What follows belongs to an exercise in optimizing a design on an open flow for small area; a production flow would make more cautious choices.
Where RTL was checked, it was by simulation tests only, not by an equivalence proof against the original.
The series may have gaps, and a smaller design here may also do less where the tests do not look.
No functional check of the RTL was part of runs 5 to 10.
In runs 3 and 4 the design's own scripts or RTL, not TritonCTS, make the clock network.
The flow treats the clock pin as an ideal source. Dropping or thinning the clock tree relies on that and would not hold on a real chip.

--- flow/flow/run.sh ---
#!/bin/bash
# The standard layout (standard.sh), with these changes to how the layout is made:
#  - synthesis maps the logic with an area-oriented ABC script (flow/abc_area2.script) and
#    leaves adders as plain gates for ABC (ADDER_MAP_FILE empty); registers are unchanged;
#  - port buffers are the smallest buffer, buf_1;
#  - clock tree: one level of clkbuf_8, no dummy loads;
#  - constant outputs share the one tie cell that synthesis makes (no repair_tie_fanout).
set -euo pipefail
HERE=$(pwd)
rm -rf "$HERE/scripts_mod"
cp -r "$FLOW_HOME/scripts" "$HERE/scripts_mod"
sed -i "s|set abc_script \$::env(SCRIPTS_DIR)/abc_area.script|set abc_script $HERE/flow/abc_area2.script|" "$HERE/scripts_mod/synth_preamble.tcl"
grep -q "abc_area2.script" "$HERE/scripts_mod/synth_preamble.tcl"
export BUFFER_PORTS_ARGS="-buffer_cell sky130_fd_sc_hd__buf_1"
export CTS_ARGS="${MY_CTS_ARGS:--sink_clustering_enable -repair_clock_nets -dont_use_dummy_load -buf_list sky130_fd_sc_hd__clkbuf_8 -sink_clustering_size 40 -sink_clustering_max_diameter 400}"
bash standard.sh SCRIPTS_DIR="$HERE/scripts_mod" ADDER_MAP_FILE= SKIP_REPAIR_TIE_FANOUT=1 finish > standard.log 2>&1
--- flow/flow/abc_area2.script ---
strash
&get -n
&deepsyn -T 30
&put
dch -f
amap
topo
--- flow/standard.sh ---
#!/bin/bash
# synth_recipe.tcl (not shown) runs the flow's synth.tcl, then flattens the netlist and writes it again
# the make line also repeats each setting of config.mk as NAME=value (left out here)
make -C /OpenROAD-flow-scripts/flow DESIGN_CONFIG=/design/flow/config.mk WORK_HOME=/design/flow/orfs CLKGATE_MAP_FILE= SYNTH_SCRIPT=/design/flow/synth_recipe.tcl "${@:-finish}"
--- flow/config.mk ---
export PLATFORM = sky130hd
export DESIGN_NAME = hockey
export DESIGN_NICKNAME = hockey
export VERILOG_FILES = /design/flow/design.v
export SDC_FILE = /design/flow/constraint.sdc
export NUM_CORES = 4
export LEC_CHECK = 0
export ABC_AREA = 1
export CAP_MARGIN = 20
export CORE_MARGIN = 2
export CORE_UTILIZATION = 40
export PLACE_DENSITY = 0.6
export SLEW_MARGIN = 20
--- flow/constraint.sdc ---
create_clock -name core_clock -period 5.0 [get_ports {clk}]
set_input_delay 1.0000 -clock core_clock [delete_from_list [all_inputs] [get_ports {clk}]]
set_output_delay 1.0000 -clock core_clock [all_outputs]
set_load 0.01 [all_outputs]
--- flow/design.v ---
module hockey(
    input clk,
    input rst,
    input BTN_A,
    input BTN_B,
    input [1:0] DIR_A,
    input [1:0] DIR_B,
    input [2:0] Y_in_A,
    input [2:0] Y_in_B,
    output [6:0] SSD5,
    output [6:0] SSD4,
    output [6:0] SSD2,
    output [6:0] SSD1,
    output [6:0] SSD0,
    output reg [2:0] X_COORD,
    output reg [2:0] Y_COORD,
    output LD0,
    output LD5,
    output LD6,
    output LD7,
    output LD8,
    output LD9,
    output LD15
    );
    localparam [2:0] IDLE = 3'b000,
                     DISP = 3'b100,
                     HIT  = 3'b001,
                     SEND = 3'b011,
                     RESP = 3'b010,
                     GOAL = 3'b101,
                     END0 = 3'b110,
                     ENDS = 3'b111;
    reg [2:0] p;
    reg s;
    reg [1:0] T;       
    reg [1:0] d;       
    reg [1:0] SA, SB;
    reg f;             
    reg m;             
    reg [2:0] v;       
    reg [2:0] L;       
    reg l0, l15;
    wire [2:0] X = X_COORD;
    wire [2:0] Y = Y_COORD;
    wire pIDLE = (p == IDLE);
    wire pDISP = (p == DISP);
    wire pHIT  = (p == HIT);
    wire pSEND = (p == SEND);
    wire pRESP = (p == RESP);
    wire pGOAL = (p == GOAL);
    wire pEND  = (p[2:1] == 2'b11);
    wire pENDS = (p == ENDS);
    wire btn = s ? BTN_B : BTN_A;
    wire [1:0] dir = s ? DIR_B : DIR_A;
    wire [2:0] yin = s ? Y_in_B : Y_in_A;
    wire tend = T[1];                        
    wire serve = pHIT & btn & (~yin[2] | ~(yin[1] | yin[0]));
    wire hit = pRESP & ~tend & btn & (Y == yin);    
    wire ret = hit & ~(dir[1] & dir[0]);             
    wire step = pSEND & tend & ~(d[1] & d[0]);       
    wire ystep = pSEND ? (tend & (d[1] ^ d[0])) : (hit & (dir[1] ^ dir[0]));
    wire up = pSEND ? d[0] : dir[0];         
    wire y0 = ~(Y[2] | Y[1] | Y[0]);
    wire [2:0] ys = {up & Y[1] & Y[0], Y[2] | (up ? (Y[1] ^ Y[0]) : (Y[1] & Y[0])), ~Y[0]};
    wire upn = up ? ~Y[2] : y0;              
    wire [2:0] yn = serve ? yin : (ystep ? ys : Y);
    wire edge_ = X[0] & ~(X[1] ^ s);         
    wire [2:0] xs = {s & X[1] & X[0], s ? (X[1] ^ X[0]) : (X[2] | (X[1] & X[0])), ~X[0]};
    wire cnt = ~(pIDLE | pHIT | hit);
    wire [1:0] Tn = (cnt & ~(tend & ~pEND)) ? {T[0], ~T[1]} : 2'b00;
    wire [1:0] scorer = s ? SA : SB;
    wire loser2 = SA[1] & SB[1];             
    always @(posedge clk or posedge rst) begin
        if (rst) begin
            p <= IDLE; s <= 0; T <= 0; d <= 0; SA <= 0; SB <= 0;
            f <= 0; m <= 0; v <= 0; L <= 0; l0 <= 0; l15 <= 0;
            X_COORD <= 0; Y_COORD <= 0;
        end else begin
            T <= Tn;
            Y_COORD <= yn;
            if (pIDLE) begin
                s <= BTN_B & ~BTN_A;
                if (BTN_A | BTN_B) p <= DISP;
            end
            if (pDISP & tend) p <= HIT;
            if (pDISP | pGOAL | pEND) f <= 1;
            if (pHIT) begin
                L <= 0; f <= 0;
                if (s) l0 <= 1; else l15 <= 1;
            end
            if (serve) begin
                X_COORD <= {s, 2'b00}; d <= dir; p <= SEND; s <= ~s;
                m <= ~(X[2] | X[1]);
            end
            if (pSEND) begin
                if (s) l15 <= 0; else l0 <= 0;
                L <= X ^ 3'b101; m <= 0;
                if (~(s & y0)) v <= yn;
                else if (ystep) v <= {v[2] | (v[1] & v[0]), v[1] ^ v[0], ~v[0]};
                if (step) begin
                    X_COORD <= xs;
                    if (edge_) p <= RESP;
                end
            end
            if (ystep) d <= {~upn, upn};
            if (pRESP & tend) begin
                p <= GOAL;
                if (s) SA <= {SA[1] ^ SA[0], ~SA[0]}; else SB <= {SB[1] ^ SB[0], ~SB[0]};
            end
            if (hit) begin
                X_COORD <= {1'b0, s, 1'b1}; m <= 1;
                if (ret) begin p <= SEND; s <= ~s; end
                if (dir == 2'b00) d <= 2'b00;
            end
            if (pGOAL) begin
                L <= 3'b010;
                if (tend) p <= (scorer == 2'd3) ? END0 : HIT;
            end
            if (pEND) begin
                p <= ENDS;
                if (T == 2'b00) L[1] <= ~L[1];
                if (loser2) v <= 0;
            end
        end
    end
    wire pa = pENDS & loser2 & ~SA[0];
    wire pb = pENDS & loser2 & ~SB[0];
    assign SSD5 = {pa, pa, 1'b0, pb, v};
    assign SSD4 = {4'b0, m ? X[1] : X[2], X[1] & ~m, X[0] & ~m};
    assign SSD2 = {5'b0, SA & {2{f}}};
    assign SSD0 = {5'b0, SB & {2{f}}};
    assign SSD1 = {{6{f & ~(SA[1] | SA[0] | SB[1] | SB[0])}}, 1'b0};
    wire lon = (L == 3'b010);
    assign LD5 = lon | (L == 3'b101);
    assign LD6 = lon | (L == 3'b100);
    assign LD7 = lon | (L == 3'b111);
    assign LD8 = lon | (L == 3'b110);
    assign LD9 = lon | (L == 3'b001);
    assign LD0 = l0;
    assign LD15 = l15;
endmodule
==> flow_metrics.env, run 1 <==
export IMPL_vias=1652
export IMPL_rsz0062_at_grt="no"
export IMPL_synthesis_area_um2=1760
export IMPL_post_cts_setup_buffer_count=0
export IMPL_grt_overflow=0
export IMPL_layout_common_cells="46 x nor2_1, 45 x buf_1, 35 x clkinv_1"
export IMPL_async_flop_share_pct=100
export IMPL_grt_first_pass_wirelength_mm=7.07
export IMPL_root_buffer="clkbuf_8"
export IMPL_reg2reg_from="s"
export IMPL_cp_required_ns=5.14
export IMPL_drtAntennaViolNets=0
export IMPL_drive_gt1_share_pct=2.33
export IMPL_post_cts_resized=0
export IMPL_critical_path_class="primary input to flop"
export IMPL_place_hpwl_mm=3.22
export IMPL_yosys_warnings=1
export IMPL_dr_pass1_iters=4
export IMPL_setup_viol=0
export IMPL_muxShareOfSynthArea_pct=0
export IMPL_rrSetupSlack_ns=1.57
export IMPL_dr_wl_met3_um=278
export IMPL_dr_wl_met2_mm=1.99
export IMPL_drt_wirelength_per_cell_um=13.5
export IMPL_synth_main_ff_cell="dfrtp_1"
export IMPL_grt_pass1_vias=1512
export IMPL_reg2reg_depth=13
export IMPL_r2r_end="v[0]"
export IMPL_synth_cells=232
export IMPL_postCtsHoldBufs=0
export IMPL_whs_path_depth=1
export IMPL_stdcell_count=310
export IMPL_tightestPinTransition_ns=0.731
export IMPL_finalCritPeriodShare_pct=70.4
export IMPL_grt_max_degree=29
export IMPL_maxSlewHeadroom_pct=50.8
export IMPL_via_per_inst=5.33
export IMPL_met3_usage_pct=3.46
export IMPL_worstPathArrival_ns=3.66
export IMPL_final_common_cell="nor2_1"
export IMPL_hp_class="flop to flop"
export IMPL_maxCapViolCount=0
export IMPL_min_period_ns=3.52
export IMPL_clkSinkCount=28
export IMPL_wl_met1_mm=1.86
export IMPL_synthToLayoutAreaGrowth_pct=6.27
export IMPL_post_route_drc_count=0
export IMPL_postLayoutCellArea_um2=1870
export IMPL_fin_skew_ns=0.0140
export IMPL_synth_edff_count=0
export IMPL_hold_end="SA[1]"
export IMPL_yosysUniqueCellTypes=28
export IMPL_critPathLaunchType="primary input"
export IMPL_dpl_cell_count=307
export IMPL_nNetsFinal=274
export IMPL_cp_num_buf_inv=2
export IMPL_insertedDiodeCount=0
export IMPL_drt_iter0_markers=81
export IMPL_clk_path_buf_depth=2
export IMPL_dieArea_um2=4940
export IMPL_post_route_util_pct=43.5
export IMPL_fmaxAchievable_mhz=284
export IMPL_synthSimpleGateAreaFrac_pct=19.7
export IMPL_gp_congestion=0.848
export IMPL_ys_seq_elements=28
export IMPL_cp_top_family="simple AND/OR/NAND/NOR gates"
export IMPL_slew_violations=0
export IMPL_cp_max_fo=7
export IMPL_worstHoldStart="SA[1]"
export IMPL_cts_made_buffers=3
export IMPL_syn_area_per_cell_um2=7.57
export IMPL_antenna_found_initial=0
export IMPL_path_cells="buf_1, o22ai_1, or4_1, nor4_1, buf_4, o21ai_0, o21ai_0, nor2_1, a222oi_1, nor2b_1, nor2_1, a21oi_1, nor2_1"
export IMPL_met1_usage_pct=23.9
export IMPL_yosysSeqAreaShare_pct=39.9
export IMPL_status="no timing/DRC/antenna violations"
export IMPL_slowest_delay_ns=0.45
export IMPL_critPathCaptureType="flop"
export IMPL_synth_top_family_by_area="compound AO/OA/AOI/OAI gates"
export IMPL_synth_xor_area_share_pct=0
export IMPL_use_met2_pct=30.1
export IMPL_highest_layer="met4"
export IMPL_synth_compound_area_share_pct=22.3
export IMPL_grt_busiest_layer="met2"
export IMPL_finalHoldViolations=0
export IMPL_core_area_um2=4290
export IMPL_htreeDepth=1
export IMPL_grtUsageTotal_pct=18.0
export IMPL_clock_latency_ns=0.28
export IMPL_cts_tree="yes"
export IMPL_cpMostUsedCell="nor2_1"
export IMPL_fillers=463
export IMPL_initial_core_util_pct=40.9
export IMPL_postPlaceCellArea_um2=1830
export IMPL_setup_tns_ns=0
export IMPL_cp_depth=13
export IMPL_path_clk_slew_ns=0.10
export IMPL_slowest_stage="o21ai_0"
export IMPL_io_buffers=45
export IMPL_synthAdderAreaFrac_pct=0
==> run 1: synth_stat cells, types with 2 or more instances <==
| cell | n | area, µm² |
|---|---|---|
| nand2_1 | 17 | 63.8 |
| nor4_1 | 3 | 18.8 |
| nor3_1 | 7 | 35.0 |
| a221oi_1 | 4 | 35.0 |
| nor2b_1 | 4 | 25.0 |
| a31oi_1 | 3 | 18.8 |
| or4_1 | 2 | 15.0 |
| nor2_1 | 46 | 173 |
| nand3_1 | 3 | 15.0 |
| a21oi_1 | 16 | 80.1 |
| o21ai_0 | 11 | 55.1 |
| clkinv_1 | 36 | 135 |
| buf_4 | 24 | 180 |
| o22ai_1 | 13 | 81.3 |
| dfrtp_1 | 28 | 701 |
| o31ai_1 | 3 | 22.5 |
==> run 1: state kept, by name, summed over array words and instances, names as in the netlist <==
signal and cells:
L 3, SA 2, SB 2, T 2, X_COORD 3, Y_COORD 3, d 2, f 1
l0 1, l15 1, m 1, p 3, s 1, v 3
==> run 1: worst reg2reg max path, cell delays in order, from the launching register on <==
cell and delay [ns]:
dfrtp_1 0.36, clkinv_1 0.39, o22ai_1 0.45, a21oi_1 0.12, nor4_1 0.26, buf_4 0.19
o21ai_0 0.12, o21ai_0 0.45, nor2_1 0.17, a222oi_1 0.31, nor2b_1 0.22, nor2_1 0.06
a21oi_1 0.12, nor2_1 0.05
==> run 1: worst max path at each step <==
| stage | start | endpoint | slack, ns |
|---|---|---|---|
| after floorplan | BTN_A | v[0] | 1.34 |
| after global placement | BTN_A | v[0] | 1.35 |
| after detailed placement | BTN_A | v[0] | 1.22 |
| after CTS | BTN_A | v[0] | 1.51 |
| after global routing | s | v[0] | 1.13 |
| final | BTN_A | v[0] | 1.48 |
==> run 1: cell type report <==
class                      instances  area (µm²)  share of cell area, %
tap                               52        65.1                   3.49
sequential                        28         701                   37.5
multi-input combinational        144         741                   39.7
timing repair buffer              47         184                   9.85
inverter                          36         135                   7.24
clock buffer                       3        41.3                   2.21
==> run 1: stage by stage <==
stage | hold slack, ns | setup slack [ns]
6_report | 0.499 | 1.48
5_1_grt | 0.534 | 1.13
4_1_cts | 0.503 | 1.51
3_5_place_dp | 0.489 | 1.22
3_3_place_gp | 0.486 | 1.35
2_1_floorplan | 0.454 | 1.34
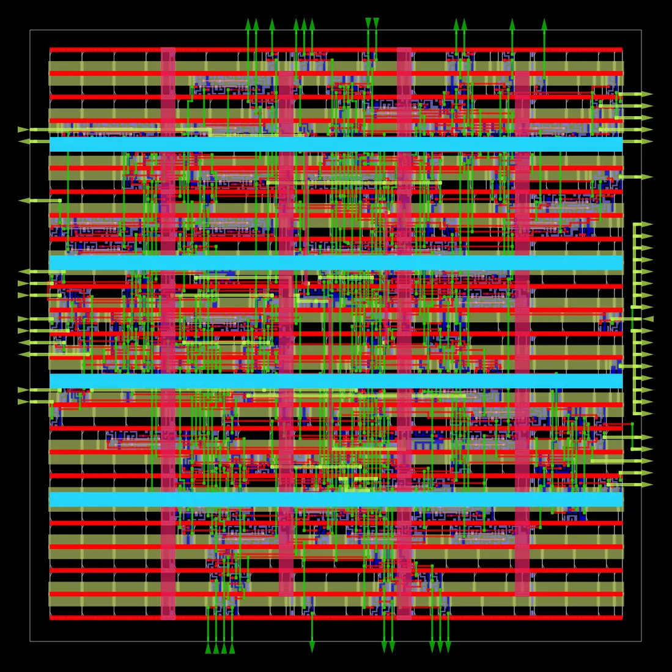
*Full-chip view from the flow's report step, run 1*
Total Routed Length: 4.18 mm
# rows: 24
I/O pin total: 62
Die Y-Extent: 70.3 µm
DIE WIDTH: 70.3 µm

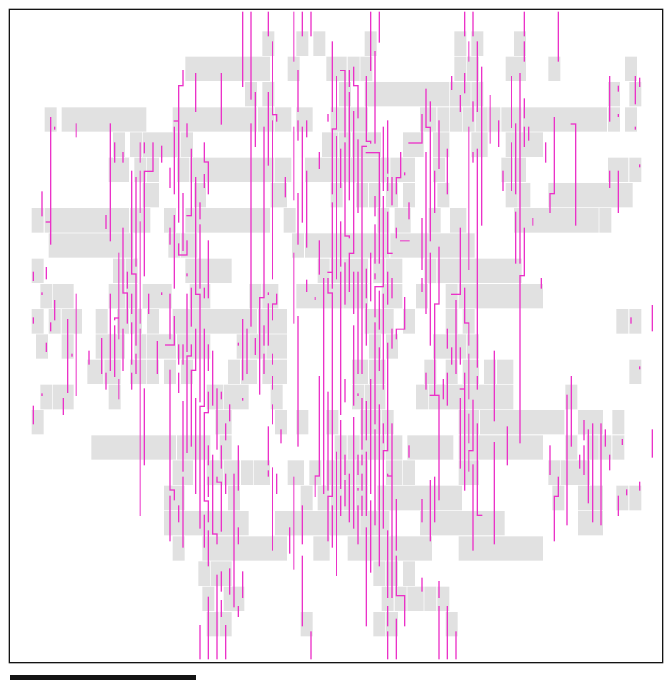
*M2 wires, run 1*
Bar = 20 µm. Cells faint in the background.
share of all routed wire: 48%
nets with wire on the layer: 232
main direction: vertical

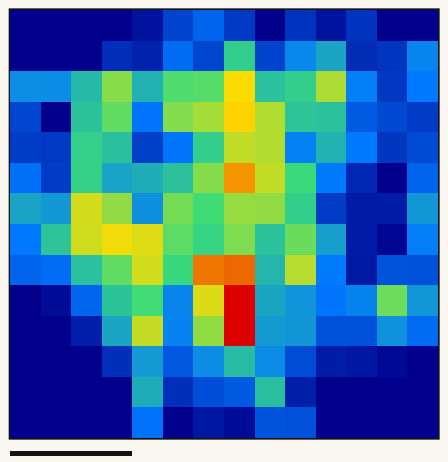
*Wiring heat map, run 1*
Bar = 20 µm. 14 x 14 tiles, from dark blue (low) to red (high), scaled to the fullest tile. Values are wire area over tile area, all layers added.
fullest tile: 0.48
mean over tiles: 0.14
nearly empty tiles: 19%
emptiest ninth of the die: south-west
tiles over half the peak: 20%

### Wires at chosen ports, followed through buffers, run 1

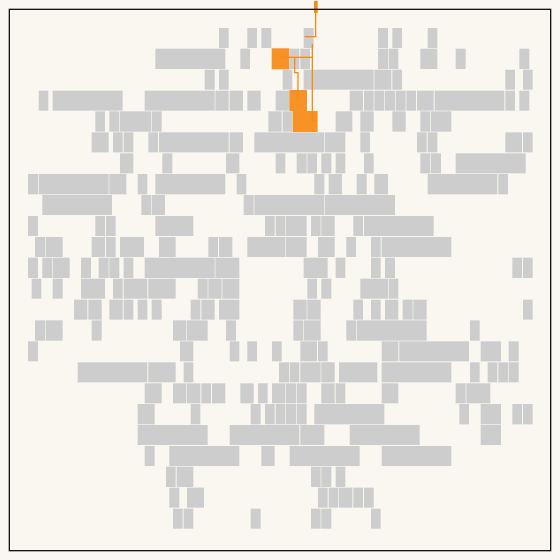

==> run 1 -> run 2 <==
--- a/flow/design.v
+++ b/flow/design.v
@@ -36,9 +36,7 @@
     reg [1:0] d;       
     reg [1:0] SA, SB;
-    reg f;             
-    reg m;             
+    reg e;             
     reg [2:0] v;       
     reg [2:0] L;       
-    reg l0, l15;
     wire [2:0] X = X_COORD;
     wire [2:0] Y = Y_COORD;
@@ -58,6 +56,6 @@
     wire hit = pRESP & ~tend & btn & (Y == yin);    
     wire ret = hit & ~(dir[1] & dir[0]);             
-    wire step = pSEND & tend & ~(d[1] & d[0]);       
-    wire ystep = pSEND ? (tend & (d[1] ^ d[0])) : (hit & (dir[1] ^ dir[0]));
+    wire step = pSEND & tend & ~(~d[1] & d[0]);       
+    wire ystep = pSEND ? (tend & d[1]) : (hit & (dir[1] ^ dir[0]));
     wire up = pSEND ? d[0] : dir[0];         
     wire y0 = ~(Y[2] | Y[1] | Y[0]);
@@ -74,8 +72,9 @@
         if (rst) begin
             p <= IDLE; s <= 0; T <= 0; d <= 0; SA <= 0; SB <= 0;
-            f <= 0; m <= 0; v <= 0; L <= 0; l0 <= 0; l15 <= 0;
+            e <= 0; v <= 0; L <= 0;
             X_COORD <= 0; Y_COORD <= 0;
         end else begin
             T <= Tn;
+            e <= serve | ret | ((pDISP | pGOAL) & tend);
             Y_COORD <= yn;
             if (pIDLE) begin
@@ -84,16 +83,12 @@
             end
             if (pDISP & tend) p <= HIT;
-            if (pDISP | pGOAL | pEND) f <= 1;
             if (pHIT) begin
-                L <= 0; f <= 0;
-                if (s) l0 <= 1; else l15 <= 1;
+                L <= 0;
             end
             if (serve) begin
-                X_COORD <= {s, 2'b00}; d <= dir; p <= SEND; s <= ~s;
-                m <= ~(X[2] | X[1]);
+                X_COORD <= {s, 2'b00}; p <= SEND; s <= ~s;
             end
             if (pSEND) begin
-                if (s) l15 <= 0; else l0 <= 0;
-                L <= X ^ 3'b101; m <= 0;
+                L <= X ^ 3'b101;
                 if (~(s & y0)) v <= yn;
                 else if (ystep) v <= {v[2] | (v[1] & v[0]), v[1] ^ v[0], ~v[0]};
@@ -103,5 +98,8 @@
                 end
             end
-            if (ystep) d <= {~upn, upn};
+            if (pSEND) begin
+                if (ystep) d[0] <= upn;
+            end else if (pRESP) d <= {dir[1] ^ dir[0], (dir[1] | dir[0]) & upn};
+            else d <= {dir[1] ^ dir[0], dir[0]};
             if (pRESP & tend) begin
                 p <= GOAL;
@@ -109,7 +107,6 @@
             end
             if (hit) begin
-                X_COORD <= {1'b0, s, 1'b1}; m <= 1;
+                X_COORD <= {1'b0, s, 1'b1};
                 if (ret) begin p <= SEND; s <= ~s; end
-                if (dir == 2'b00) d <= 2'b00;
             end
             if (pGOAL) begin
@@ -124,4 +121,7 @@
         end
     end
+    wire noscore = ~(SA[1] | SA[0] | SB[1] | SB[0]);
+    wire f = ((pDISP | pGOAL) & T[0]) | pEND | (pHIT & e);     
+    wire m = pSEND ? (e & (X[0] | noscore)) : X[0];
     wire pa = pENDS & loser2 & ~SA[0];
     wire pb = pENDS & loser2 & ~SB[0];
@@ -130,5 +130,5 @@
     assign SSD2 = {5'b0, SA & {2{f}}};
     assign SSD0 = {5'b0, SB & {2{f}}};
-    assign SSD1 = {{6{f & ~(SA[1] | SA[0] | SB[1] | SB[0])}}, 1'b0};
+    assign SSD1 = {{6{f & noscore}}, 1'b0};
     wire lon = (L == 3'b010);
     assign LD5 = lon | (L == 3'b101);
@@ -137,5 +137,5 @@
     assign LD8 = lon | (L == 3'b110);
     assign LD9 = lon | (L == 3'b001);
-    assign LD0 = l0;
-    assign LD15 = l15;
+    assign LD0  = s ? (pHIT & ~e) : (pSEND & e & ~X[0]);
+    assign LD15 = s ? (pSEND & e & ~X[0]) : (pHIT & ~e);
 endmodule
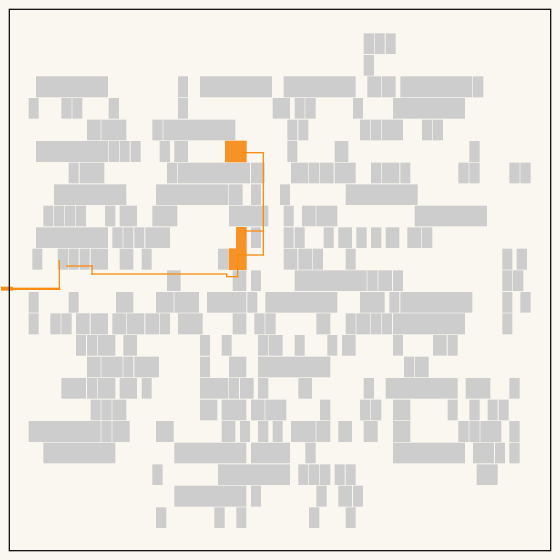
*Wires at chosen ports, followed through buffers, run 2*
| color | port | bits | direction | end cells | buffers | wire |
|---|---|---|---|---|---|---|
| orange | BTN_B | 1 | input | 3 | 1 | 56.9 µm |

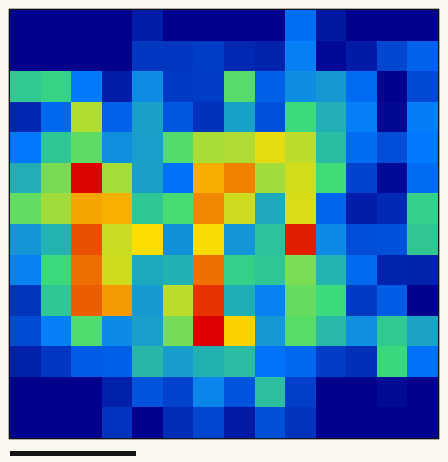
*Wiring heat map, run 2*
Bar = 20 µm. 14 x 14 tiles, from dark blue (low) to red (high), scaled to the fullest tile. Values are wire area over tile area, all layers added.
mean over tiles: 0.14
tiles over half the peak: 22%
fullest tile: 0.45
nearly empty tiles: 17%

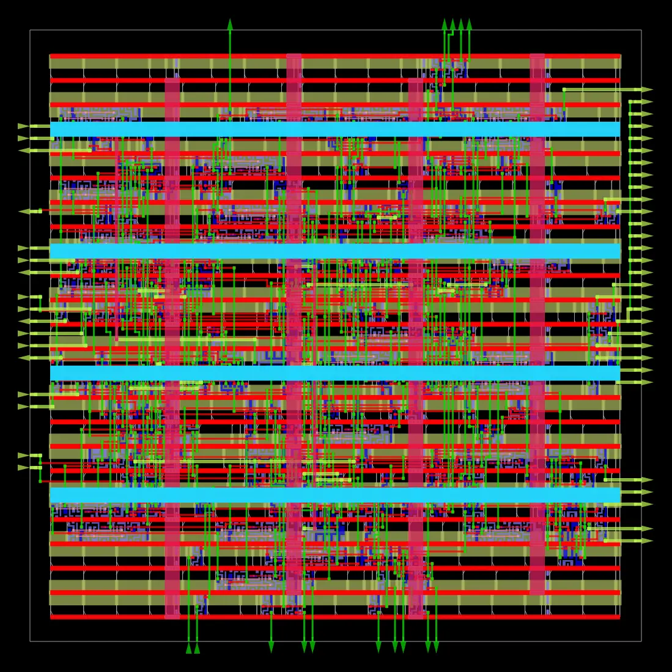
*Full-chip view from the flow's report step, run 2*
Total Routed Length: 4.08 mm
Die Y-Extent: 68.2 µm

==> flow_metrics.env, run 2 <==
export IMPL_dr_pass1_iters=4
export IMPL_initial_core_util_pct=41.5
export IMPL_drt_iter0_markers=102
export IMPL_clock_latency_ns=0.28
export IMPL_post_cts_resized=0
export IMPL_grtUsageTotal_pct=18.9
export IMPL_slew_violations=0
export IMPL_core_area_um2=3970
export IMPL_clk_path_buf_depth=2
export IMPL_critPathCaptureType="output pin"
export IMPL_slowest_delay_ns=0.81
export IMPL_ios=62
export IMPL_synth_common_cells="47 x nor2_1, 31 x clkinv_1, 25 x dfrtp_1"
export IMPL_rsz0062_at_grt="no"
export IMPL_slowest_stage="nor3_1"
export IMPL_hp_class="flop to flop"
export IMPL_whs_path_depth=1
export IMPL_dieArea_um2=4650
export IMPL_critPathLaunchType="flop"
export IMPL_grt_first_pass_wirelength_mm=6.51
export IMPL_drt_wirelength_per_cell_um=13.8
export IMPL_hold_slack_ns=0.516
export IMPL_cts_made_buffers=3
export IMPL_tightestPinTransition_ns=0.976
export IMPL_insertedDiodeCount=0
export IMPL_synth_edff_count=0
export IMPL_post_route_drc_count=0
export IMPL_yosysSeqAreaShare_pct=38.0
export IMPL_finalHoldViolations=0
export IMPL_drtAntennaViolNets=0
export IMPL_htreeDepth=1
export IMPL_post_cts_setup_buffer_count=0
export IMPL_cpMostUsedCell="nor2_1"
export IMPL_grt_max_degree=26
export IMPL_gp_congestion=0.881
export IMPL_nNetsFinal=261
export IMPL_maxSlewHeadroom_pct=34.4
export IMPL_yosysUniqueCellTypes=25
export IMPL_root_buffer="clkbuf_8"
export IMPL_place_hpwl_mm=3.14
export IMPL_min_period_ns=4.02
export IMPL_reg2reg_depth=11
export IMPL_path_cells="clkinv_1, nor3_1, clkinv_1, nor2_1, nor2_1, a21oi_1, nor2_1, a21oi_1, buf_1"
export IMPL_worst_slack_ns=0.977
export IMPL_netlist_area_leader_share_pct=38.0
export IMPL_setup_viol=0
export IMPL_layout_common_cells="47 x nor2_1, 45 x buf_1, 31 x clkinv_1"
export IMPL_ys_seq_elements=25
export IMPL_async_flop_share_pct=100
export IMPL_fillers=412
export IMPL_syn_area_per_cell_um2=7.46
export IMPL_via_per_inst=5.47
export IMPL_synth_area_leaders="dfrtp_1 38%, buf_4 11%, nor2_1 11%"
export IMPL_grt_overflow=0
export IMPL_cp_required_ns=4.00
export IMPL_vias=1614
export IMPL_drive_gt1_share_pct=1.22
export IMPL_rows=23
export IMPL_yosys_warnings=1
export IMPL_stdcell_count=295
export IMPL_postCtsHoldBufs=0
export IMPL_die_width_um=68.2
export IMPL_antenna_found_initial=0
export IMPL_critical_path_class="flop to output pin"
export IMPL_synth_cells=221
export IMPL_yosys_cell_count_top_type="nor2_1"
export IMPL_synthToLayoutAreaGrowth_pct=5.62
export IMPL_finalCritPeriodShare_pct=80.5
export IMPL_setup_tns_ns=0
export IMPL_path_clk_slew_ns=0.09
export IMPL_final_common_cell="nor2_1"
export IMPL_synth_main_ff_cell="dfrtp_1"
export IMPL_grt_pass1_vias=1408
export IMPL_fin_skew_ns=0.0145
export IMPL_maxCapViolCount=0
export IMPL_multiInputGateArea_um2=726
export IMPL_io_buffers=45
export IMPL_dpl_cell_count=292
export IMPL_pre_cts_slack_ns=1.31
export IMPL_fmaxAchievable_mhz=249
export IMPL_cts_tree="yes"
export IMPL_synthesis_area_um2=1650
export IMPL_worstPathArrival_ns=3.02
export IMPL_clkSinkCount=25
export IMPL_status="no timing/DRC/antenna violations"
## run 2: path summary, 6_finish.rpt
kind                       startpoint  endpoint  slack [ns]
setup / recovery                 p[0]   SSD4[2]        0.98
hold / removal                  SA[1]     SA[1]        0.52
setup reg to reg                    s      v[0]        1.44
hold reg to reg                 SA[1]     SA[1]        0.52
max in group asynchronous         rst      T[1]        3.80
min in group asynchronous         rst      v[2]        0.77
## run 2: area by class of cell
| class | count | area share (%) |
|---|---|---|
| Timing Repair Buffer | 45 | 9.71 |
| Multi-Input combinational cell | 141 | 41.7 |
| Tap cell | 50 | 3.59 |
| Clock buffer | 3 | 2.37 |
| Inverter | 31 | 6.69 |
| Sequential cell | 25 | 35.9 |
## run 2: cells by family after synthesis
logic type             synth area share (%)
AOI/OAI and AO/OA                      23.5
buffers and inverters                  18.0
DFF                                    38.0
other                                 0.228
and+or+nand+nor                        20.4
## run 2: metal layers
metal,GRT usage (%),up-vias,share of wire [%]
li1,-,792,-
met1,25.8,742,47
met2,31.4,75,46
met3,1.48,5,5.6
met4,6.75,0,1.3
met5,0,-,0
## run 2: metrics by stage
stage	instance area (µm²)	utilization, %
after floorplan	1650	-
final	1740	43.8
after CTS	1740	43.8
after global placement	1700	42.8
after global routing	1740	43.8
after detailed placement	1700	42.8
## run 2: critical path: cells and delay by family (launching register included)
kind / cells / cell delay (ns)
compound gates: 2 / 0.32
buf+inv: 3 / 0.91
flops: 1 / 0.39
simple gates: 4 / 1.12
### M2 wires, run 2

Bar = 20 µm. Cells faint in the background.
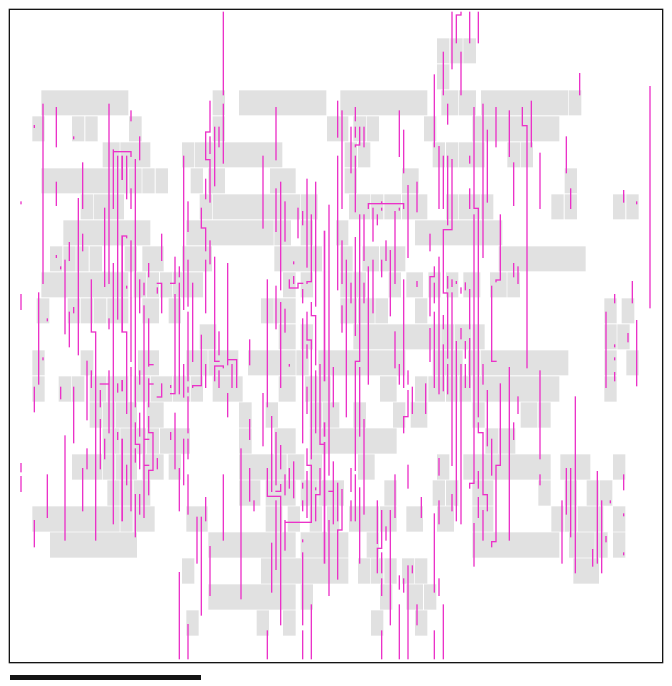

==> run 2 -> run 3 <==
--- a/flow/flow/run.sh
+++ b/flow/flow/run.sh
@@ -4,5 +4,5 @@
 #    leaves adders as plain gates for ABC (ADDER_MAP_FILE empty); registers are unchanged;
 #  - port buffers are the smallest buffer, buf_1;
-#  - clock tree: one level of clkbuf_8, no dummy loads;
+#  - clock tree: a single clkbuf_16 drives every register (flow/cts_collapse.tcl), no dummy loads;
 #  - constant outputs share the one tie cell that synthesis makes (no repair_tie_fanout).
 set -euo pipefail
@@ -13,4 +13,5 @@
 grep -q "abc_area2.script" "$HERE/scripts_mod/synth_preamble.tcl"
 export BUFFER_PORTS_ARGS="-buffer_cell sky130_fd_sc_hd__buf_1"
+export POST_CTS_TCL="$HERE/flow/cts_collapse.tcl"
 export CTS_ARGS="${MY_CTS_ARGS:--sink_clustering_enable -repair_clock_nets -dont_use_dummy_load -buf_list sky130_fd_sc_hd__clkbuf_8 -sink_clustering_size 40 -sink_clustering_max_diameter 400}"
 bash standard.sh SCRIPTS_DIR="$HERE/scripts_mod" ADDER_MAP_FILE= SKIP_REPAIR_TIE_FANOUT=1 finish > standard.log 2>&1
==> flow/flow/cts_collapse.tcl (new file) <==
# POST_CTS hook: the design is small enough for one clock buffer. Move every sink of the
# leaf clock buffers onto the root buffer's net and remove the leaf buffers, so all
# registers are clocked through the same single buffer, a clkbuf_16.
set block [ord::get_db_block]
set root [$block findInst clkbuf_0_clk]
if { $root ne "NULL" } {
  set rnet [[$root findITerm X] getNet]
  set rname [$rnet getName]
  set leaves {}
  foreach inst [$block getInsts] {
    set name [$inst getName]
    if { $name eq "clkbuf_0_clk" } { continue }
    if { ![string match "sky130_fd_sc_hd__clkbuf_*" [[$inst getMaster] getName]] } { continue }
    set anet [[$inst findITerm A] getNet]
    if { $anet eq "NULL" || [$anet getName] ne $rname } { continue }
    lappend leaves $inst
  }
  foreach inst $leaves {
    set name [$inst getName]
    set xit [$inst findITerm X]
    set onet [$xit getNet]
    foreach it [$onet getITerms] {
      if { [[$it getInst] getName] ne $name } {
        $it disconnect
        $it connect $rnet
      }
    }
    [$inst findITerm A] disconnect
    $xit disconnect
    odb::dbInst_destroy $inst
    odb::dbNet_destroy $onet
    puts "cts_collapse: removed $name"
  }
  # one buffer for all registers: the strongest clock buffer keeps the clock-pin slew low
  set big [[ord::get_db] findMaster sky130_fd_sc_hd__clkbuf_16]
  $root swapMaster $big
  puts "cts_collapse: [llength [$rnet getITerms]] pins on $rname, root is [[$root getMaster] getName]"
}
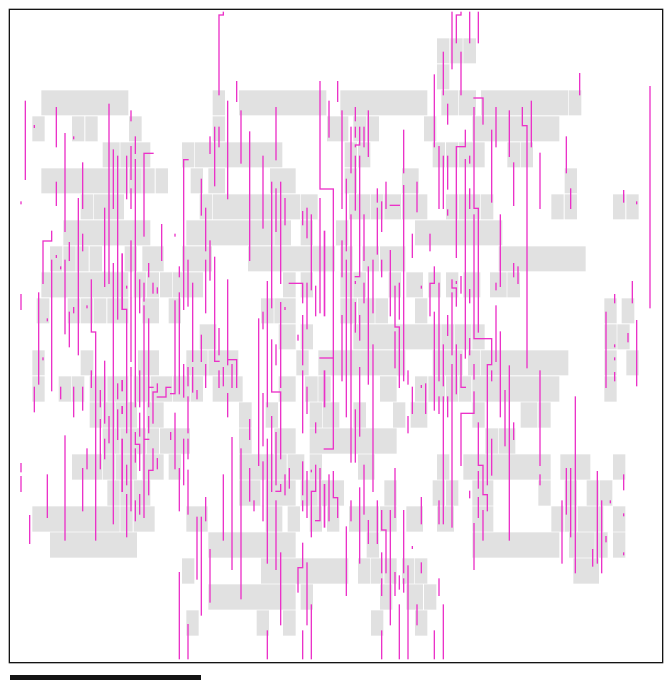
*M2 wires, run 3*
Bar = 20 µm. Cells faint in the background.
wire length on this layer: 1900 µm
longest straight run: 27.2 µm
nets with wire on the layer: 218
main direction: vertical
share of all routed wire: 46%

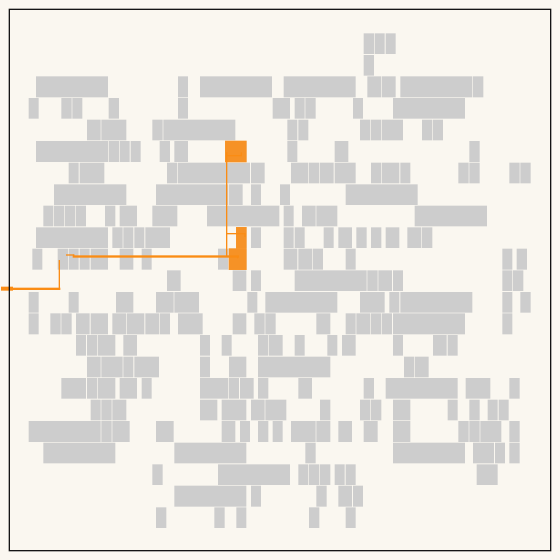
*Wires at chosen ports, followed through buffers, run 3*
| color | port | bits | direction | end cells | buffers | wire |
|---|---|---|---|---|---|---|
| orange | BTN_B | 1 | input | 3 | 1 | 49.5 µm |

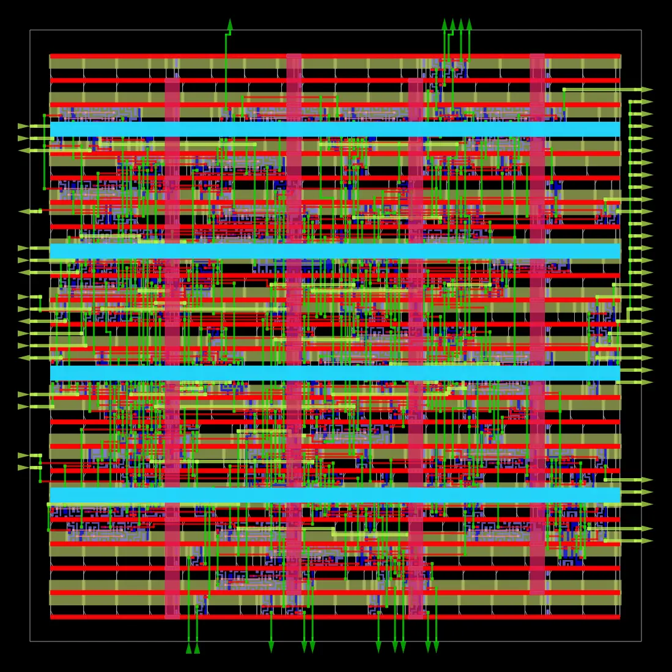
*Full-chip view from the flow's report step, run 3*
# rows: 23
DIE WIDTH: 68.2 µm
Final Cell Area: 1720 µm²

==> flow_metrics.env, run 3 <==
export IMPL_status="no timing/DRC/antenna violations"
export IMPL_ff_latch_area_um2=626
export IMPL_slew_violations=0
export IMPL_grtUsageTotal_pct=20.8
export IMPL_syn_area_per_cell_um2=7.46
export IMPL_synth_common_cells="47 x nor2_1, 31 x clkinv_1, 25 x dfrtp_1"
export IMPL_core_area_um2=3970
export IMPL_dieArea_um2=4650
export IMPL_maxCapViolCount=0
export IMPL_async_flop_share_pct=100
export IMPL_layout_common_cells="47 x nor2_1, 45 x buf_1, 31 x clkinv_1"
export IMPL_fin_skew_ns=0.00242
export IMPL_rrSetupSlack_ns=1.45
export IMPL_ys_seq_elements=25
export IMPL_stdcell_count=293
export IMPL_grt_pass1_vias=1386
export IMPL_grt_overflow=0
export IMPL_multiInputGateArea_um2=726
export IMPL_antenna_found_initial=0
export IMPL_postRouteWirelength_mm=4.11
export IMPL_drtAntennaViolNets=0
export IMPL_whs_path_depth=1
export IMPL_synth_cells=221
export IMPL_slowest_stage="nor3_1"
export IMPL_yosysSeqAreaShare_pct=38.0
export IMPL_via_per_inst=5.55
export IMPL_drt_wirelength_per_cell_um=14.0
export IMPL_synthToLayoutAreaGrowth_pct=4.63
export IMPL_hp_class="flop to flop"
export IMPL_netlist_area_leader_share_pct=38.0
export IMPL_yosysUniqueCellTypes=25
export IMPL_crit_start="p[0]"
export IMPL_synth_area_leaders="dfrtp_1 38%, buf_4 11%, nor2_1 11%"
export IMPL_fillers=415
export IMPL_cp_required_ns=4.00
export IMPL_nNetsFinal=259
export IMPL_path_cells="clkinv_1, nor3_1, clkinv_1, nor2_1, nor2_1, a21oi_1, nor2_1, a21oi_1, buf_1"
export IMPL_synth_main_ff_cell="dfrtp_1"
export IMPL_dpl_cell_count=292
export IMPL_drt_iter0_markers=137
export IMPL_clock_latency_ns=0.16
export IMPL_yosys_cell_count_top_type="nor2_1"
export IMPL_rsz0062_at_grt="no"
export IMPL_critPathLaunchType="flop"
export IMPL_dr_pass1_iters=7
export IMPL_yosys_warnings=1
export IMPL_worst_slack_ns=1.04
export IMPL_ios=62
export IMPL_io_buffers=45
export IMPL_finalHoldViolations=0
export IMPL_setup_viol=0
export IMPL_min_period_ns=3.96
export IMPL_initial_core_util_pct=41.5
export IMPL_post_route_util_pct=43.4
export IMPL_yosys_area_top_type="dfrtp_1"
export IMPL_cpMostUsedCell="nor2_1"
export IMPL_maxSlewHeadroom_pct=34.1
export IMPL_reg2reg_from="s"
export IMPL_vias=1626
export IMPL_insertedDiodeCount=0
export IMPL_final_common_cell="nor2_1"
export IMPL_synthesis_area_um2=1650
export IMPL_tightestPinTransition_ns=0.981
export IMPL_cp_max_fo=10
export IMPL_setup_tns_ns=0
export IMPL_grt_max_degree=26
export IMPL_clkSinkCount=25
export IMPL_setup_worst_path_end="SSD4[2]"
export IMPL_postPlaceCellArea_um2=1700
export IMPL_path_clk_slew_ns=0.10
export IMPL_r2r_end="v[0]"
export IMPL_worstPathArrival_ns=2.96
export IMPL_grt_first_pass_wirelength_mm=6.48
export IMPL_critPathCaptureType="output pin"
export IMPL_fmaxAchievable_mhz=253
export IMPL_post_route_drc_count=0
export IMPL_drive_gt1_share_pct=0.412
export IMPL_place_hpwl_mm=3.14
export IMPL_critical_path_class="flop to output pin"
export IMPL_reg2reg_depth=11
export IMPL_pre_cts_slack_ns=1.31
export IMPL_slowest_delay_ns=0.81
export IMPL_finalCritPeriodShare_pct=79.2
export IMPL_worstHoldStart="SA[1]"
export IMPL_synth_edff_count=0
export IMPL_gp_congestion=0.881
-- run 3: how the worst min path moves through the flow --
stage | endpoint | slack [ns]
global placement | SA[1] | 0.50
global route | SA[1] | 0.56
finish | SA[1] | 0.52
detailed placement | SA[1] | 0.50
floorplan | SA[1] | 0.47
-- run 3: kinds of logic after synthesis --
| kind of cell | synth area share, % |
|---|---|
| buf+inv | 18.0 |
| simple gates | 20.4 |
| compound gates | 23.5 |
| other cells | 0.228 |
| flops | 38.0 |
-- run 3: critical path: cells and delay by family, from the launching register on --
kind	cells	cell delay (ns)
DFF	1	0.39
and+or+nand+nor	4	1.13
AOI/OAI and AO/OA	2	0.34
buffers and inverters	3	0.93
-- run 3: through the flow --
step / hold slack (ns)
2_1_floorplan: 0.465
3_3_place_gp: 0.496
3_5_place_dp: 0.503
5_1_grt: 0.565
6_report: 0.515
-- run 3: layout make-up --
class	instances	area share, %
Multi-Input combinational cell	141	42.1
Tap cell	50	3.63
Timing Repair Buffer	45	9.80
Clock buffer	1	1.45
Inverter	31	6.75
Sequential cell	25	36.3
-- run 3: layer usage --
layer	vias to the layer above	part of all wire (%)	GRT usage, %
met1	739	44	29.9
met3	0	9.5	1.48
met5	-	0	0
li1	792	-	-
met4	0	0	3.50
met2	95	46	35.0
### Clock network drawn from the DEF, run 3

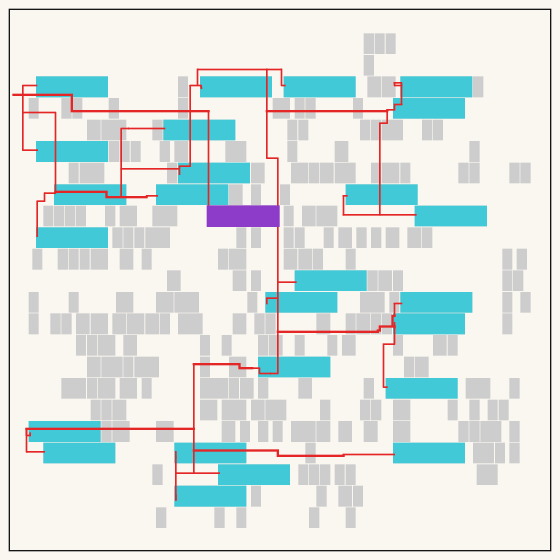

==> run 3 -> run 4 <==
--- a/flow/flow/run.sh
+++ b/flow/flow/run.sh
@@ -5,5 +5,4 @@
 #  - port buffers are the smallest buffer, buf_1;
 #  - clock tree: a single clkbuf_16 drives every register (flow/cts_collapse.tcl), no dummy loads;
-#  - constant outputs share the one tie cell that synthesis makes (no repair_tie_fanout).
 set -euo pipefail
 HERE=$(pwd)
@@ -15,3 +14,3 @@
 export POST_CTS_TCL="$HERE/flow/cts_collapse.tcl"
 export CTS_ARGS="${MY_CTS_ARGS:--sink_clustering_enable -repair_clock_nets -dont_use_dummy_load -buf_list sky130_fd_sc_hd__clkbuf_8 -sink_clustering_size 40 -sink_clustering_max_diameter 400}"
-bash standard.sh SCRIPTS_DIR="$HERE/scripts_mod" ADDER_MAP_FILE= SKIP_REPAIR_TIE_FANOUT=1 finish > standard.log 2>&1
+bash standard.sh SCRIPTS_DIR="$HERE/scripts_mod" ADDER_MAP_FILE= finish > standard.log 2>&1
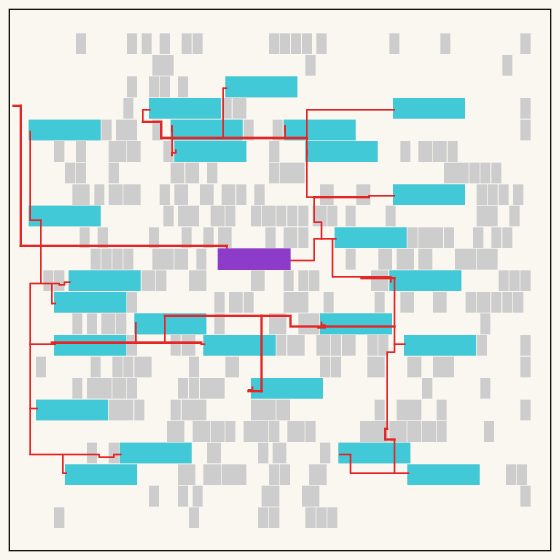
*Clock network drawn from the DEF, run 4*
[purple] clock-net drivers | count: 1
[red] clock wires | length: 333 µm
[cyan] flip-flops | count: 25
routed clock nets: 2

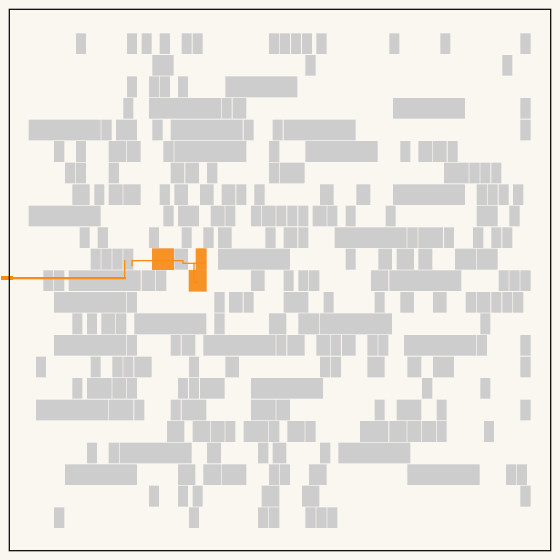
*Wires at chosen ports, followed through buffers, run 4*
| color | port | bits | direction | end cells | buffers | wire |
|---|---|---|---|---|---|---|
| orange | BTN_B | 1 | input | 3 | 1 | 29.6 µm |

==> flow_metrics.env, run 4 <==
export IMPL_drt_wirelength_per_cell_um=13.4
export IMPL_rows=23
export IMPL_dr_pass1_iters=6
export IMPL_ios=62
export IMPL_grtUsageTotal_pct=21.1
export IMPL_postPlaceCellArea_um2=1760
export IMPL_hold_slack_ns=0.502
export IMPL_cp_required_ns=5.04
export IMPL_synthToLayoutAreaGrowth_pct=8.05
export IMPL_clkSinkCount=25
export IMPL_status="no timing/DRC/antenna violations"
export IMPL_async_flop_share_pct=100
export IMPL_fin_skew_ns=0.00345
export IMPL_grt_max_degree=26
export IMPL_synth_main_ff_cell="dfrtp_1"
export IMPL_drive_gt1_share_pct=0.388
export IMPL_gp_congestion=0.867
export IMPL_synth_cells=221
export IMPL_path_cells="clkinv_1, o22ai_1, a221oi_1, o2111ai_1, clkinv_1, o21ai_0, clkinv_1, a221oi_1, nand2_1, a21oi_1, nor2_1"
export IMPL_maxCapViolCount=0
export IMPL_ys_seq_elements=25
export IMPL_postRouteWirelength_mm=4.12
export IMPL_yosys_warnings=1
export IMPL_dieArea_um2=4650
export IMPL_io_buffers=45
export IMPL_min_period_ns=3.82
export IMPL_insertedDiodeCount=0
export IMPL_yosys_area_top_type="dfrtp_1"
export IMPL_worstPathArrival_ns=3.87
export IMPL_yosys_cell_count_top_type="nor2_1"
export IMPL_place_hpwl_mm=3.22
export IMPL_final_common_cell="nor2_1"
export IMPL_post_route_util_pct=44.8
export IMPL_grt_overflow=0
export IMPL_finalHoldViolations=0
export IMPL_syn_area_per_cell_um2=7.46
export IMPL_maxSlewHeadroom_pct=38.2
export IMPL_critical_path_class="flop to flop"
export IMPL_vias=1600
export IMPL_netlist_area_leader_share_pct=38.0
export IMPL_critPathCaptureType="flop"
export IMPL_die_width_um=68.2
export IMPL_drt_iter0_markers=95
export IMPL_via_per_inst=5.19
export IMPL_slowest_delay_ns=0.71
export IMPL_cpMostUsedCell="clkinv_1"
export IMPL_setup_tns_ns=0
export IMPL_clock_latency_ns=0.16
export IMPL_synth_area_leaders="dfrtp_1 38%, buf_4 11%, nor2_1 11%"
export IMPL_fmaxAchievable_mhz=261
export IMPL_hp_class="flop to flop"
export IMPL_finalCritPeriodShare_pct=76.5
export IMPL_grt_pass1_vias=1454
export IMPL_slew_violations=0
export IMPL_rsz0062_at_grt="no"
export IMPL_nNetsFinal=274
export IMPL_yosysSeqAreaShare_pct=38.0
export IMPL_tightestPinTransition_ns=0.922
export IMPL_synthesis_area_um2=1650
export IMPL_yosysUniqueCellTypes=25
export IMPL_core_area_um2=3970
export IMPL_die_y_um=68.2
export IMPL_post_route_drc_count=0
export IMPL_initial_core_util_pct=41.5
export IMPL_path_clk_slew_ns=0.10
export IMPL_postLayoutCellArea_um2=1780
export IMPL_setup_viol=0
export IMPL_cp_max_fo=15
export IMPL_layout_common_cells="47 x nor2_1, 45 x buf_1, 31 x clkinv_1"
export IMPL_synth_edff_count=0
export IMPL_grt_first_pass_wirelength_mm=6.57
export IMPL_slowest_stage="dfrtp_1"
export IMPL_synth_common_cells="47 x nor2_1, 31 x clkinv_1, 25 x dfrtp_1"
export IMPL_drtAntennaViolNets=0
export IMPL_critPathLaunchType="flop"
export IMPL_antenna_found_initial=0
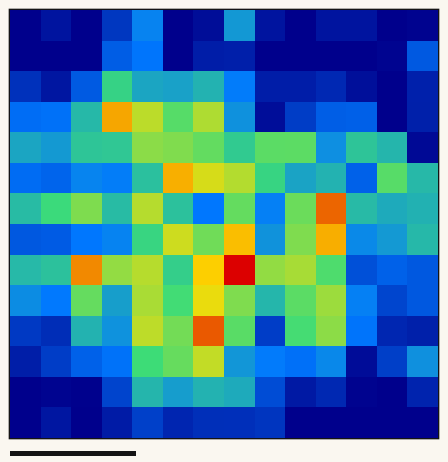
*Wiring heat map, run 4*
Bar = 20 µm. 14 x 14 tiles, from dark blue (low) to red (high), scaled to the fullest tile. Values are wire area over tile area, all layers added.
mean over tiles: 0.14
fullest tile: 0.48
tiles over half the peak: 24%
nearly empty tiles: 15%

-- run 4: worst paths after layout --
check / end / cells after the start / start / slack, ns
min in group asynchronous: SA[0] / 2 / rst / 0.88
max in group asynchronous: T[1] / 2 / rst / 3.69
hold / removal: SA[1] / 1 / SA[1] / 0.50
hold reg to reg: SA[1] / 1 / SA[1] / 0.50
setup / recovery: v[0] / 11 / s / 1.18
setup reg to reg: v[0] / 11 / s / 1.18
-- run 4: through the flow --
step	setup WS (ns)	cells
after floorplan	2.04	236
final	1.18	308
after global routing	0.798	308
after detailed placement	1.24	307
after global placement	1.17	307
-- run 4: per-layer routing --
metal  vias up  GRT usage [%]  wire [µm]
met4         0           4.25         42
met2        73           34.6       1930
met5         -              0          0
li1        806              -          -
met3         6           2.63        326
met1       715           29.9       1820
-- run 4: cell families after synthesis --
logic type	Yosys count	synth area share [%]
flops	25	38.0
compound gates	59	23.5
other cells	1	0.228
simple gates	81	20.4
buf+inv	55	18.0
-- run 4: layout make-up --
cell class	count	area, µm²
Clock buffer	1	25.0
Fill cell	453	2190
Inverter	31	116
Multi-Input combinational cell	156	782
Sequential cell	25	626
Tap cell	50	62.6
Timing Repair Buffer	45	169
-- run 4: critical path, delay by kind of cell (launching register included) --
kind / cells / cell delay (ns)
AOI/OAI and AO/OA: 6 / 1.87
buffers and inverters: 3 / 0.94
DFF: 1 / 0.71
and+or+nand+nor: 2 / 0.18
### Full-chip view from the flow's report step, run 4

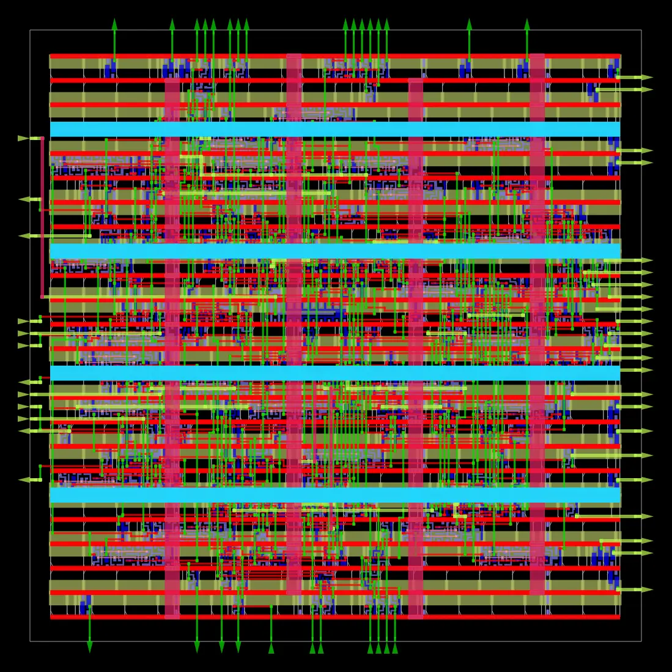

--- run 5 (changed files replaced; the others as in run 4) ---
removed: flow/flow/run.sh
removed: flow/flow/abc_area2.script
removed: flow/flow/cts_collapse.tcl
removed: flow/standard.sh
==> flow/design.v <==
module hockey(
    input clk,
    input rst,
    input BTN_A,
    input BTN_B,
    input [1:0] DIR_A,
    input [1:0] DIR_B,
    input [2:0] Y_in_A,
    input [2:0] Y_in_B,
    output [6:0] SSD5,
    output [6:0] SSD4,
    output [6:0] SSD2,
    output [6:0] SSD1,
    output [6:0] SSD0,
    output reg [2:0] X_COORD,
    output reg [2:0] Y_COORD,
    output LD0,
    output LD5,
    output LD6,
    output LD7,
    output LD8,
    output LD9,
    output LD15
    );
    localparam [2:0] IDLE = 3'd0,
                     DISP = 3'd1,
                     HIT  = 3'd2,
                     SEND = 3'd3,
                     RESP = 3'd4,
                     GOAL = 3'd5,
                     END0 = 3'd6,
                     ENDS = 3'd7;
    reg [2:0] p;
    reg s;
    reg [1:0] T;
    reg [1:0] d;
    reg [1:0] SA, SB;
    reg f;           
    reg s1;          
    reg m;           
    reg [2:0] v;     
    reg [4:0] led;   
    reg l0, l15;
    wire btn = s ? BTN_B : BTN_A;
    wire [1:0] dir = s ? DIR_B : DIR_A;
    wire [2:0] yin = s ? Y_in_B : Y_in_A;
    wire tend = (T == 2'd2);
    wire [1:0] dd = (p == SEND) ? d : dir;
    wire up = (dd == 2'd1);
    wire [2:0] yst = up ? ((Y_COORD == 3'd4) ? 3'd3 : Y_COORD + 3'd1)
                        : ((Y_COORD == 3'd0) ? 3'd1 : Y_COORD - 3'd1);
    wire [1:0] dst = up ? ((Y_COORD == 3'd4) ? 2'd2 : 2'd1)
                        : ((Y_COORD == 3'd0) ? 2'd1 : 2'd2);
    wire ymove = (d == 2'd1) || (d == 2'd2);
    wire [2:0] ynext = (tend && ymove) ? yst : Y_COORD;
    wire [4:0] xoh = 5'b1 << X_COORD;
    wire [1:0] conc = s ? SA : SB;    
    wire hit = btn && (Y_COORD == yin);
    always @(posedge clk or posedge rst) begin
        if (rst) begin
            p <= IDLE; s <= 0; T <= 0; d <= 0; SA <= 0; SB <= 0;
            f <= 0; s1 <= 0; m <= 0; v <= 0; led <= 0; l0 <= 0; l15 <= 0;
            X_COORD <= 0; Y_COORD <= 0;
        end else begin
            case (p)
            IDLE: begin
                if (BTN_A) p <= DISP;
                else if (BTN_B) begin p <= DISP; s <= 1; end
            end
            DISP: begin
                f <= 1; s1 <= 1;
                if (tend) begin T <= 0; p <= HIT; end
                else T <= T + 1;
            end
            HIT: begin
                led <= 0; f <= 0; s1 <= 0;
                if (s) l0 <= 1; else l15 <= 1;
                if (btn && yin < 5) begin
                    X_COORD <= {s, 2'b00}; Y_COORD <= yin; d <= dir; p <= SEND; s <= ~s;
                    m <= s & (X_COORD[2:1] == 2'b00);
                end
            end
            SEND: begin
                if (s) l15 <= 0; else l0 <= 0;
                led <= xoh; m <= 0;
                v <= (~s || Y_COORD != 0) ? ynext : v + {2'b0, tend && ymove};
                if (tend) begin
                    T <= 0;
                    if (d != 2'd3) begin
                        X_COORD <= s ? X_COORD + 1 : X_COORD - 1;
                        if (X_COORD == {1'b0, s, 1'b1}) p <= RESP;
                        if (ymove) begin d <= dst; Y_COORD <= yst; end
                    end
                end else T <= T + 1;
            end
            RESP: begin
                if (tend) begin
                    T <= 0; p <= GOAL;
                    if (s) SA <= SA + 1; else SB <= SB + 1;
                end else if (hit) begin
                    X_COORD <= {1'b0, s, 1'b1}; T <= 0; m <= 1;
                    if (dir != 2'd3) begin p <= SEND; s <= ~s; end
                    if (dir == 2'd0) d <= 0;
                    else if (dir != 2'd3) begin d <= dst; Y_COORD <= yst; end
                end else T <= T + 1;
            end
            GOAL: begin
                led <= 5'b11111; f <= 1;
                if (tend) begin
                    T <= 0;
                    p <= ((s ? SA : SB) == 2'd3) ? END0 : HIT;
                end else T <= T + 1;
            end
            default: begin  
                p <= ENDS;
                T <= T + 1;
                if (T == 2'd0) led <= ~led;
                if (SA == 2'd2 || SB == 2'd2) v <= 0;
            end
            endcase
        end
    end
    wire pa = (p == ENDS) && (SA == 2'd2);
    wire pb = (p == ENDS) && (SB == 2'd2);
    assign SSD5 = {pa, pa, 1'b0, pb, v};
    assign SSD4 = {4'b0, m ? X_COORD[1] : X_COORD[2], X_COORD[1] & ~m, X_COORD[0] & ~m};
    assign SSD2 = {5'b0, SA & {2{f}}};
    assign SSD0 = {5'b0, SB & {2{f}}};
    assign SSD1 = {{6{s1}}, 1'b0};
    assign {LD9, LD8, LD7, LD6, LD5} = led;
    assign LD0 = l0;
    assign LD15 = l15;
endmodule
==> flow/run.sh <==
#!/bin/bash
# synth_recipe.tcl (not shown) runs the flow's synth.tcl, then flattens the netlist and writes it again
# the make line also repeats each setting of config.mk as NAME=value (left out here)
make -C /OpenROAD-flow-scripts/flow DESIGN_CONFIG=/design/flow/config.mk WORK_HOME=/design/flow/orfs CLKGATE_MAP_FILE= SYNTH_SCRIPT=/design/flow/synth_recipe.tcl finish
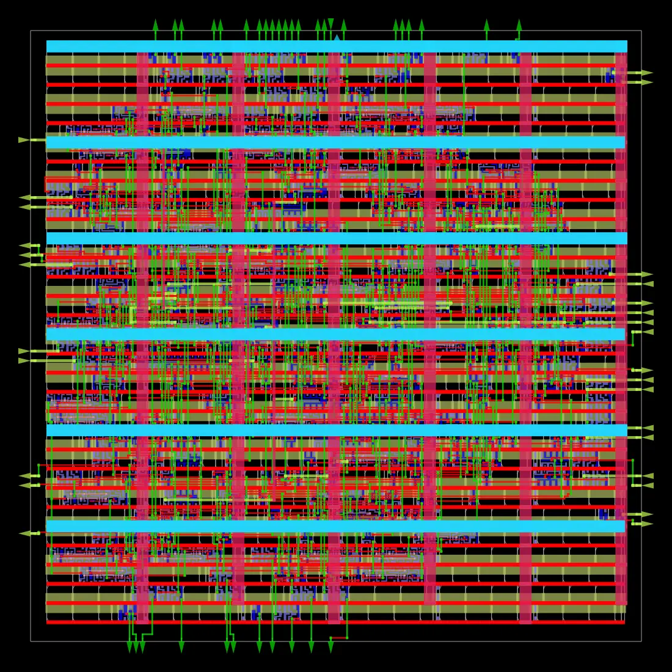
*Full-chip view from the flow's report step, run 5*
# rows: 30
Die Y-Extent: 86.6 µm
DIE WIDTH: 86.6 µm
Final Cell Area: 3220 µm²

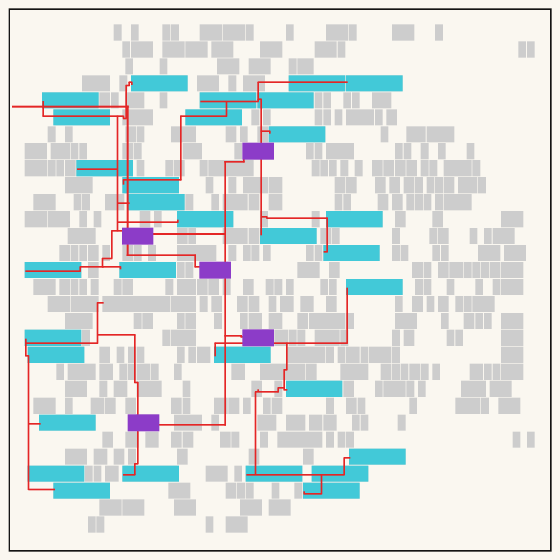
*Clock network drawn from the DEF, run 5*
[red] clock wires | length: 495 µm
[cyan] flip-flops | count: 31
[purple] clock-net drivers | count: 5
routed clock nets: 6

==> flow_metrics.env, run 5 <==
export IMPL_synth_cells=385
export IMPL_drt_wirelength_per_cell_um=12.7
export IMPL_vias=2408
export IMPL_dpl_cell_count=495
export IMPL_synth_edff_count=0
export IMPL_multiInputGateArea_um2=1560
export IMPL_tightestPinTransition_ns=0.890
export IMPL_grt_pass1_vias=2254
export IMPL_drtAntennaViolNets=0
export IMPL_finalHoldViolations=0
export IMPL_setup_tns_ns=0
export IMPL_syn_area_per_cell_um2=7.08
export IMPL_clkSinkCount=31
export IMPL_synthToLayoutAreaGrowth_pct=18.1
export IMPL_use_met2_pct=29.1
export IMPL_fillers=723
export IMPL_yosys_area_top_type="dfrtp_1"
export IMPL_met3_usage_pct=3.24
export IMPL_yosysUniqueCellTypes=32
export IMPL_rsz0062_at_grt="no"
export IMPL_worst_slack_ns=2.17
export IMPL_nNetsFinal=450
export IMPL_layout_common_cells="102 x nand2_1, 48 x inv_1, 45 x clkdlybuf4s50_1"
export IMPL_ff_latch_area_um2=776
export IMPL_via_per_inst=4.79
export IMPL_postPlaceCellArea_um2=3100
export IMPL_path_clk_slew_ns=0.07
export IMPL_drt_iter0_markers=145
export IMPL_critPathCaptureType="output pin"
export IMPL_grt_overflow=0
export IMPL_stdcell_count=503
export IMPL_io_buffers=45
export IMPL_cts_tree="yes"
export IMPL_grtUsageTotal_pct=18.2
export IMPL_slew_violations=0
export IMPL_post_route_util_pct=48.2
export IMPL_met1_usage_pct=25.1
export IMPL_drive_gt1_share_pct=10.9
export IMPL_final_common_cell="nand2_1"
export IMPL_critical_path_class="flop to output pin"
export IMPL_synthesis_area_um2=2730
export IMPL_cp_max_fo=7
export IMPL_ios=62
export IMPL_critPathLaunchType="flop"
export IMPL_insertedDiodeCount=0
export IMPL_synth_common_cells="102 x nand2_1, 48 x inv_1, 37 x nand3_1"
export IMPL_post_route_drc_count=0
export IMPL_synth_main_ff_cell="dfrtp_1"
export IMPL_yosysSeqAreaShare_pct=28.5
export IMPL_min_period_ns=2.83
export IMPL_ys_seq_elements=31
export IMPL_grt_busiest_layer="met2"
export IMPL_cp_required_ns=4.00
export IMPL_clock_latency_ns=0.28
export IMPL_place_hpwl_mm=4.87
export IMPL_pre_cts_slack_ns=2.39
export IMPL_hp_class="flop to flop"
export IMPL_gp_congestion=0.899
export IMPL_fin_skew_ns=0.00361
export IMPL_hold_slack_ns=0.513
export IMPL_dr_pass1_iters=5
export IMPL_postRouteWirelength_mm=6.37
export IMPL_maxCapViolCount=0
export IMPL_netlist_area_leader_share_pct=28.5
export IMPL_core_area_um2=6680
export IMPL_maxSlewHeadroom_pct=39.9
export IMPL_async_flop_share_pct=100
export IMPL_dieArea_um2=7490
export IMPL_synth_area_leaders="dfrtp_1 28%, nand2_1 14%, buf_4 7.7%"
export IMPL_initial_core_util_pct=40.8
export IMPL_yosys_cell_count_top_type="nand2_1"
export IMPL_yosys_warnings=1
export IMPL_cts_made_buffers=5
export IMPL_setup_viol=0
export IMPL_status="no timing/DRC/antenna violations"
export IMPL_regMostFlops="led"
export IMPL_finalCritPeriodShare_pct=56.7
export IMPL_grt_first_pass_wirelength_mm=10.7
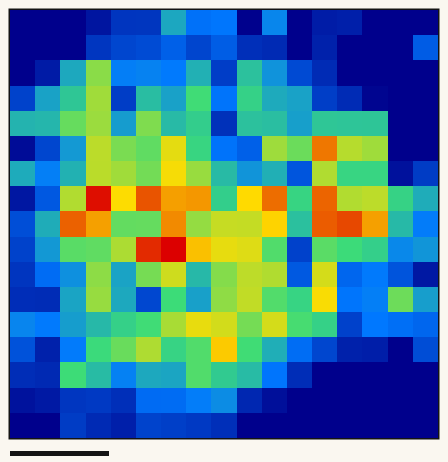
*Wiring heat map, run 5*
Bar = 20 µm. 17 x 17 tiles, from dark blue (low) to red (high), scaled to the fullest tile. Values are wire area over tile area, all layers added.
fullest tile: 0.40
densest ninth of the die: center
mean over tiles: 0.13
tiles over half the peak: 28%

[run 5: path summary, 6_finish.rpt]
kind                       startpoint      end  slack, ns  cells after the start
setup / recovery                 p[2]  SSD5[6]       2.17                      5
hold / removal                    l15      l15       0.51                      2
setup reg to reg                    s     p[1]       2.79                      9
hold reg to reg                   l15      l15       0.51                      2
max in group asynchronous         rst   led[3]       3.60                      3
min in group asynchronous         rst     v[1]       1.09                      3
[run 5: cell families after synthesis]
family,after synthesis,share of synthesized area [%]
buffers and inverters,86,16.5
and+or+nand+nor,198,36.3
AOI/OAI and AO/OA,48,9.73
other,1,0.138
xor gates and xnor gates,7,2.25
adders and majority gates,14,6.70
DFF,31,28.5
[run 5: area by class of cell]
| cell class | count | area share, % |
|---|---|---|
| clock inverters | 2 | 1.09 |
| repair buffers | 46 | 14.2 |
| flip-flops and latches | 31 | 24.1 |
| clock buffers | 6 | 2.56 |
| well taps | 80 | 3.11 |
| inverters | 55 | 6.57 |
| multi-input cells | 283 | 48.4 |
[run 5: critical path, stage by stage (launching register included)]
cell and delay [ns]:
dfrtp_1 0.56, nand2_1 0.12, inv_1 0.10, nand2_1 0.08
nor2_1 0.14, clkdlybuf4s50_1 0.56
[run 5: routing by layer]
layer	wire length [µm]	up-vias
li1	-	1248
met1	3150	1093
met2	2870	58
met3	269	9
met4	87	0
met5	0	-
### M2 wires, run 5

Bar = 20 µm. Cells faint in the background.
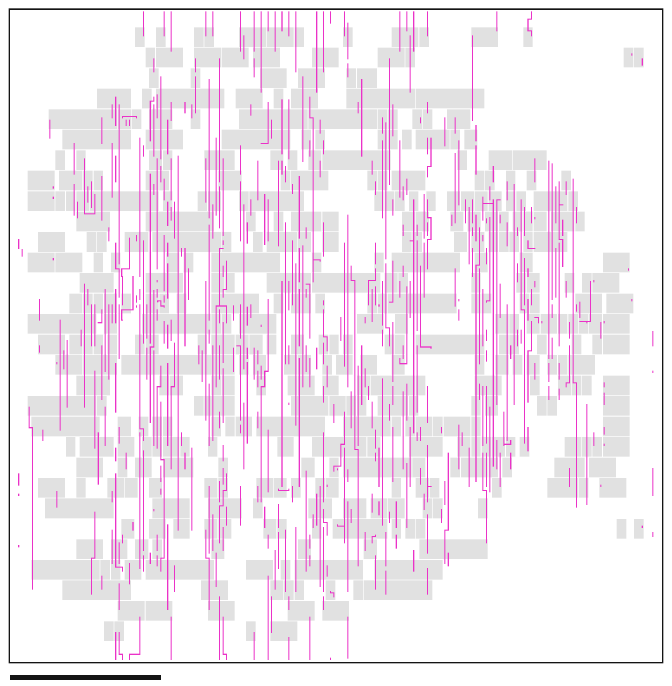

==> run 5 -> run 6 <==
==> flow/flow/run.sh (new file) <==
#!/bin/bash
# The standard layout (standard.sh), with two changes to how the layout is made:
#  - synthesis maps the logic with an area-oriented ABC script (flow/abc_area2.script) and
#    leaves adders as plain gates for ABC (ADDER_MAP_FILE empty); registers are unchanged;
#  - port buffers are the smallest buffer, buf_1.
set -euo pipefail
HERE=$(pwd)
rm -rf "$HERE/scripts_mod"
cp -r "$FLOW_HOME/scripts" "$HERE/scripts_mod"
sed -i "s|set abc_script \$::env(SCRIPTS_DIR)/abc_area.script|set abc_script $HERE/flow/abc_area2.script|" "$HERE/scripts_mod/synth_preamble.tcl"
grep -q "abc_area2.script" "$HERE/scripts_mod/synth_preamble.tcl"
export BUFFER_PORTS_ARGS="-buffer_cell sky130_fd_sc_hd__buf_1"
bash standard.sh SCRIPTS_DIR="$HERE/scripts_mod" ADDER_MAP_FILE= finish > standard.log 2>&1
==> flow/flow/abc_area2.script (new file) <==
strash
&get -n
&deepsyn -T 30
&put
dch
map -a
topo
==> flow/standard.sh (new file) <==
#!/bin/bash
# synth_recipe.tcl (not shown) runs the flow's synth.tcl, then flattens the netlist and writes it again
# the make line also repeats each setting of config.mk as NAME=value (left out here)
make -C /OpenROAD-flow-scripts/flow DESIGN_CONFIG=/design/flow/config.mk WORK_HOME=/design/flow/orfs CLKGATE_MAP_FILE= SYNTH_SCRIPT=/design/flow/synth_recipe.tcl "${@:-finish}"
removed: flow/run.sh
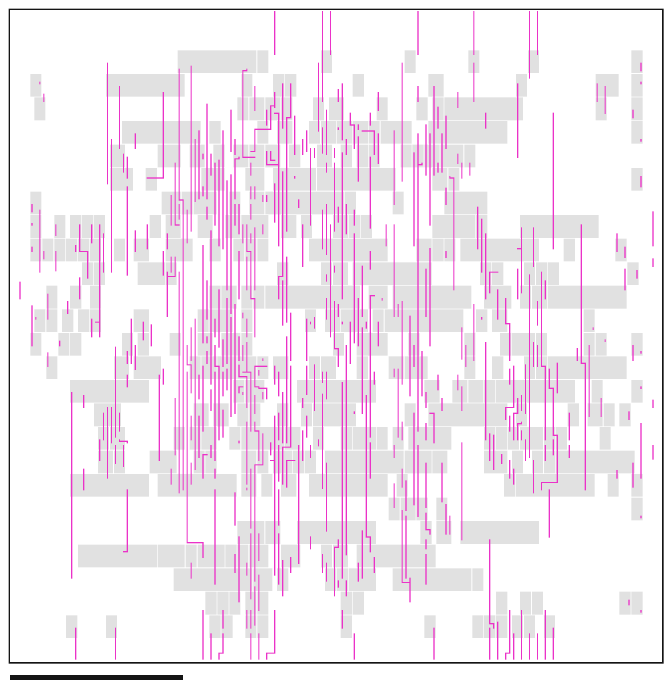
*M2 wires, run 6*
Bar = 20 µm. Cells faint in the background.
longest straight run: 34.3 µm
share of all routed wire: 42%
main direction: vertical
wire length on this layer: 2100 µm
nets with wire on the layer: 269

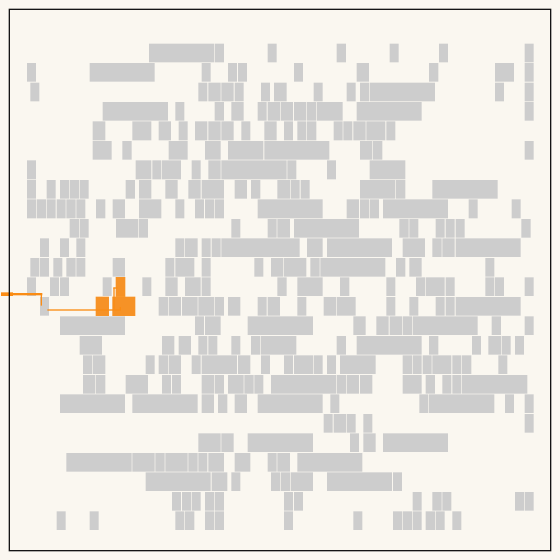
*Wires at chosen ports, followed through buffers, run 6*
| color | port | bits | direction | end cells | buffers | wire |
|---|---|---|---|---|---|---|
| orange | BTN_B | 1 | input | 3 | 1 | 19.4 µm |

==> flow_metrics.env, run 6 <==
export IMPL_critPathLaunchType="flop"
export IMPL_cts_tree="yes"
export IMPL_yosys_warnings=1
export IMPL_hp_class="flop to flop"
export IMPL_htreeDepth=2
export IMPL_cts_made_buffers=5
export IMPL_root_buffer="clkbuf_8"
export IMPL_yosys_area_top_type="dfrtp_1"
export IMPL_grtUsageTotal_pct=18.9
export IMPL_slowest_delay_ns=0.63
export IMPL_drt_iter0_markers=170
export IMPL_path_clk_slew_ns=0.07
export IMPL_initial_core_util_pct=42.3
export IMPL_io_buffers=45
export IMPL_synthesis_area_um2=2040
export IMPL_ios=62
export IMPL_regMostFlops="led"
export IMPL_rsz0062_at_grt="no"
export IMPL_grt_max_degree=32
export IMPL_post_cts_resized=0
export IMPL_nNetsFinal=345
export IMPL_status="no timing/DRC/antenna violations"
export IMPL_maxSlewHeadroom_pct=61.8
export IMPL_dpl_cell_count=391
export IMPL_post_cts_setup_buffer_count=0
export IMPL_clock_latency_ns=0.28
export IMPL_cp_num_buf_inv=4
export IMPL_finalHoldViolations=0
export IMPL_dieArea_um2=5680
export IMPL_cp_max_fo=15
export IMPL_core_area_um2=4820
export IMPL_die_width_um=75.3
export IMPL_drt_wirelength_per_cell_um=12.4
export IMPL_layout_common_cells="55 x nand2_1, 45 x clkinv_1, 45 x buf_1"
export IMPL_grt_pass1_vias=1689
export IMPL_yosys_cell_count_top_type="nand2_1"
export IMPL_synth_cells=287
export IMPL_postRouteWirelength_mm=4.95
export IMPL_synth_edff_count=0
export IMPL_setup_tns_ns=0
export IMPL_yosysSeqAreaShare_pct=38.1
export IMPL_grt_overflow=0
export IMPL_via_per_inst=4.94
export IMPL_postPlaceCellArea_um2=2170
export IMPL_cp_required_ns=5.20
export IMPL_ys_seq_elements=31
export IMPL_fin_skew_ns=0.00437
export IMPL_antenna_found_initial=0
export IMPL_synth_area_leaders="dfrtp_1 38%, nand2_1 10%, buf_4 9.2%"
export IMPL_synthToLayoutAreaGrowth_pct=12.5
export IMPL_yosysUniqueCellTypes=25
export IMPL_slew_violations=0
export IMPL_insertedDiodeCount=0
export IMPL_grt_first_pass_wirelength_mm=7.98
export IMPL_path_cells="clkinv_1, nand2_1, nand2_1, clkinv_1, o22ai_1, a21oi_1, o2111ai_1, o21ai_0, nand2_1, o21ai_0, nand2_1, clkinv_1, o21ai_0, clkinv_1, o21ai_0, a22oi_1"
export IMPL_die_y_um=75.3
export IMPL_synth_main_ff_cell="dfrtp_1"
export IMPL_tightestPinTransition_ns=0.567
export IMPL_syn_area_per_cell_um2=7.09
export IMPL_drive_gt1_share_pct=3.61
export IMPL_finalCritPeriodShare_pct=63.1
export IMPL_stdcell_count=399
export IMPL_dr_pass1_iters=4
export IMPL_pre_cts_slack_ns=1.88
export IMPL_largest_register_ffs=5
export IMPL_postLayoutCellArea_um2=2290
export IMPL_async_flop_share_pct=100
export IMPL_maxCapViolCount=0
export IMPL_post_route_util_pct=47.5
export IMPL_critPathCaptureType="flop"
export IMPL_final_common_cell="nand2_1"
export IMPL_clkSinkCount=31
export IMPL_netlist_area_leader_share_pct=38.1
export IMPL_rows=25
export IMPL_min_period_ns=3.16
export IMPL_gp_congestion=0.883
export IMPL_post_route_drc_count=0
export IMPL_hold_slack_ns=0.479
export IMPL_postCtsHoldBufs=0
export IMPL_slowest_stage="dfrtp_1"
export IMPL_clk_path_buf_depth=2
export IMPL_setup_viol=0
export IMPL_drtAntennaViolNets=0
export IMPL_vias=1970
export IMPL_critical_path_class="flop to flop"
export IMPL_cp_top_family="compound AO/OA/AOI/OAI gates"
export IMPL_fmaxAchievable_mhz=317
export IMPL_synth_common_cells="55 x nand2_1, 45 x clkinv_1, 41 x nor2_1"
export IMPL_place_hpwl_mm=3.80
export IMPL_worstPathArrival_ns=3.36
export IMPL_worst_slack_ns=1.84
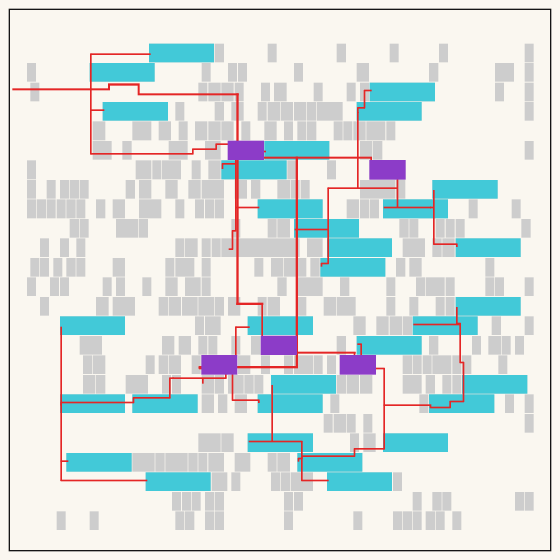
*Clock network drawn from the DEF, run 6*
[purple] clock-net drivers | count: 5
[red] clock wires | length: 456 µm
[cyan] flip-flops | count: 31
routed clock nets: 6

-- run 6: cell types whose count changed after synthesis, moves of 13 or more --
cell and change:
ha_1 -13, o21ai_0 +13, inv_1 -48, nand2_1 -47
nand3_1 -30, clkinv_1 +45
-- run 6: layout make-up --
cell class	instances	area, µm²
tap	67	83.8
fill	493	2530
multi-input combinational	201	960
sequential	31	776
clock inverter	2	35.0
timing repair buffer	47	184
clock buffer	6	82.6
inverter	45	169
-- run 6: per-layer routing --
metal	share of wire, %	vias up	GRT usage, %	wire length (µm)
met5	0	-	0	0
met4	1.4	0	6.63	70
met3	6.7	6	4.76	334
met2	42	78	27.0	2100
met1	49	882	27.7	2440
li1	-	1004	-	-
-- run 6: logic make-up after synthesis --
group / Yosys count / synth area share [%]
AND/OR/NAND/NOR: 109 / 21.0
AO/OA/AOI/OAI: 71 / 21.0
buffers and inverters: 70 / 17.5
flip-flops: 31 / 38.1
XOR/XNOR: 5 / 2.15
other: 1 / 0.184
-- run 6: final timing paths --
check,start,slack (ns),endpoint,cells past startpoint
worst max-delay path,s,1.84,Y_COORD[2],16
worst max register to register,s,1.84,Y_COORD[2],16
worst min register to register,SB[1],0.48,SB[1],1
max in group asynchronous,rst,3.94,l0,3
worst min-delay path,SB[1],0.48,SB[1],1
min in group asynchronous,rst,0.76,v[0],3
### Full-chip view from the flow's report step, run 6

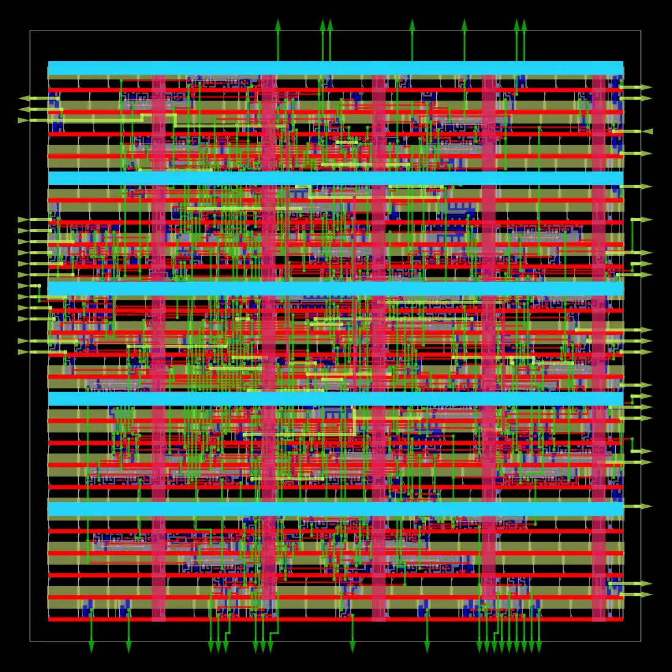

==> run 6 -> run 7 <==
--- a/flow/config.mk
+++ b/flow/config.mk
@@ -10,4 +10,5 @@
 export CORE_MARGIN = 2
 export CORE_UTILIZATION = 40
+export CTS_BUF_LIST = sky130_fd_sc_hd__clkbuf_2 sky130_fd_sc_hd__clkbuf_4
 export PLACE_DENSITY = 0.6
 export SLEW_MARGIN = 20
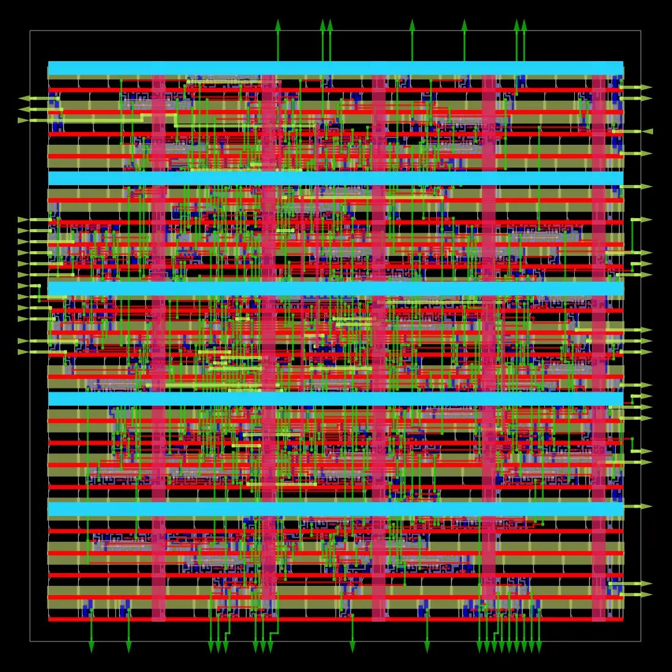
*Full-chip view from the flow's report step, run 7*
Final Util: 46.7%
Final Instance Count excl. Fillers: 399
# rows: 25
Final Cell Area: 2250 µm²

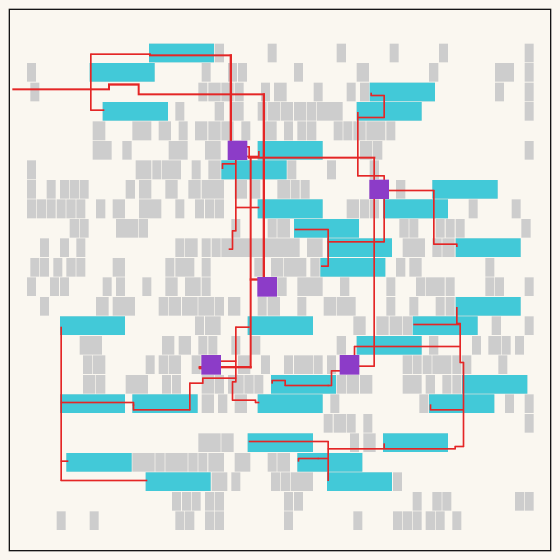
*Clock network drawn from the DEF, run 7*
[red] clock wires | length: 482 µm
[cyan] flip-flops | count: 31
[purple] clock-net drivers | count: 5
flops lie: spread over the die
routed clock nets: 6

==> flow_metrics.env, run 7 <==
export IMPL_status="no timing/DRC/antenna violations"
export IMPL_vias=1984
export IMPL_dr_wl_met3_um=282
export IMPL_regMostFlops="led"
export IMPL_layout_common_cells="55 x nand2_1, 46 x clkinv_1, 45 x buf_1"
export IMPL_hold_slack_ns=0.485
export IMPL_post_route_drc_count=0
export IMPL_clk_path_buf_depth=2
export IMPL_synth_edff_count=0
export IMPL_synthesis_area_um2=2040
export IMPL_setup_viol=0
export IMPL_postCtsHoldBufs=0
export IMPL_reg2reg_depth=16
export IMPL_gp_congestion=0.883
export IMPL_grtUsageTotal_pct=18.8
export IMPL_cts_made_buffers=5
export IMPL_die_y_um=75.3
export IMPL_critPathCaptureType="flop"
export IMPL_cp_num_buf_inv=4
export IMPL_async_flop_share_pct=100
export IMPL_grt_overflow=0
export IMPL_slowest_delay_ns=0.64
export IMPL_drt_wirelength_per_cell_um=12.4
export IMPL_setup_tns_ns=0
export IMPL_pre_cts_slack_ns=1.88
export IMPL_die_width_um=75.3
export IMPL_synth_cells=287
export IMPL_netlist_area_leader_share_pct=38.1
export IMPL_yosysUniqueCellTypes=25
export IMPL_slew_violations=0
export IMPL_grt_first_pass_wirelength_mm=7.98
export IMPL_dieArea_um2=5680
export IMPL_met1_usage_pct=27.4
export IMPL_htreeDepth=2
export IMPL_worst_slack_ns=1.83
export IMPL_slowest_stage="dfrtp_1"
export IMPL_synth_area_leaders="dfrtp_1 38%, nand2_1 10%, buf_4 9.2%"
export IMPL_syn_area_per_cell_um2=7.09
export IMPL_ys_seq_elements=31
export IMPL_synth_main_ff_cell="dfrtp_1"
export IMPL_path_clk_slew_ns=0.10
export IMPL_place_hpwl_mm=3.80
export IMPL_cp_top_family="compound AO/OA/AOI/OAI gates"
export IMPL_cp_depth=16
export IMPL_ios=62
export IMPL_drive_gt1_share_pct=3.31
export IMPL_rsz0062_at_grt="no"
export IMPL_yosysSeqAreaShare_pct=38.1
export IMPL_core_area_um2=4820
export IMPL_critical_path_class="flop to flop"
export IMPL_fmaxAchievable_mhz=316
export IMPL_hp_class="flop to flop"
export IMPL_highest_layer="met4"
export IMPL_drt_iter0_markers=172
export IMPL_finalHoldViolations=0
export IMPL_wl_met1_mm=2.49
export IMPL_finalCritPeriodShare_pct=63.4
export IMPL_synthToLayoutAreaGrowth_pct=10.4
export IMPL_fin_skew_ns=0.0130
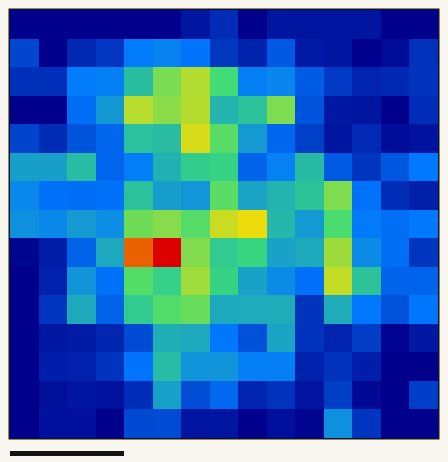
*Wiring heat map, run 7*
Bar = 20 µm. 15 x 15 tiles, from dark blue (low) to red (high), scaled to the fullest tile. Values are wire area over tile area, all layers added.
tiles over half the peak: 12%
fullest tile: 0.60
emptiest ninth of the die: north-east
mean over tiles: 0.14
densest ninth of the die: center
nearly empty tiles: 14%

-- run 7: cell counts after synthesis --
Identical to the previous run, type by type.
-- run 7: through the flow --
| step | std cells | area, µm² |
|---|---|---|
| floorplan | 302 | 2090 |
| global placement | 391 | 2170 |
| detailed placement | 391 | 2170 |
| CTS | 399 | 2250 |
| global route | 399 | 2250 |
| finish | 399 | 2250 |
-- run 7: final timing paths --
check / from / to / slack [ns]
max reg2reg: s / Y_COORD[2] / 1.83
min reg2reg: SB[1] / SB[1] / 0.48
max: s / Y_COORD[2] / 1.83
min: SB[1] / SB[1] / 0.48
max in group asynchronous: rst / m / 4.00
min in group asynchronous: rst / s1 / 0.69
-- run 7: cells by family (layout without fill, tap and decap cells) --
kind of cell              after synthesis  after routing  share of synthesized area, %
xor gates and xnor gates                5              5                          2.15
other                                   1             16                         0.184
and+or+nand+nor                       109            109                          21.0
DFF                                    31             31                          38.1
AOI/OAI and AO/OA                      71             71                          21.0
buffers and inverters                  70            100                          17.5
-- run 7: worst reg2reg max path, cell delays in order (launching register included) --
cell	delay (ns)
dfrtp_1	0.64
clkinv_1	0.45
nand2_1	0.16
nand2_1	0.11
clkinv_1	0.06
o22ai_1	0.05
a21oi_1	0.12
o2111ai_1	0.11
o21ai_0	0.31
nand2_1	0.13
o21ai_0	0.21
nand2_1	0.14
clkinv_1	0.11
o21ai_0	0.14
clkinv_1	0.12
o21ai_0	0.09
a22oi_1	0.14
-- run 7: cell type report --
cell class / instances / area, µm² / area share (%)
clock buffer: 5 / 37.5 / 1.67
inverter: 45 / 169 / 7.51
sequential: 31 / 776 / 34.5
multi-input combinational: 201 / 960 / 42.7
tap: 67 / 83.8 / 3.73
timing repair buffer: 47 / 184 / 8.18
clock inverter: 3 / 38.8 / 1.73
### M2 wires, run 7

Bar = 20 µm. Cells faint in the background.
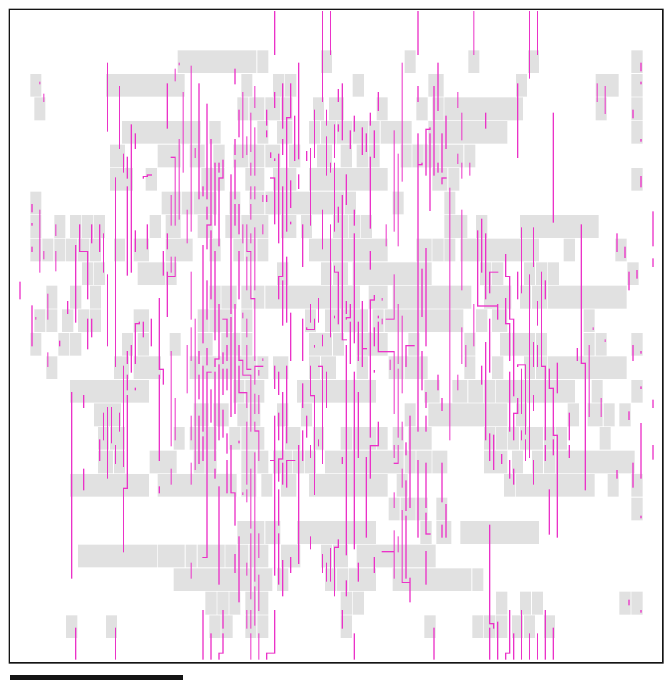

==> run 7 -> run 8 <==
--- a/flow/design.v
+++ b/flow/design.v
@@ -37,8 +37,7 @@
     reg [1:0] SA, SB;
     reg f;           
-    reg s1;          
     reg m;           
     reg [2:0] v;     
-    reg [4:0] led;   
+    reg [2:0] L;     
     reg l0, l15;
     wire btn = s ? BTN_B : BTN_A;
@@ -54,5 +53,4 @@
     wire ymove = (d == 2'd1) || (d == 2'd2);
     wire [2:0] ynext = (tend && ymove) ? yst : Y_COORD;
-    wire [4:0] xoh = 5'b1 << X_COORD;
     wire [1:0] conc = s ? SA : SB;    
     wire hit = btn && (Y_COORD == yin);
@@ -60,5 +58,5 @@
         if (rst) begin
             p <= IDLE; s <= 0; T <= 0; d <= 0; SA <= 0; SB <= 0;
-            f <= 0; s1 <= 0; m <= 0; v <= 0; led <= 0; l0 <= 0; l15 <= 0;
+            f <= 0; m <= 0; v <= 0; L <= 0; l0 <= 0; l15 <= 0;
             X_COORD <= 0; Y_COORD <= 0;
         end else begin
@@ -69,10 +67,10 @@
             end
             DISP: begin
-                f <= 1; s1 <= 1;
+                f <= 1;
                 if (tend) begin T <= 0; p <= HIT; end
                 else T <= T + 1;
             end
             HIT: begin
-                led <= 0; f <= 0; s1 <= 0;
+                L <= 0; f <= 0;
                 if (s) l0 <= 1; else l15 <= 1;
                 if (btn && yin < 5) begin
@@ -83,5 +81,5 @@
             SEND: begin
                 if (s) l15 <= 0; else l0 <= 0;
-                led <= xoh; m <= 0;
+                L <= X_COORD ^ 3'b101; m <= 0;
                 v <= (~s || Y_COORD != 0) ? ynext : v + {2'b0, tend && ymove};
                 if (tend) begin
@@ -106,5 +104,5 @@
             end
             GOAL: begin
-                led <= 5'b11111; f <= 1;
+                L <= 3'b010; f <= 1;
                 if (tend) begin
                     T <= 0;
@@ -115,5 +113,5 @@
                 p <= ENDS;
                 T <= T + 1;
-                if (T == 2'd0) led <= ~led;
+                if (T == 2'd0) L[1] <= ~L[1];
                 if (SA == 2'd2 || SB == 2'd2) v <= 0;
             end
@@ -127,6 +125,11 @@
     assign SSD2 = {5'b0, SA & {2{f}}};
     assign SSD0 = {5'b0, SB & {2{f}}};
-    assign SSD1 = {{6{s1}}, 1'b0};
-    assign {LD9, LD8, LD7, LD6, LD5} = led;
+    assign SSD1 = {{6{f & ~|{SA, SB}}}, 1'b0};
+    wire lon = (L == 3'b010);
+    assign LD5 = lon | (L == 3'd5);
+    assign LD6 = lon | (L == 3'd4);
+    assign LD7 = lon | (L == 3'd7);
+    assign LD8 = lon | (L == 3'd6);
+    assign LD9 = lon | (L == 3'd1);
     assign LD0 = l0;
     assign LD15 = l15;
--- a/flow/flow/run.sh
+++ b/flow/flow/run.sh
@@ -3,5 +3,6 @@
 #  - synthesis maps the logic with an area-oriented ABC script (flow/abc_area2.script) and
 #    leaves adders as plain gates for ABC (ADDER_MAP_FILE empty); registers are unchanged;
-#  - port buffers are the smallest buffer, buf_1.
+#  - port buffers are the smallest buffer, buf_1;
+#  - clock tree: one level of clkbuf_8, no dummy loads.
 set -euo pipefail
 HERE=$(pwd)
@@ -11,3 +12,4 @@
 grep -q "abc_area2.script" "$HERE/scripts_mod/synth_preamble.tcl"
 export BUFFER_PORTS_ARGS="-buffer_cell sky130_fd_sc_hd__buf_1"
+export CTS_ARGS="${MY_CTS_ARGS:--sink_clustering_enable -repair_clock_nets -dont_use_dummy_load -buf_list sky130_fd_sc_hd__clkbuf_8 -sink_clustering_size 40 -sink_clustering_max_diameter 400}"
 bash standard.sh SCRIPTS_DIR="$HERE/scripts_mod" ADDER_MAP_FILE= finish > standard.log 2>&1
--- a/flow/config.mk
+++ b/flow/config.mk
@@ -10,5 +10,4 @@
 export CORE_MARGIN = 2
 export CORE_UTILIZATION = 40
-export CTS_BUF_LIST = sky130_fd_sc_hd__clkbuf_2 sky130_fd_sc_hd__clkbuf_4
 export PLACE_DENSITY = 0.6
 export SLEW_MARGIN = 20
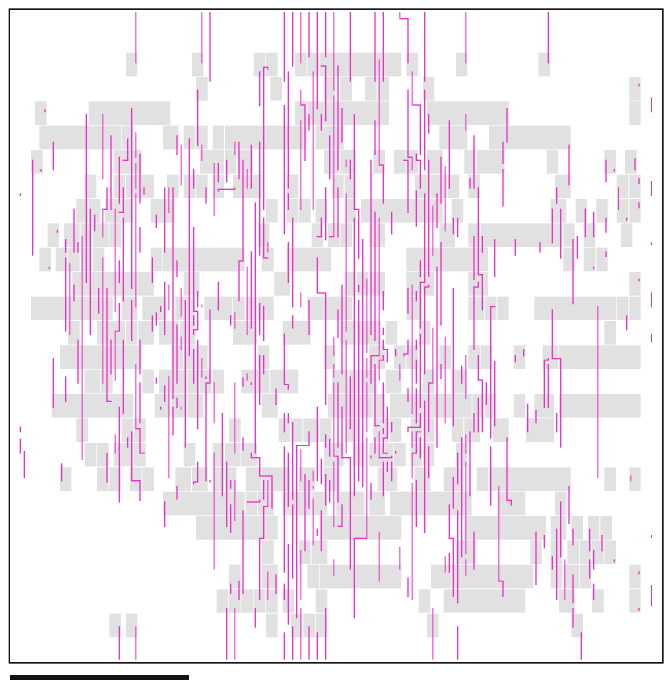
*M2 wires, run 8*
Bar = 20 µm. Cells faint in the background.
nets with wire on the layer: 265
main direction: vertical
longest straight run: 30.9 µm
wire length on this layer: 2210 µm

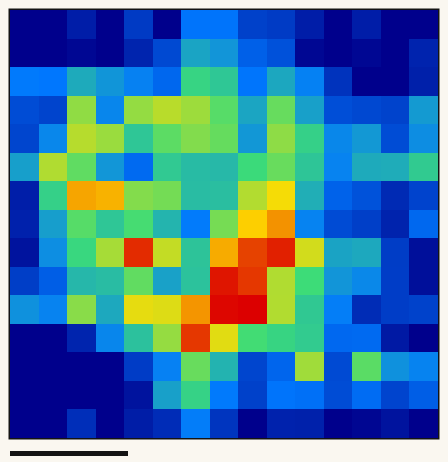
*Wiring heat map, run 8*
Bar = 20 µm. 15 x 15 tiles, from dark blue (low) to red (high), scaled to the fullest tile. Values are wire area over tile area, all layers added.
tiles over half the peak: 23%
densest ninth of the die: center
nearly empty tiles: 16%
mean over tiles: 0.14
fullest tile: 0.46

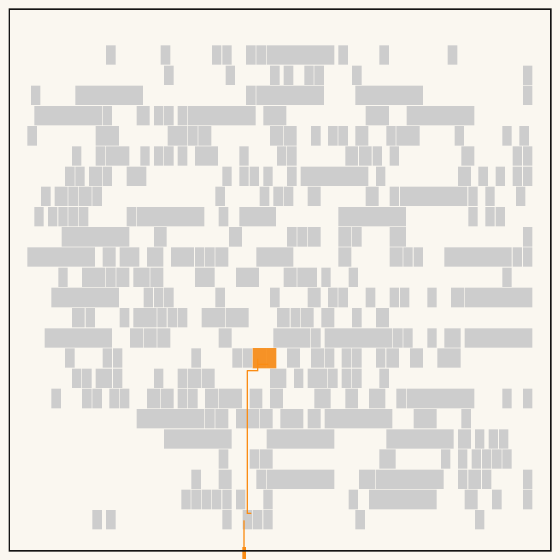
*Wires at chosen ports, followed through buffers, run 8*
| color | port | bits | direction | end cells | buffers | wire |
|---|---|---|---|---|---|---|
| orange | BTN_B | 1 | input | 2 | 1 | 27.5 µm |

==> flow_metrics.env, run 8 <==
export IMPL_status="no timing/DRC/antenna violations"
export IMPL_synthesis_area_um2=1890
export IMPL_hp_class="flop to flop"
export IMPL_ys_seq_elements=28
export IMPL_drive_gt1_share_pct=1.64
export IMPL_nNetsFinal=321
export IMPL_setup_viol=0
export IMPL_critical_path_class="flop to flop"
export IMPL_fmaxAchievable_mhz=252
export IMPL_postPlaceCellArea_um2=2000
export IMPL_yosysUniqueCellTypes=24
export IMPL_post_route_drc_count=0
export IMPL_met1_usage_pct=28.1
export IMPL_yosys_cell_count_top_type="nand2_1"
export IMPL_critPathCaptureType="flop"
export IMPL_die_y_um=72.7
export IMPL_synth_edff_count=0
export IMPL_finalCritPeriodShare_pct=79.5
export IMPL_synth_area_leaders="dfrtp_1 37%, nand2_1 10%, buf_4 9.5%"
export IMPL_place_hpwl_mm=3.75
export IMPL_die_width_um=72.7
export IMPL_crit_start="s"
export IMPL_setup_tns_ns=0
export IMPL_drt_iter0_markers=110
export IMPL_grt_overflow=0
export IMPL_reg2reg_from="s"
export IMPL_slew_violations=0
export IMPL_rows=24
export IMPL_post_cts_resized=0
export IMPL_synth_main_ff_cell="dfrtp_1"
export IMPL_slowest_stage="dfrtp_1"
export IMPL_clk_path_buf_depth=2
export IMPL_path_clk_slew_ns=0.10
export IMPL_netlist_area_leader_share_pct=37.1
export IMPL_gp_congestion=0.874
export IMPL_postCtsHoldBufs=0
export IMPL_synthToLayoutAreaGrowth_pct=8.02
export IMPL_cts_made_buffers=3
export IMPL_finalHoldViolations=0
export IMPL_io_buffers=45
export IMPL_synth_common_cells="51 x nand2_1, 38 x nor2_1, 34 x clkinv_1"
export IMPL_grtUsageTotal_pct=19.0
export IMPL_vias=1845
export IMPL_drt_wirelength_per_cell_um=13.2
export IMPL_postLayoutCellArea_um2=2040
export IMPL_worstHoldStart="SA[0]"
export IMPL_core_area_um2=4440
export IMPL_fin_skew_ns=0.00743
export IMPL_fillers=473
export IMPL_syn_area_per_cell_um2=7.10
export IMPL_synth_cells=266
export IMPL_rsz0062_at_grt="no"
export IMPL_async_flop_share_pct=100
export IMPL_yosysSeqAreaShare_pct=37.1
export IMPL_slowest_delay_ns=0.72
export IMPL_ios=62
export IMPL_layout_common_cells="51 x nand2_1, 45 x buf_1, 38 x nor2_1"
export IMPL_htreeDepth=1
export IMPL_grt_first_pass_wirelength_mm=7.90
export IMPL_dieArea_um2=5290
export IMPL_cp_required_ns=5.15
run 8: cell count changes in the layout (fill, tap and decap cells not counted), sizes merged, moves of 3 or more:
cell | before | now
nor3 | 4 | 10
nand2 | 55 | 51
a21oi | 13 | 19
clkinv | 47 | 33
xnor2 | 0 | 3
o21ai | 30 | 20
dfrtp | 31 | 28
nor2 | 41 | 38
o22ai | 5 | 8
run 8: routing by layer:
| metal | up-vias | share of wire (%) |
|---|---|---|
| met1 | 841 | 46 |
| li1 | 932 | - |
| met3 | 4 | 6.2 |
| met2 | 68 | 47 |
| met5 | - | 0 |
| met4 | 0 | 0.66 |
run 8: layout make-up:
type / instances / area [µm²] / area share, %
clock buffer: 3 / 41.3 / 2.02
inverter: 34 / 128 / 6.26
multi-input combinational: 195 / 936 / 45.9
sequential: 28 / 701 / 34.4
tap: 52 / 65.1 / 3.19
timing repair buffer: 45 / 169 / 8.28
run 8: cell families after synthesis:
| kind of cell | count (synthesis) | share of synthesized area [%] |
|---|---|---|
| other | 1 | 0.199 |
| and+or+nand+nor | 107 | 22.5 |
| DFF | 28 | 37.1 |
| AOI/OAI and AO/OA | 63 | 19.7 |
| buffers and inverters | 58 | 16.3 |
| xor gates and xnor gates | 9 | 4.18 |
run 8: final timing paths:
check | end | slack [ns] | depth (start not counted)
max | d[0] | 1.03 | 15
min | SA[0] | 0.51 | 1
max reg2reg | d[0] | 1.03 | 15
min reg2reg | SA[0] | 0.51 | 1
max in group asynchronous | v[1] | 3.84 | 2
min in group asynchronous | L[1] | 0.76 | 2
run 8: worst max-delay path, delay by kind of cell (launching register included):
kind	cells	cell delay, ns
buffers and inverters	2	0.72
and+or+nand+nor	8	1.47
AOI/OAI and AO/OA	5	0.96
DFF	1	0.72
run 8: per-stage QoR:
step	cells	utilization [%]	setup WS (ns)	hold WS, ns
floorplan	281	-	1.82	0.470
global placement	354	45.0	1.32	0.495
detailed placement	354	45.0	1.10	0.493
CTS	357	45.9	1.07	0.509
global route	357	45.9	0.562	0.527
finish	357	45.9	1.03	0.508
### Clock network drawn from the DEF, run 8

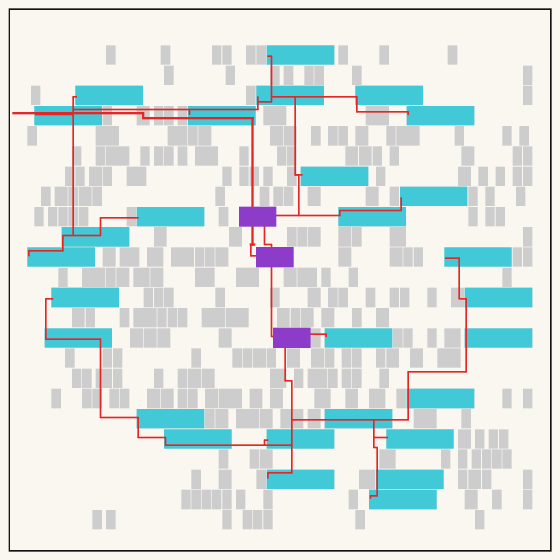

==> run 8 -> run 9 <==
--- a/flow/flow/run.sh
+++ b/flow/flow/run.sh
@@ -13,3 +13,3 @@
 export BUFFER_PORTS_ARGS="-buffer_cell sky130_fd_sc_hd__buf_1"
 export CTS_ARGS="${MY_CTS_ARGS:--sink_clustering_enable -repair_clock_nets -dont_use_dummy_load -buf_list sky130_fd_sc_hd__clkbuf_8 -sink_clustering_size 40 -sink_clustering_max_diameter 400}"
-bash standard.sh SCRIPTS_DIR="$HERE/scripts_mod" ADDER_MAP_FILE= finish > standard.log 2>&1
+bash standard.sh SCRIPTS_DIR="$HERE/scripts_mod" ADDER_MAP_FILE= SKIP_REPAIR_TIE_FANOUT=1 finish > standard.log 2>&1
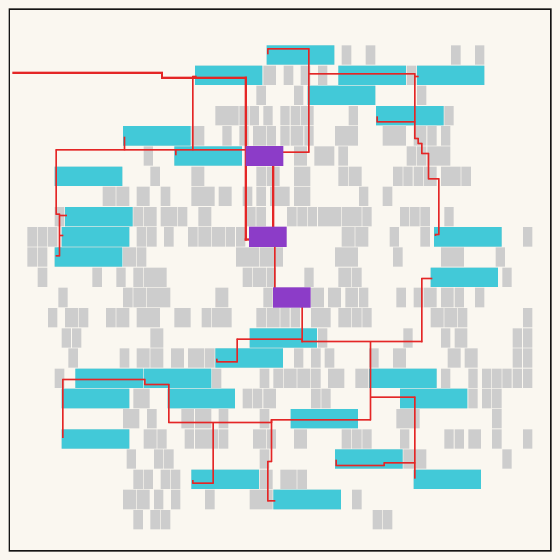
*Clock network drawn from the DEF, run 9*
[cyan] flip-flops | count: 28
[purple] clock-net drivers | count: 3
[red] clock wires | length: 378 µm
flops lie: spread over the die

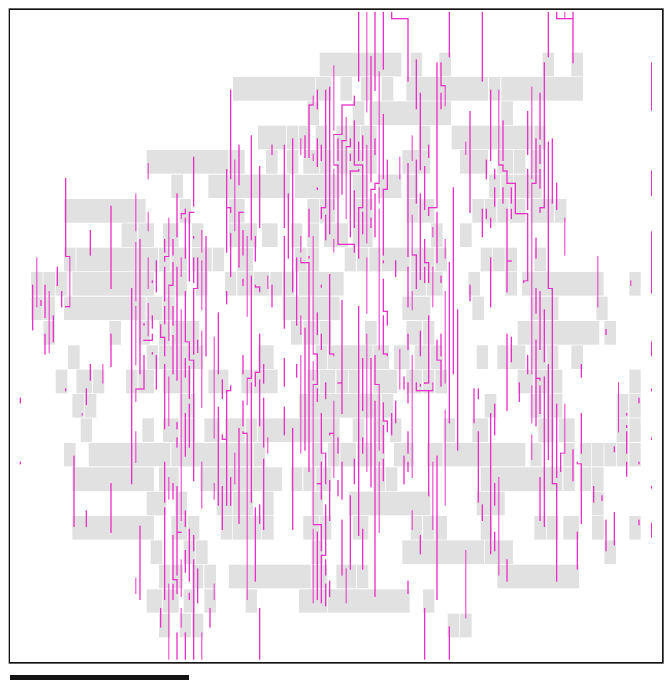
*M2 wires, run 9*
Bar = 20 µm. Cells faint in the background.
share of all routed wire: 45%
wire length on this layer: 2170 µm
nets with wire on the layer: 253

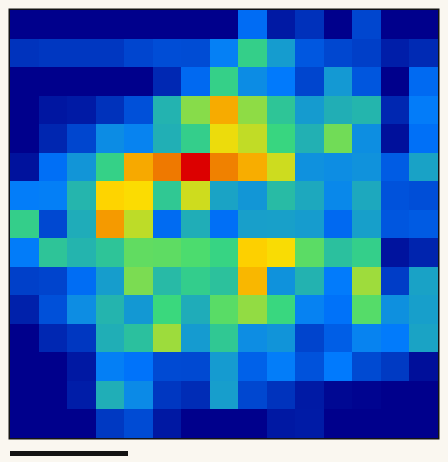
*Wiring heat map, run 9*
Bar = 20 µm. 15 x 15 tiles, from dark blue (low) to red (high), scaled to the fullest tile. Values are wire area over tile area, all layers added.
nearly empty tiles: 17%
emptiest ninth of the die: north-west
tiles over half the peak: 13%
fullest tile: 0.54
densest ninth of the die: center
mean over tiles: 0.15

==> flow_metrics.env, run 9 <==
export IMPL_drtAntennaViolNets=0
export IMPL_grtUsageTotal_pct=19.4
export IMPL_layout_common_cells="51 x nand2_1, 45 x buf_1, 38 x nor2_1"
export IMPL_rows=24
export IMPL_die_y_um=72.7
export IMPL_hold_slack_ns=0.509
export IMPL_via_per_inst=5.33
export IMPL_yosysSeqAreaShare_pct=37.1
export IMPL_worstPathArrival_ns=4.19
export IMPL_place_hpwl_mm=3.75
export IMPL_cts_tree="yes"
export IMPL_yosysUniqueCellTypes=24
export IMPL_grt_overflow=0
export IMPL_synthToLayoutAreaGrowth_pct=5.04
export IMPL_hp_class="flop to flop"
export IMPL_netlist_area_leader_share_pct=37.1
export IMPL_synth_edff_count=0
export IMPL_cts_made_buffers=3
export IMPL_dieArea_um2=5290
export IMPL_slowest_stage="dfrtp_1"
export IMPL_gp_congestion=0.883
export IMPL_hold_end="SA[0]"
export IMPL_synth_common_cells="51 x nand2_1, 38 x nor2_1, 34 x clkinv_1"
export IMPL_drive_gt1_share_pct=1.72
export IMPL_final_common_cell="nand2_1"
export IMPL_cpMostUsedCell="nand2_1"
export IMPL_setup_tns_ns=0
export IMPL_drt_iter0_markers=73
export IMPL_clk_path_buf_depth=2
export IMPL_post_cts_setup_buffer_count=0
export IMPL_synth_main_ff_cell="dfrtp_1"
export IMPL_dr_pass1_iters=4
export IMPL_r2r_end="d[0]"
export IMPL_reg2reg_depth=15
export IMPL_finalHoldViolations=0
export IMPL_drt_wirelength_per_cell_um=14.1
export IMPL_rsz0062_at_grt="no"
export IMPL_crit_start="s"
export IMPL_root_buffer="clkbuf_8"
export IMPL_critPathLaunchType="flop"
export IMPL_fmaxAchievable_mhz=247
export IMPL_clock_latency_ns=0.28
export IMPL_post_route_drc_count=0
export IMPL_critPathCaptureType="flop"
export IMPL_grt_first_pass_wirelength_mm=8.07
export IMPL_clkSinkCount=28
export IMPL_syn_area_per_cell_um2=7.10
export IMPL_stdcell_count=342
export IMPL_initial_core_util_pct=42.5
export IMPL_worstHoldStart="SA[0]"
export IMPL_cp_required_ns=5.14
export IMPL_die_width_um=72.7
export IMPL_maxSlewHeadroom_pct=59.4
export IMPL_whs_path_depth=1
export IMPL_critical_path_class="flop to flop"
export IMPL_postCtsHoldBufs=0
export IMPL_slew_violations=0
export IMPL_cp_max_fo=18
export IMPL_synth_area_leaders="dfrtp_1 37%, nand2_1 10%, buf_4 9.5%"
export IMPL_fin_skew_ns=0.0115
export IMPL_postRouteWirelength_mm=4.84
export IMPL_tightestPinTransition_ns=0.607
export IMPL_nNetsFinal=306
export IMPL_ys_seq_elements=28
export IMPL_slowest_delay_ns=0.74
export IMPL_fillers=470
export IMPL_dpl_cell_count=339
export IMPL_path_clk_slew_ns=0.09
export IMPL_yosys_area_top_type="dfrtp_1"
export IMPL_pre_cts_slack_ns=1.05
export IMPL_rrSetupSlack_ns=0.95
export IMPL_vias=1823
export IMPL_post_cts_resized=0
export IMPL_yosys_warnings=1
export IMPL_async_flop_share_pct=100
export IMPL_grt_max_degree=29
export IMPL_reg2reg_from="s"
export IMPL_yosys_cell_count_top_type="nand2_1"
export IMPL_status="no timing/DRC/antenna violations"
export IMPL_insertedDiodeCount=0
export IMPL_io_buffers=45
export IMPL_antenna_found_initial=0
export IMPL_ios=62
export IMPL_worst_slack_ns=0.954
export IMPL_setup_viol=0
export IMPL_synthesis_area_um2=1890
export IMPL_core_area_um2=4440
export IMPL_path_cells="clkinv_1, nand2_1, nand2_1, a22oi_1, o21ai_0, o41ai_1, nand3_1, nor2_1, clkinv_1, nand2_1, nand2_1, nor2_1, nand2_1, a32oi_1, a21oi_1"
export IMPL_htreeDepth=1
export IMPL_grt_pass1_vias=1740
export IMPL_finalCritPeriodShare_pct=80.9
export IMPL_min_period_ns=4.05
export IMPL_maxCapViolCount=0
export IMPL_synth_cells=266
-- run 9: how the worst max path moves through the flow --
| stage | cells after the start | end |
|---|---|---|
| 6_report | 15 | d[0] |
| 5_1_grt | 15 | d[0] |
| 4_1_cts | 15 | d[0] |
| 3_5_place_dp | 15 | d[0] |
| 3_3_place_gp | 15 | d[0] |
| 2_1_floorplan | 14 | d[0] |
-- run 9: critical path: cells and delay by family (launching register included) --
kind / cells / cell delay, ns
AOI/OAI and AO/OA: 5 / 0.93
buffers and inverters: 2 / 0.75
DFF: 1 / 0.74
and+or+nand+nor: 8 / 1.49
-- run 9: final cells by class --
| class | instances | area (µm²) | area share, % |
|---|---|---|---|
| tap | 52 | 65.1 | 3.28 |
| sequential | 28 | 701 | 35.3 |
| clock buffer | 3 | 41.3 | 2.08 |
| timing repair buffer | 45 | 169 | 8.52 |
| multi-input combinational | 180 | 880 | 44.4 |
| inverter | 34 | 128 | 6.44 |
-- run 9: kinds of logic (layout without fill, tap and decap cells) --
logic type | Yosys count | in the layout | share of synthesized area, %
buffers and inverters | 58 | 82 | 16.3
XOR/XNOR | 9 | 9 | 4.18
other | 1 | 1 | 0.199
flip-flops | 28 | 28 | 37.1
AO/OA/AOI/OAI | 63 | 63 | 19.7
AND/OR/NAND/NOR | 107 | 107 | 22.5
-- run 9: metrics by stage --
stage	util, %	area [µm²]
2_1_floorplan	-	1890
3_3_place_gp	43.7	1940
3_5_place_dp	43.7	1940
4_1_cts	44.6	1980
5_1_grt	44.6	1980
6_report	44.6	1980
-- run 9: routing by layer --
metal  vias to the layer above  global-route usage, %  part of all wire, %
li1                        925                      -                    -
met2                        62                   30.9                   45
met4                         0                   5.35                 0.93
met5                         -                      0                    0
met1                       830                   27.7                   49
met3                         6                   2.62                  5.5
### Full-chip view from the flow's report step, run 9

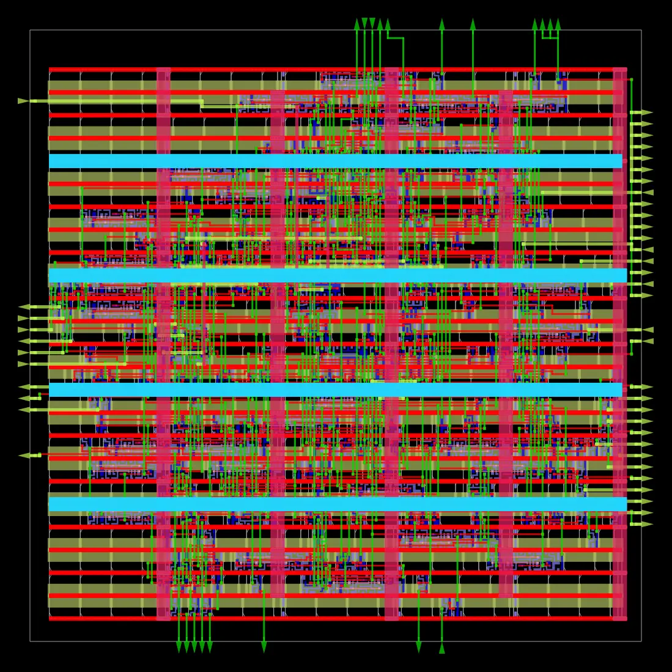

## Run 10: large edit since run 9, in outline
flow/design.v: 136 -> 482 lines; modules unchanged: 0
  hockey: edited, 136 -> 482 lines
==> flow/run.sh (new file) <==
#!/bin/bash
# synth_recipe.tcl (not shown) runs the flow's synth.tcl, then flattens the netlist and writes it again
# the make line also repeats each setting of config.mk as NAME=value (left out here)
make -C /OpenROAD-flow-scripts/flow DESIGN_CONFIG=/design/flow/config.mk WORK_HOME=/design/flow/orfs CLKGATE_MAP_FILE= SYNTH_SCRIPT=/design/flow/synth_recipe.tcl finish
--- a/flow/config.mk
+++ b/flow/config.mk
@@ -6,5 +6,4 @@
 export NUM_CORES = 4
 export LEC_CHECK = 0
-export ABC_AREA = 1
 export CAP_MARGIN = 20
 export CORE_MARGIN = 2
removed: flow/flow/run.sh
removed: flow/flow/abc_area2.script
removed: flow/standard.sh
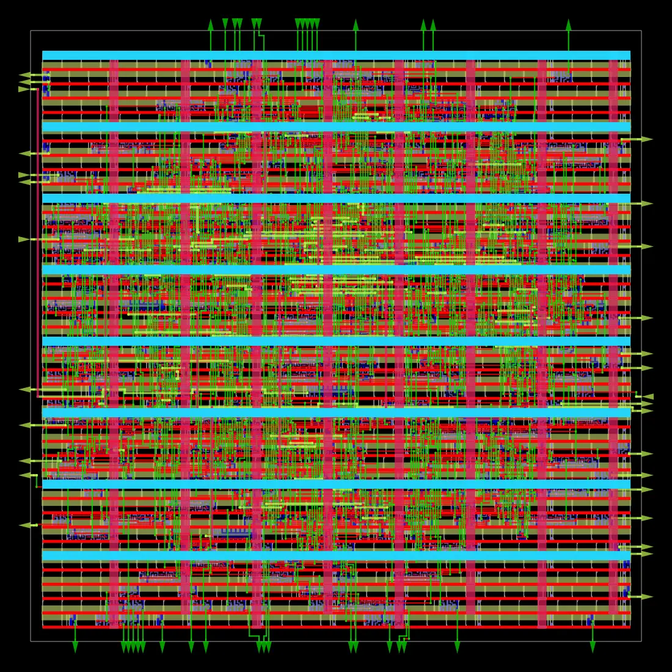
*Full-chip view from the flow's report step, run 10*
# rows: 40
Final Cell Area: 5630 µm²
Final Util: 46.3%

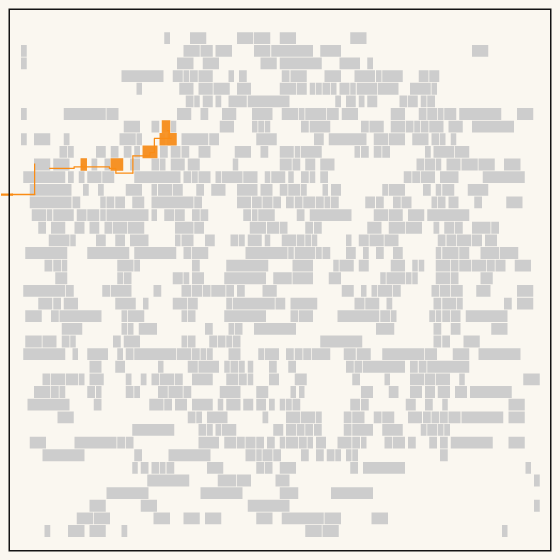
*Wires at chosen ports, followed through buffers, run 10*
| color | port | bits | direction | end cells | buffers | wire |
|---|---|---|---|---|---|---|
| orange | BTN_B | 1 | input | 6 | 1 | 49.7 µm |

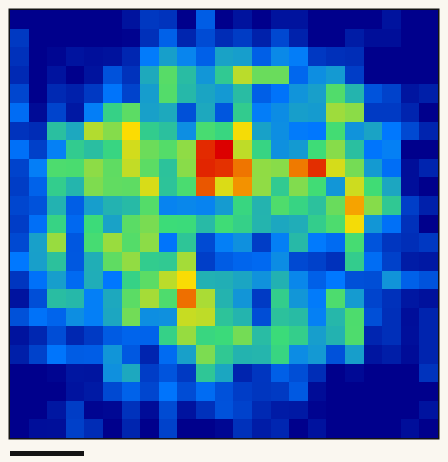
*Wiring heat map, run 10*
Bar = 20 µm. 23 x 23 tiles, from dark blue (low) to red (high), scaled to the fullest tile. Values are wire area over tile area, all layers added.
emptiest ninth of the die: south-east
nearly empty tiles: 16%
densest ninth of the die: center
tiles over half the peak: 17%

==> flow_metrics.env, run 10 <==
export IMPL_dieArea_um2=13500
export IMPL_clk_path_buf_depth=2
export IMPL_yosys_cell_count_top_type="o21ai_0"
export IMPL_yosys_area_top_type="dfrtp_1"
export IMPL_min_period_ns=3.17
export IMPL_grt_pass1_vias=4917
export IMPL_critPathCaptureType="flop"
export IMPL_synth_compound_area_share_pct=33.1
export IMPL_crit_start="Y_in_A[1]"
export IMPL_cts_made_buffers=5
export IMPL_synthSimpleGateAreaFrac_pct=20.4
export IMPL_fmaxAchievable_mhz=315
export IMPL_worstPathArrival_ns=3.36
export IMPL_drtAntennaViolNets=0
export IMPL_status="no timing/DRC/antenna violations"
export IMPL_nNetsFinal=717
export IMPL_synthToLayoutAreaGrowth_pct=11.8
export IMPL_syn_area_per_cell_um2=7.55
export IMPL_async_flop_share_pct=100
export IMPL_synthAdderAreaFrac_pct=7.70
export IMPL_antenna_found_initial=0
export IMPL_hp_class="flop to flop"
export IMPL_finalCritPeriodShare_pct=63.5
export IMPL_cp_required_ns=5.19
export IMPL_synth_cells=667
export IMPL_layout_common_cells="74 x o21ai_0, 58 x a21oi_1, 52 x nor2_1"
export IMPL_hold_slack_ns=0.485
export IMPL_ys_seq_elements=45
export IMPL_core_area_um2=12200
export IMPL_cts_tree="yes"
export IMPL_yosys_warnings=1
export IMPL_drive_gt1_share_pct=6.39
export IMPL_worst_slack_ns=1.83
export IMPL_yosysSeqAreaShare_pct=22.4
export IMPL_muxShareOfSynthArea_pct=4.42
export IMPL_clock_latency_ns=0.30
export IMPL_die_width_um=116
run 10: final timing paths:
check	cells past startpoint	end	slack, ns
setup reg to reg	8	SSD5[6]	1.88
min in group asynchronous	2	SSD5[1]	1.17
hold reg to reg	1	SSD4[6]	0.48
max in group asynchronous	2	Score_A[0]	3.31
setup / recovery	7	Y_COORD[0]	1.83
hold / removal	1	SSD4[6]	0.48
run 10: layer usage:
metal	share of wire (%)	global-route usage, %	up-vias
li1	-	-	2463
met1	45	30.5	2537
met2	48	38.1	192
met3	5.9	3.79	18
met4	1.5	7.86	0
met5	0	0	-
run 10: worst max-delay path, stage by stage:
cell and delay, ns:
clkdlybuf4s50_1 0.47, o21ai_0 0.37, a32oi_1 0.21, a2111oi_4 0.48
nand2_1 0.11, nor3_2 0.34, mux2_2 0.38
run 10: cell type report:
class                      count  area (µm²)
tap                          168         210
clock buffer                   8         136
fill                        1216        6530
sequential                    45        1130
timing repair buffer          55         538
multi-input combinational    530        3490
inverter                      35         133
run 10: logic make-up (layout without fill, tap and decap cells):
logic type | count (synthesis) | count (layout)
other | 1 | 11
adder cells (fa/ha/maj) | 31 | 31
multiplexers | 20 | 20
AND/OR/NAND/NOR | 198 | 198
AO/OA/AOI/OAI | 254 | 254
buffers and inverters | 102 | 98
flip-flops | 45 | 45
XOR/XNOR | 16 | 16

## Gallery

Clock network drawn from the DEF.
shot_01.png
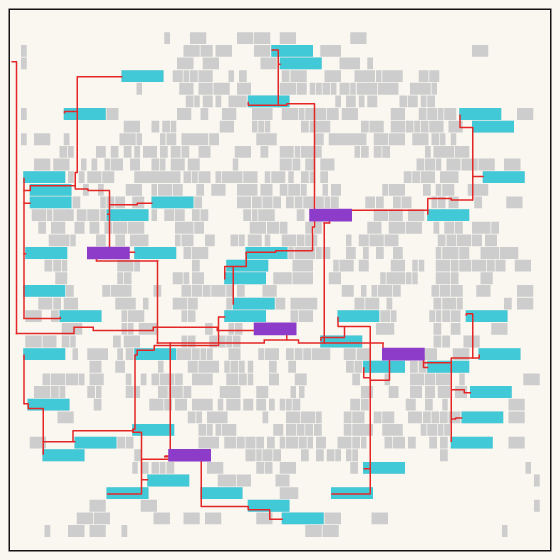
shot_02.png
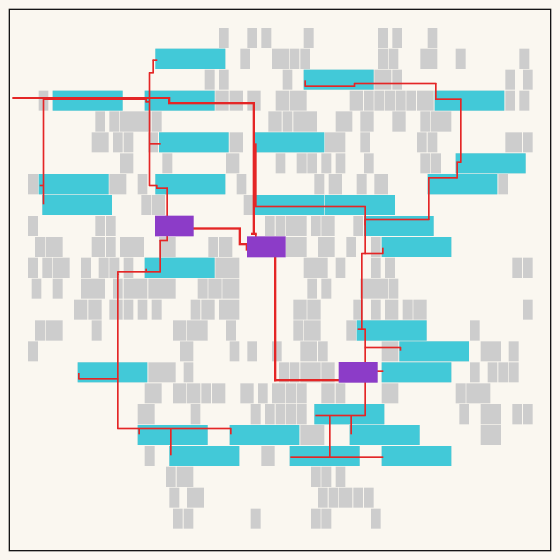
shot_03.png
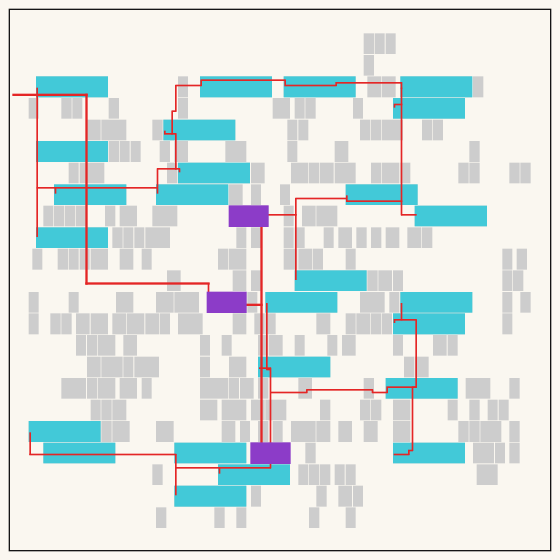
The one with the most sequential cells is shot_01.png.
- run 1 = shot_02.png
- run 10 = shot_01.png
- run 2 = shot_03.png


==> gallery <==
Wires at chosen ports, followed through buffers.
image #1
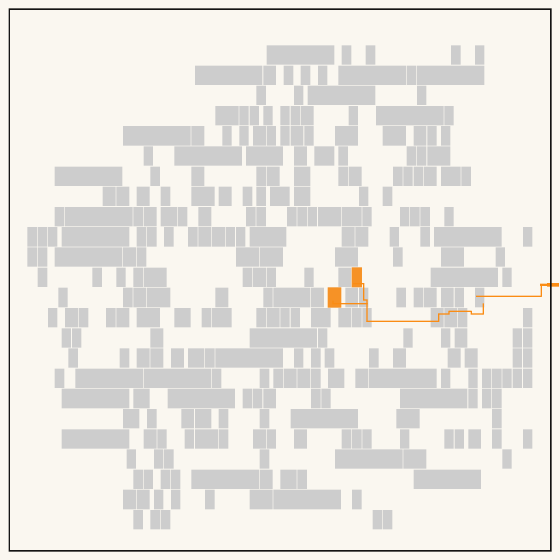
image #2
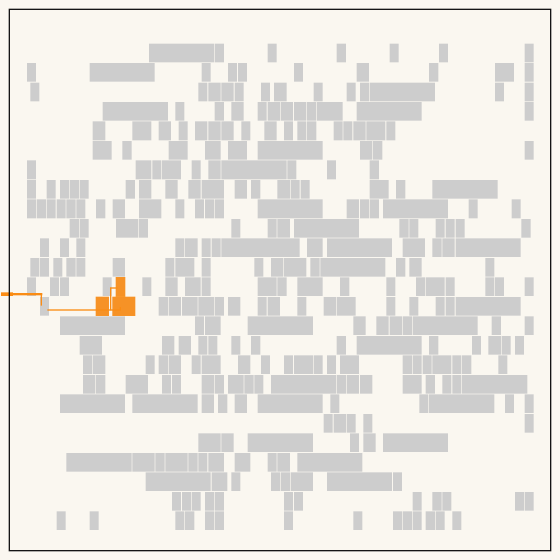
image #3
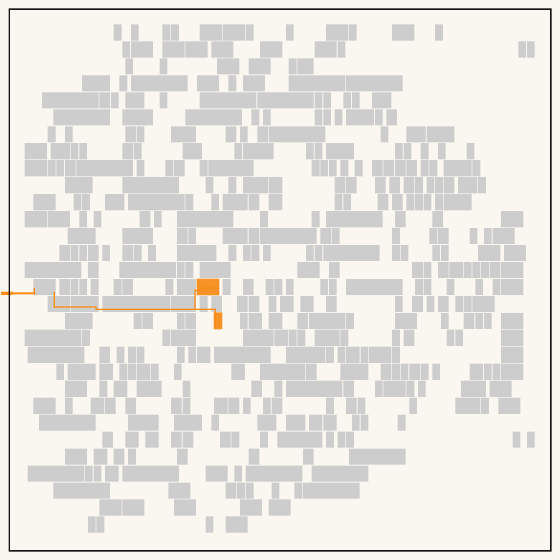
| from | picture |
|---|---|
| run 5 | image #3 |
| run 9 | image #1 |
| run 7 | image #2 |
- fewest cells: image #1
- most cells: image #3

## afterwards: timing with drivers on the ports
No port has a modelled driver above. Below, the same layouts with a new extraction and two added sets of constraints.
Step 1: set_driving_cell puts a clkbuf_16 on clk and a buf_2 on each other input, an assumption about the parent block.
Step 2 adds t to the input delays and takes it off the output delays; t is the mean of the earliest and latest rising clock arrival at the registers after step 1. Input paths then give back, and output paths get back, about the clock's delay inside the block.
Three values: no drivers, after step 1, after step 2; two values: the first two.
run | t, ns | slack for setup (ns) | hold slack, ns | clock arrival spread, ns | pins driven straight from the clock port
run 1 | 0.300 | 1.482 / 1.484 / 1.184 | 0.499 / 0.499 / 0.499 | 0.014 / 0.014 | 1
run 2 | 0.295 | 0.977 / 0.951 / 1.246 | 0.516 / 0.516 / 0.516 | 0.014 / 0.014 | 1
run 3 | 0.191 | 1.040 / 1.013 / 1.203 | 0.515 / 0.515 / 0.515 | 0.003 / 0.003 | 1
run 4 | 0.191 | 1.176 / 1.176 / 1.176 | 0.502 / 0.502 / 0.502 | 0.004 / 0.003 | 1
run 5 | 0.310 | 2.167 / 2.139 / 2.372 | 0.513 / 0.513 / 0.513 | 0.005 / 0.004 | 1
run 6 | 0.310 | 1.845 / 1.845 / 1.845 | 0.479 / 0.479 / 0.479 | 0.004 / 0.005 | 1
run 7 | 0.365 | 1.832 / 1.832 / 1.832 | 0.485 / 0.485 / 0.485 | 0.013 / 0.014 | 1
run 8 | 0.293 | 1.025 / 1.025 / 1.025 | 0.508 / 0.508 / 0.508 | 0.007 / 0.008 | 1
run 9 | 0.296 | 0.954 / 0.954 / 0.954 | 0.509 / 0.509 / 0.509 | 0.012 / 0.012 | 1
run 10 | 0.334 | 1.826 / 1.843 / 1.509 | 0.485 / 0.485 / 0.485 | 0.009 / 0.009 | 1
After both steps every run listed still meets setup and hold. The setup slack of run 10, which loses most, moves by +0.017 ns with the drivers and by -0.317 ns with both steps.
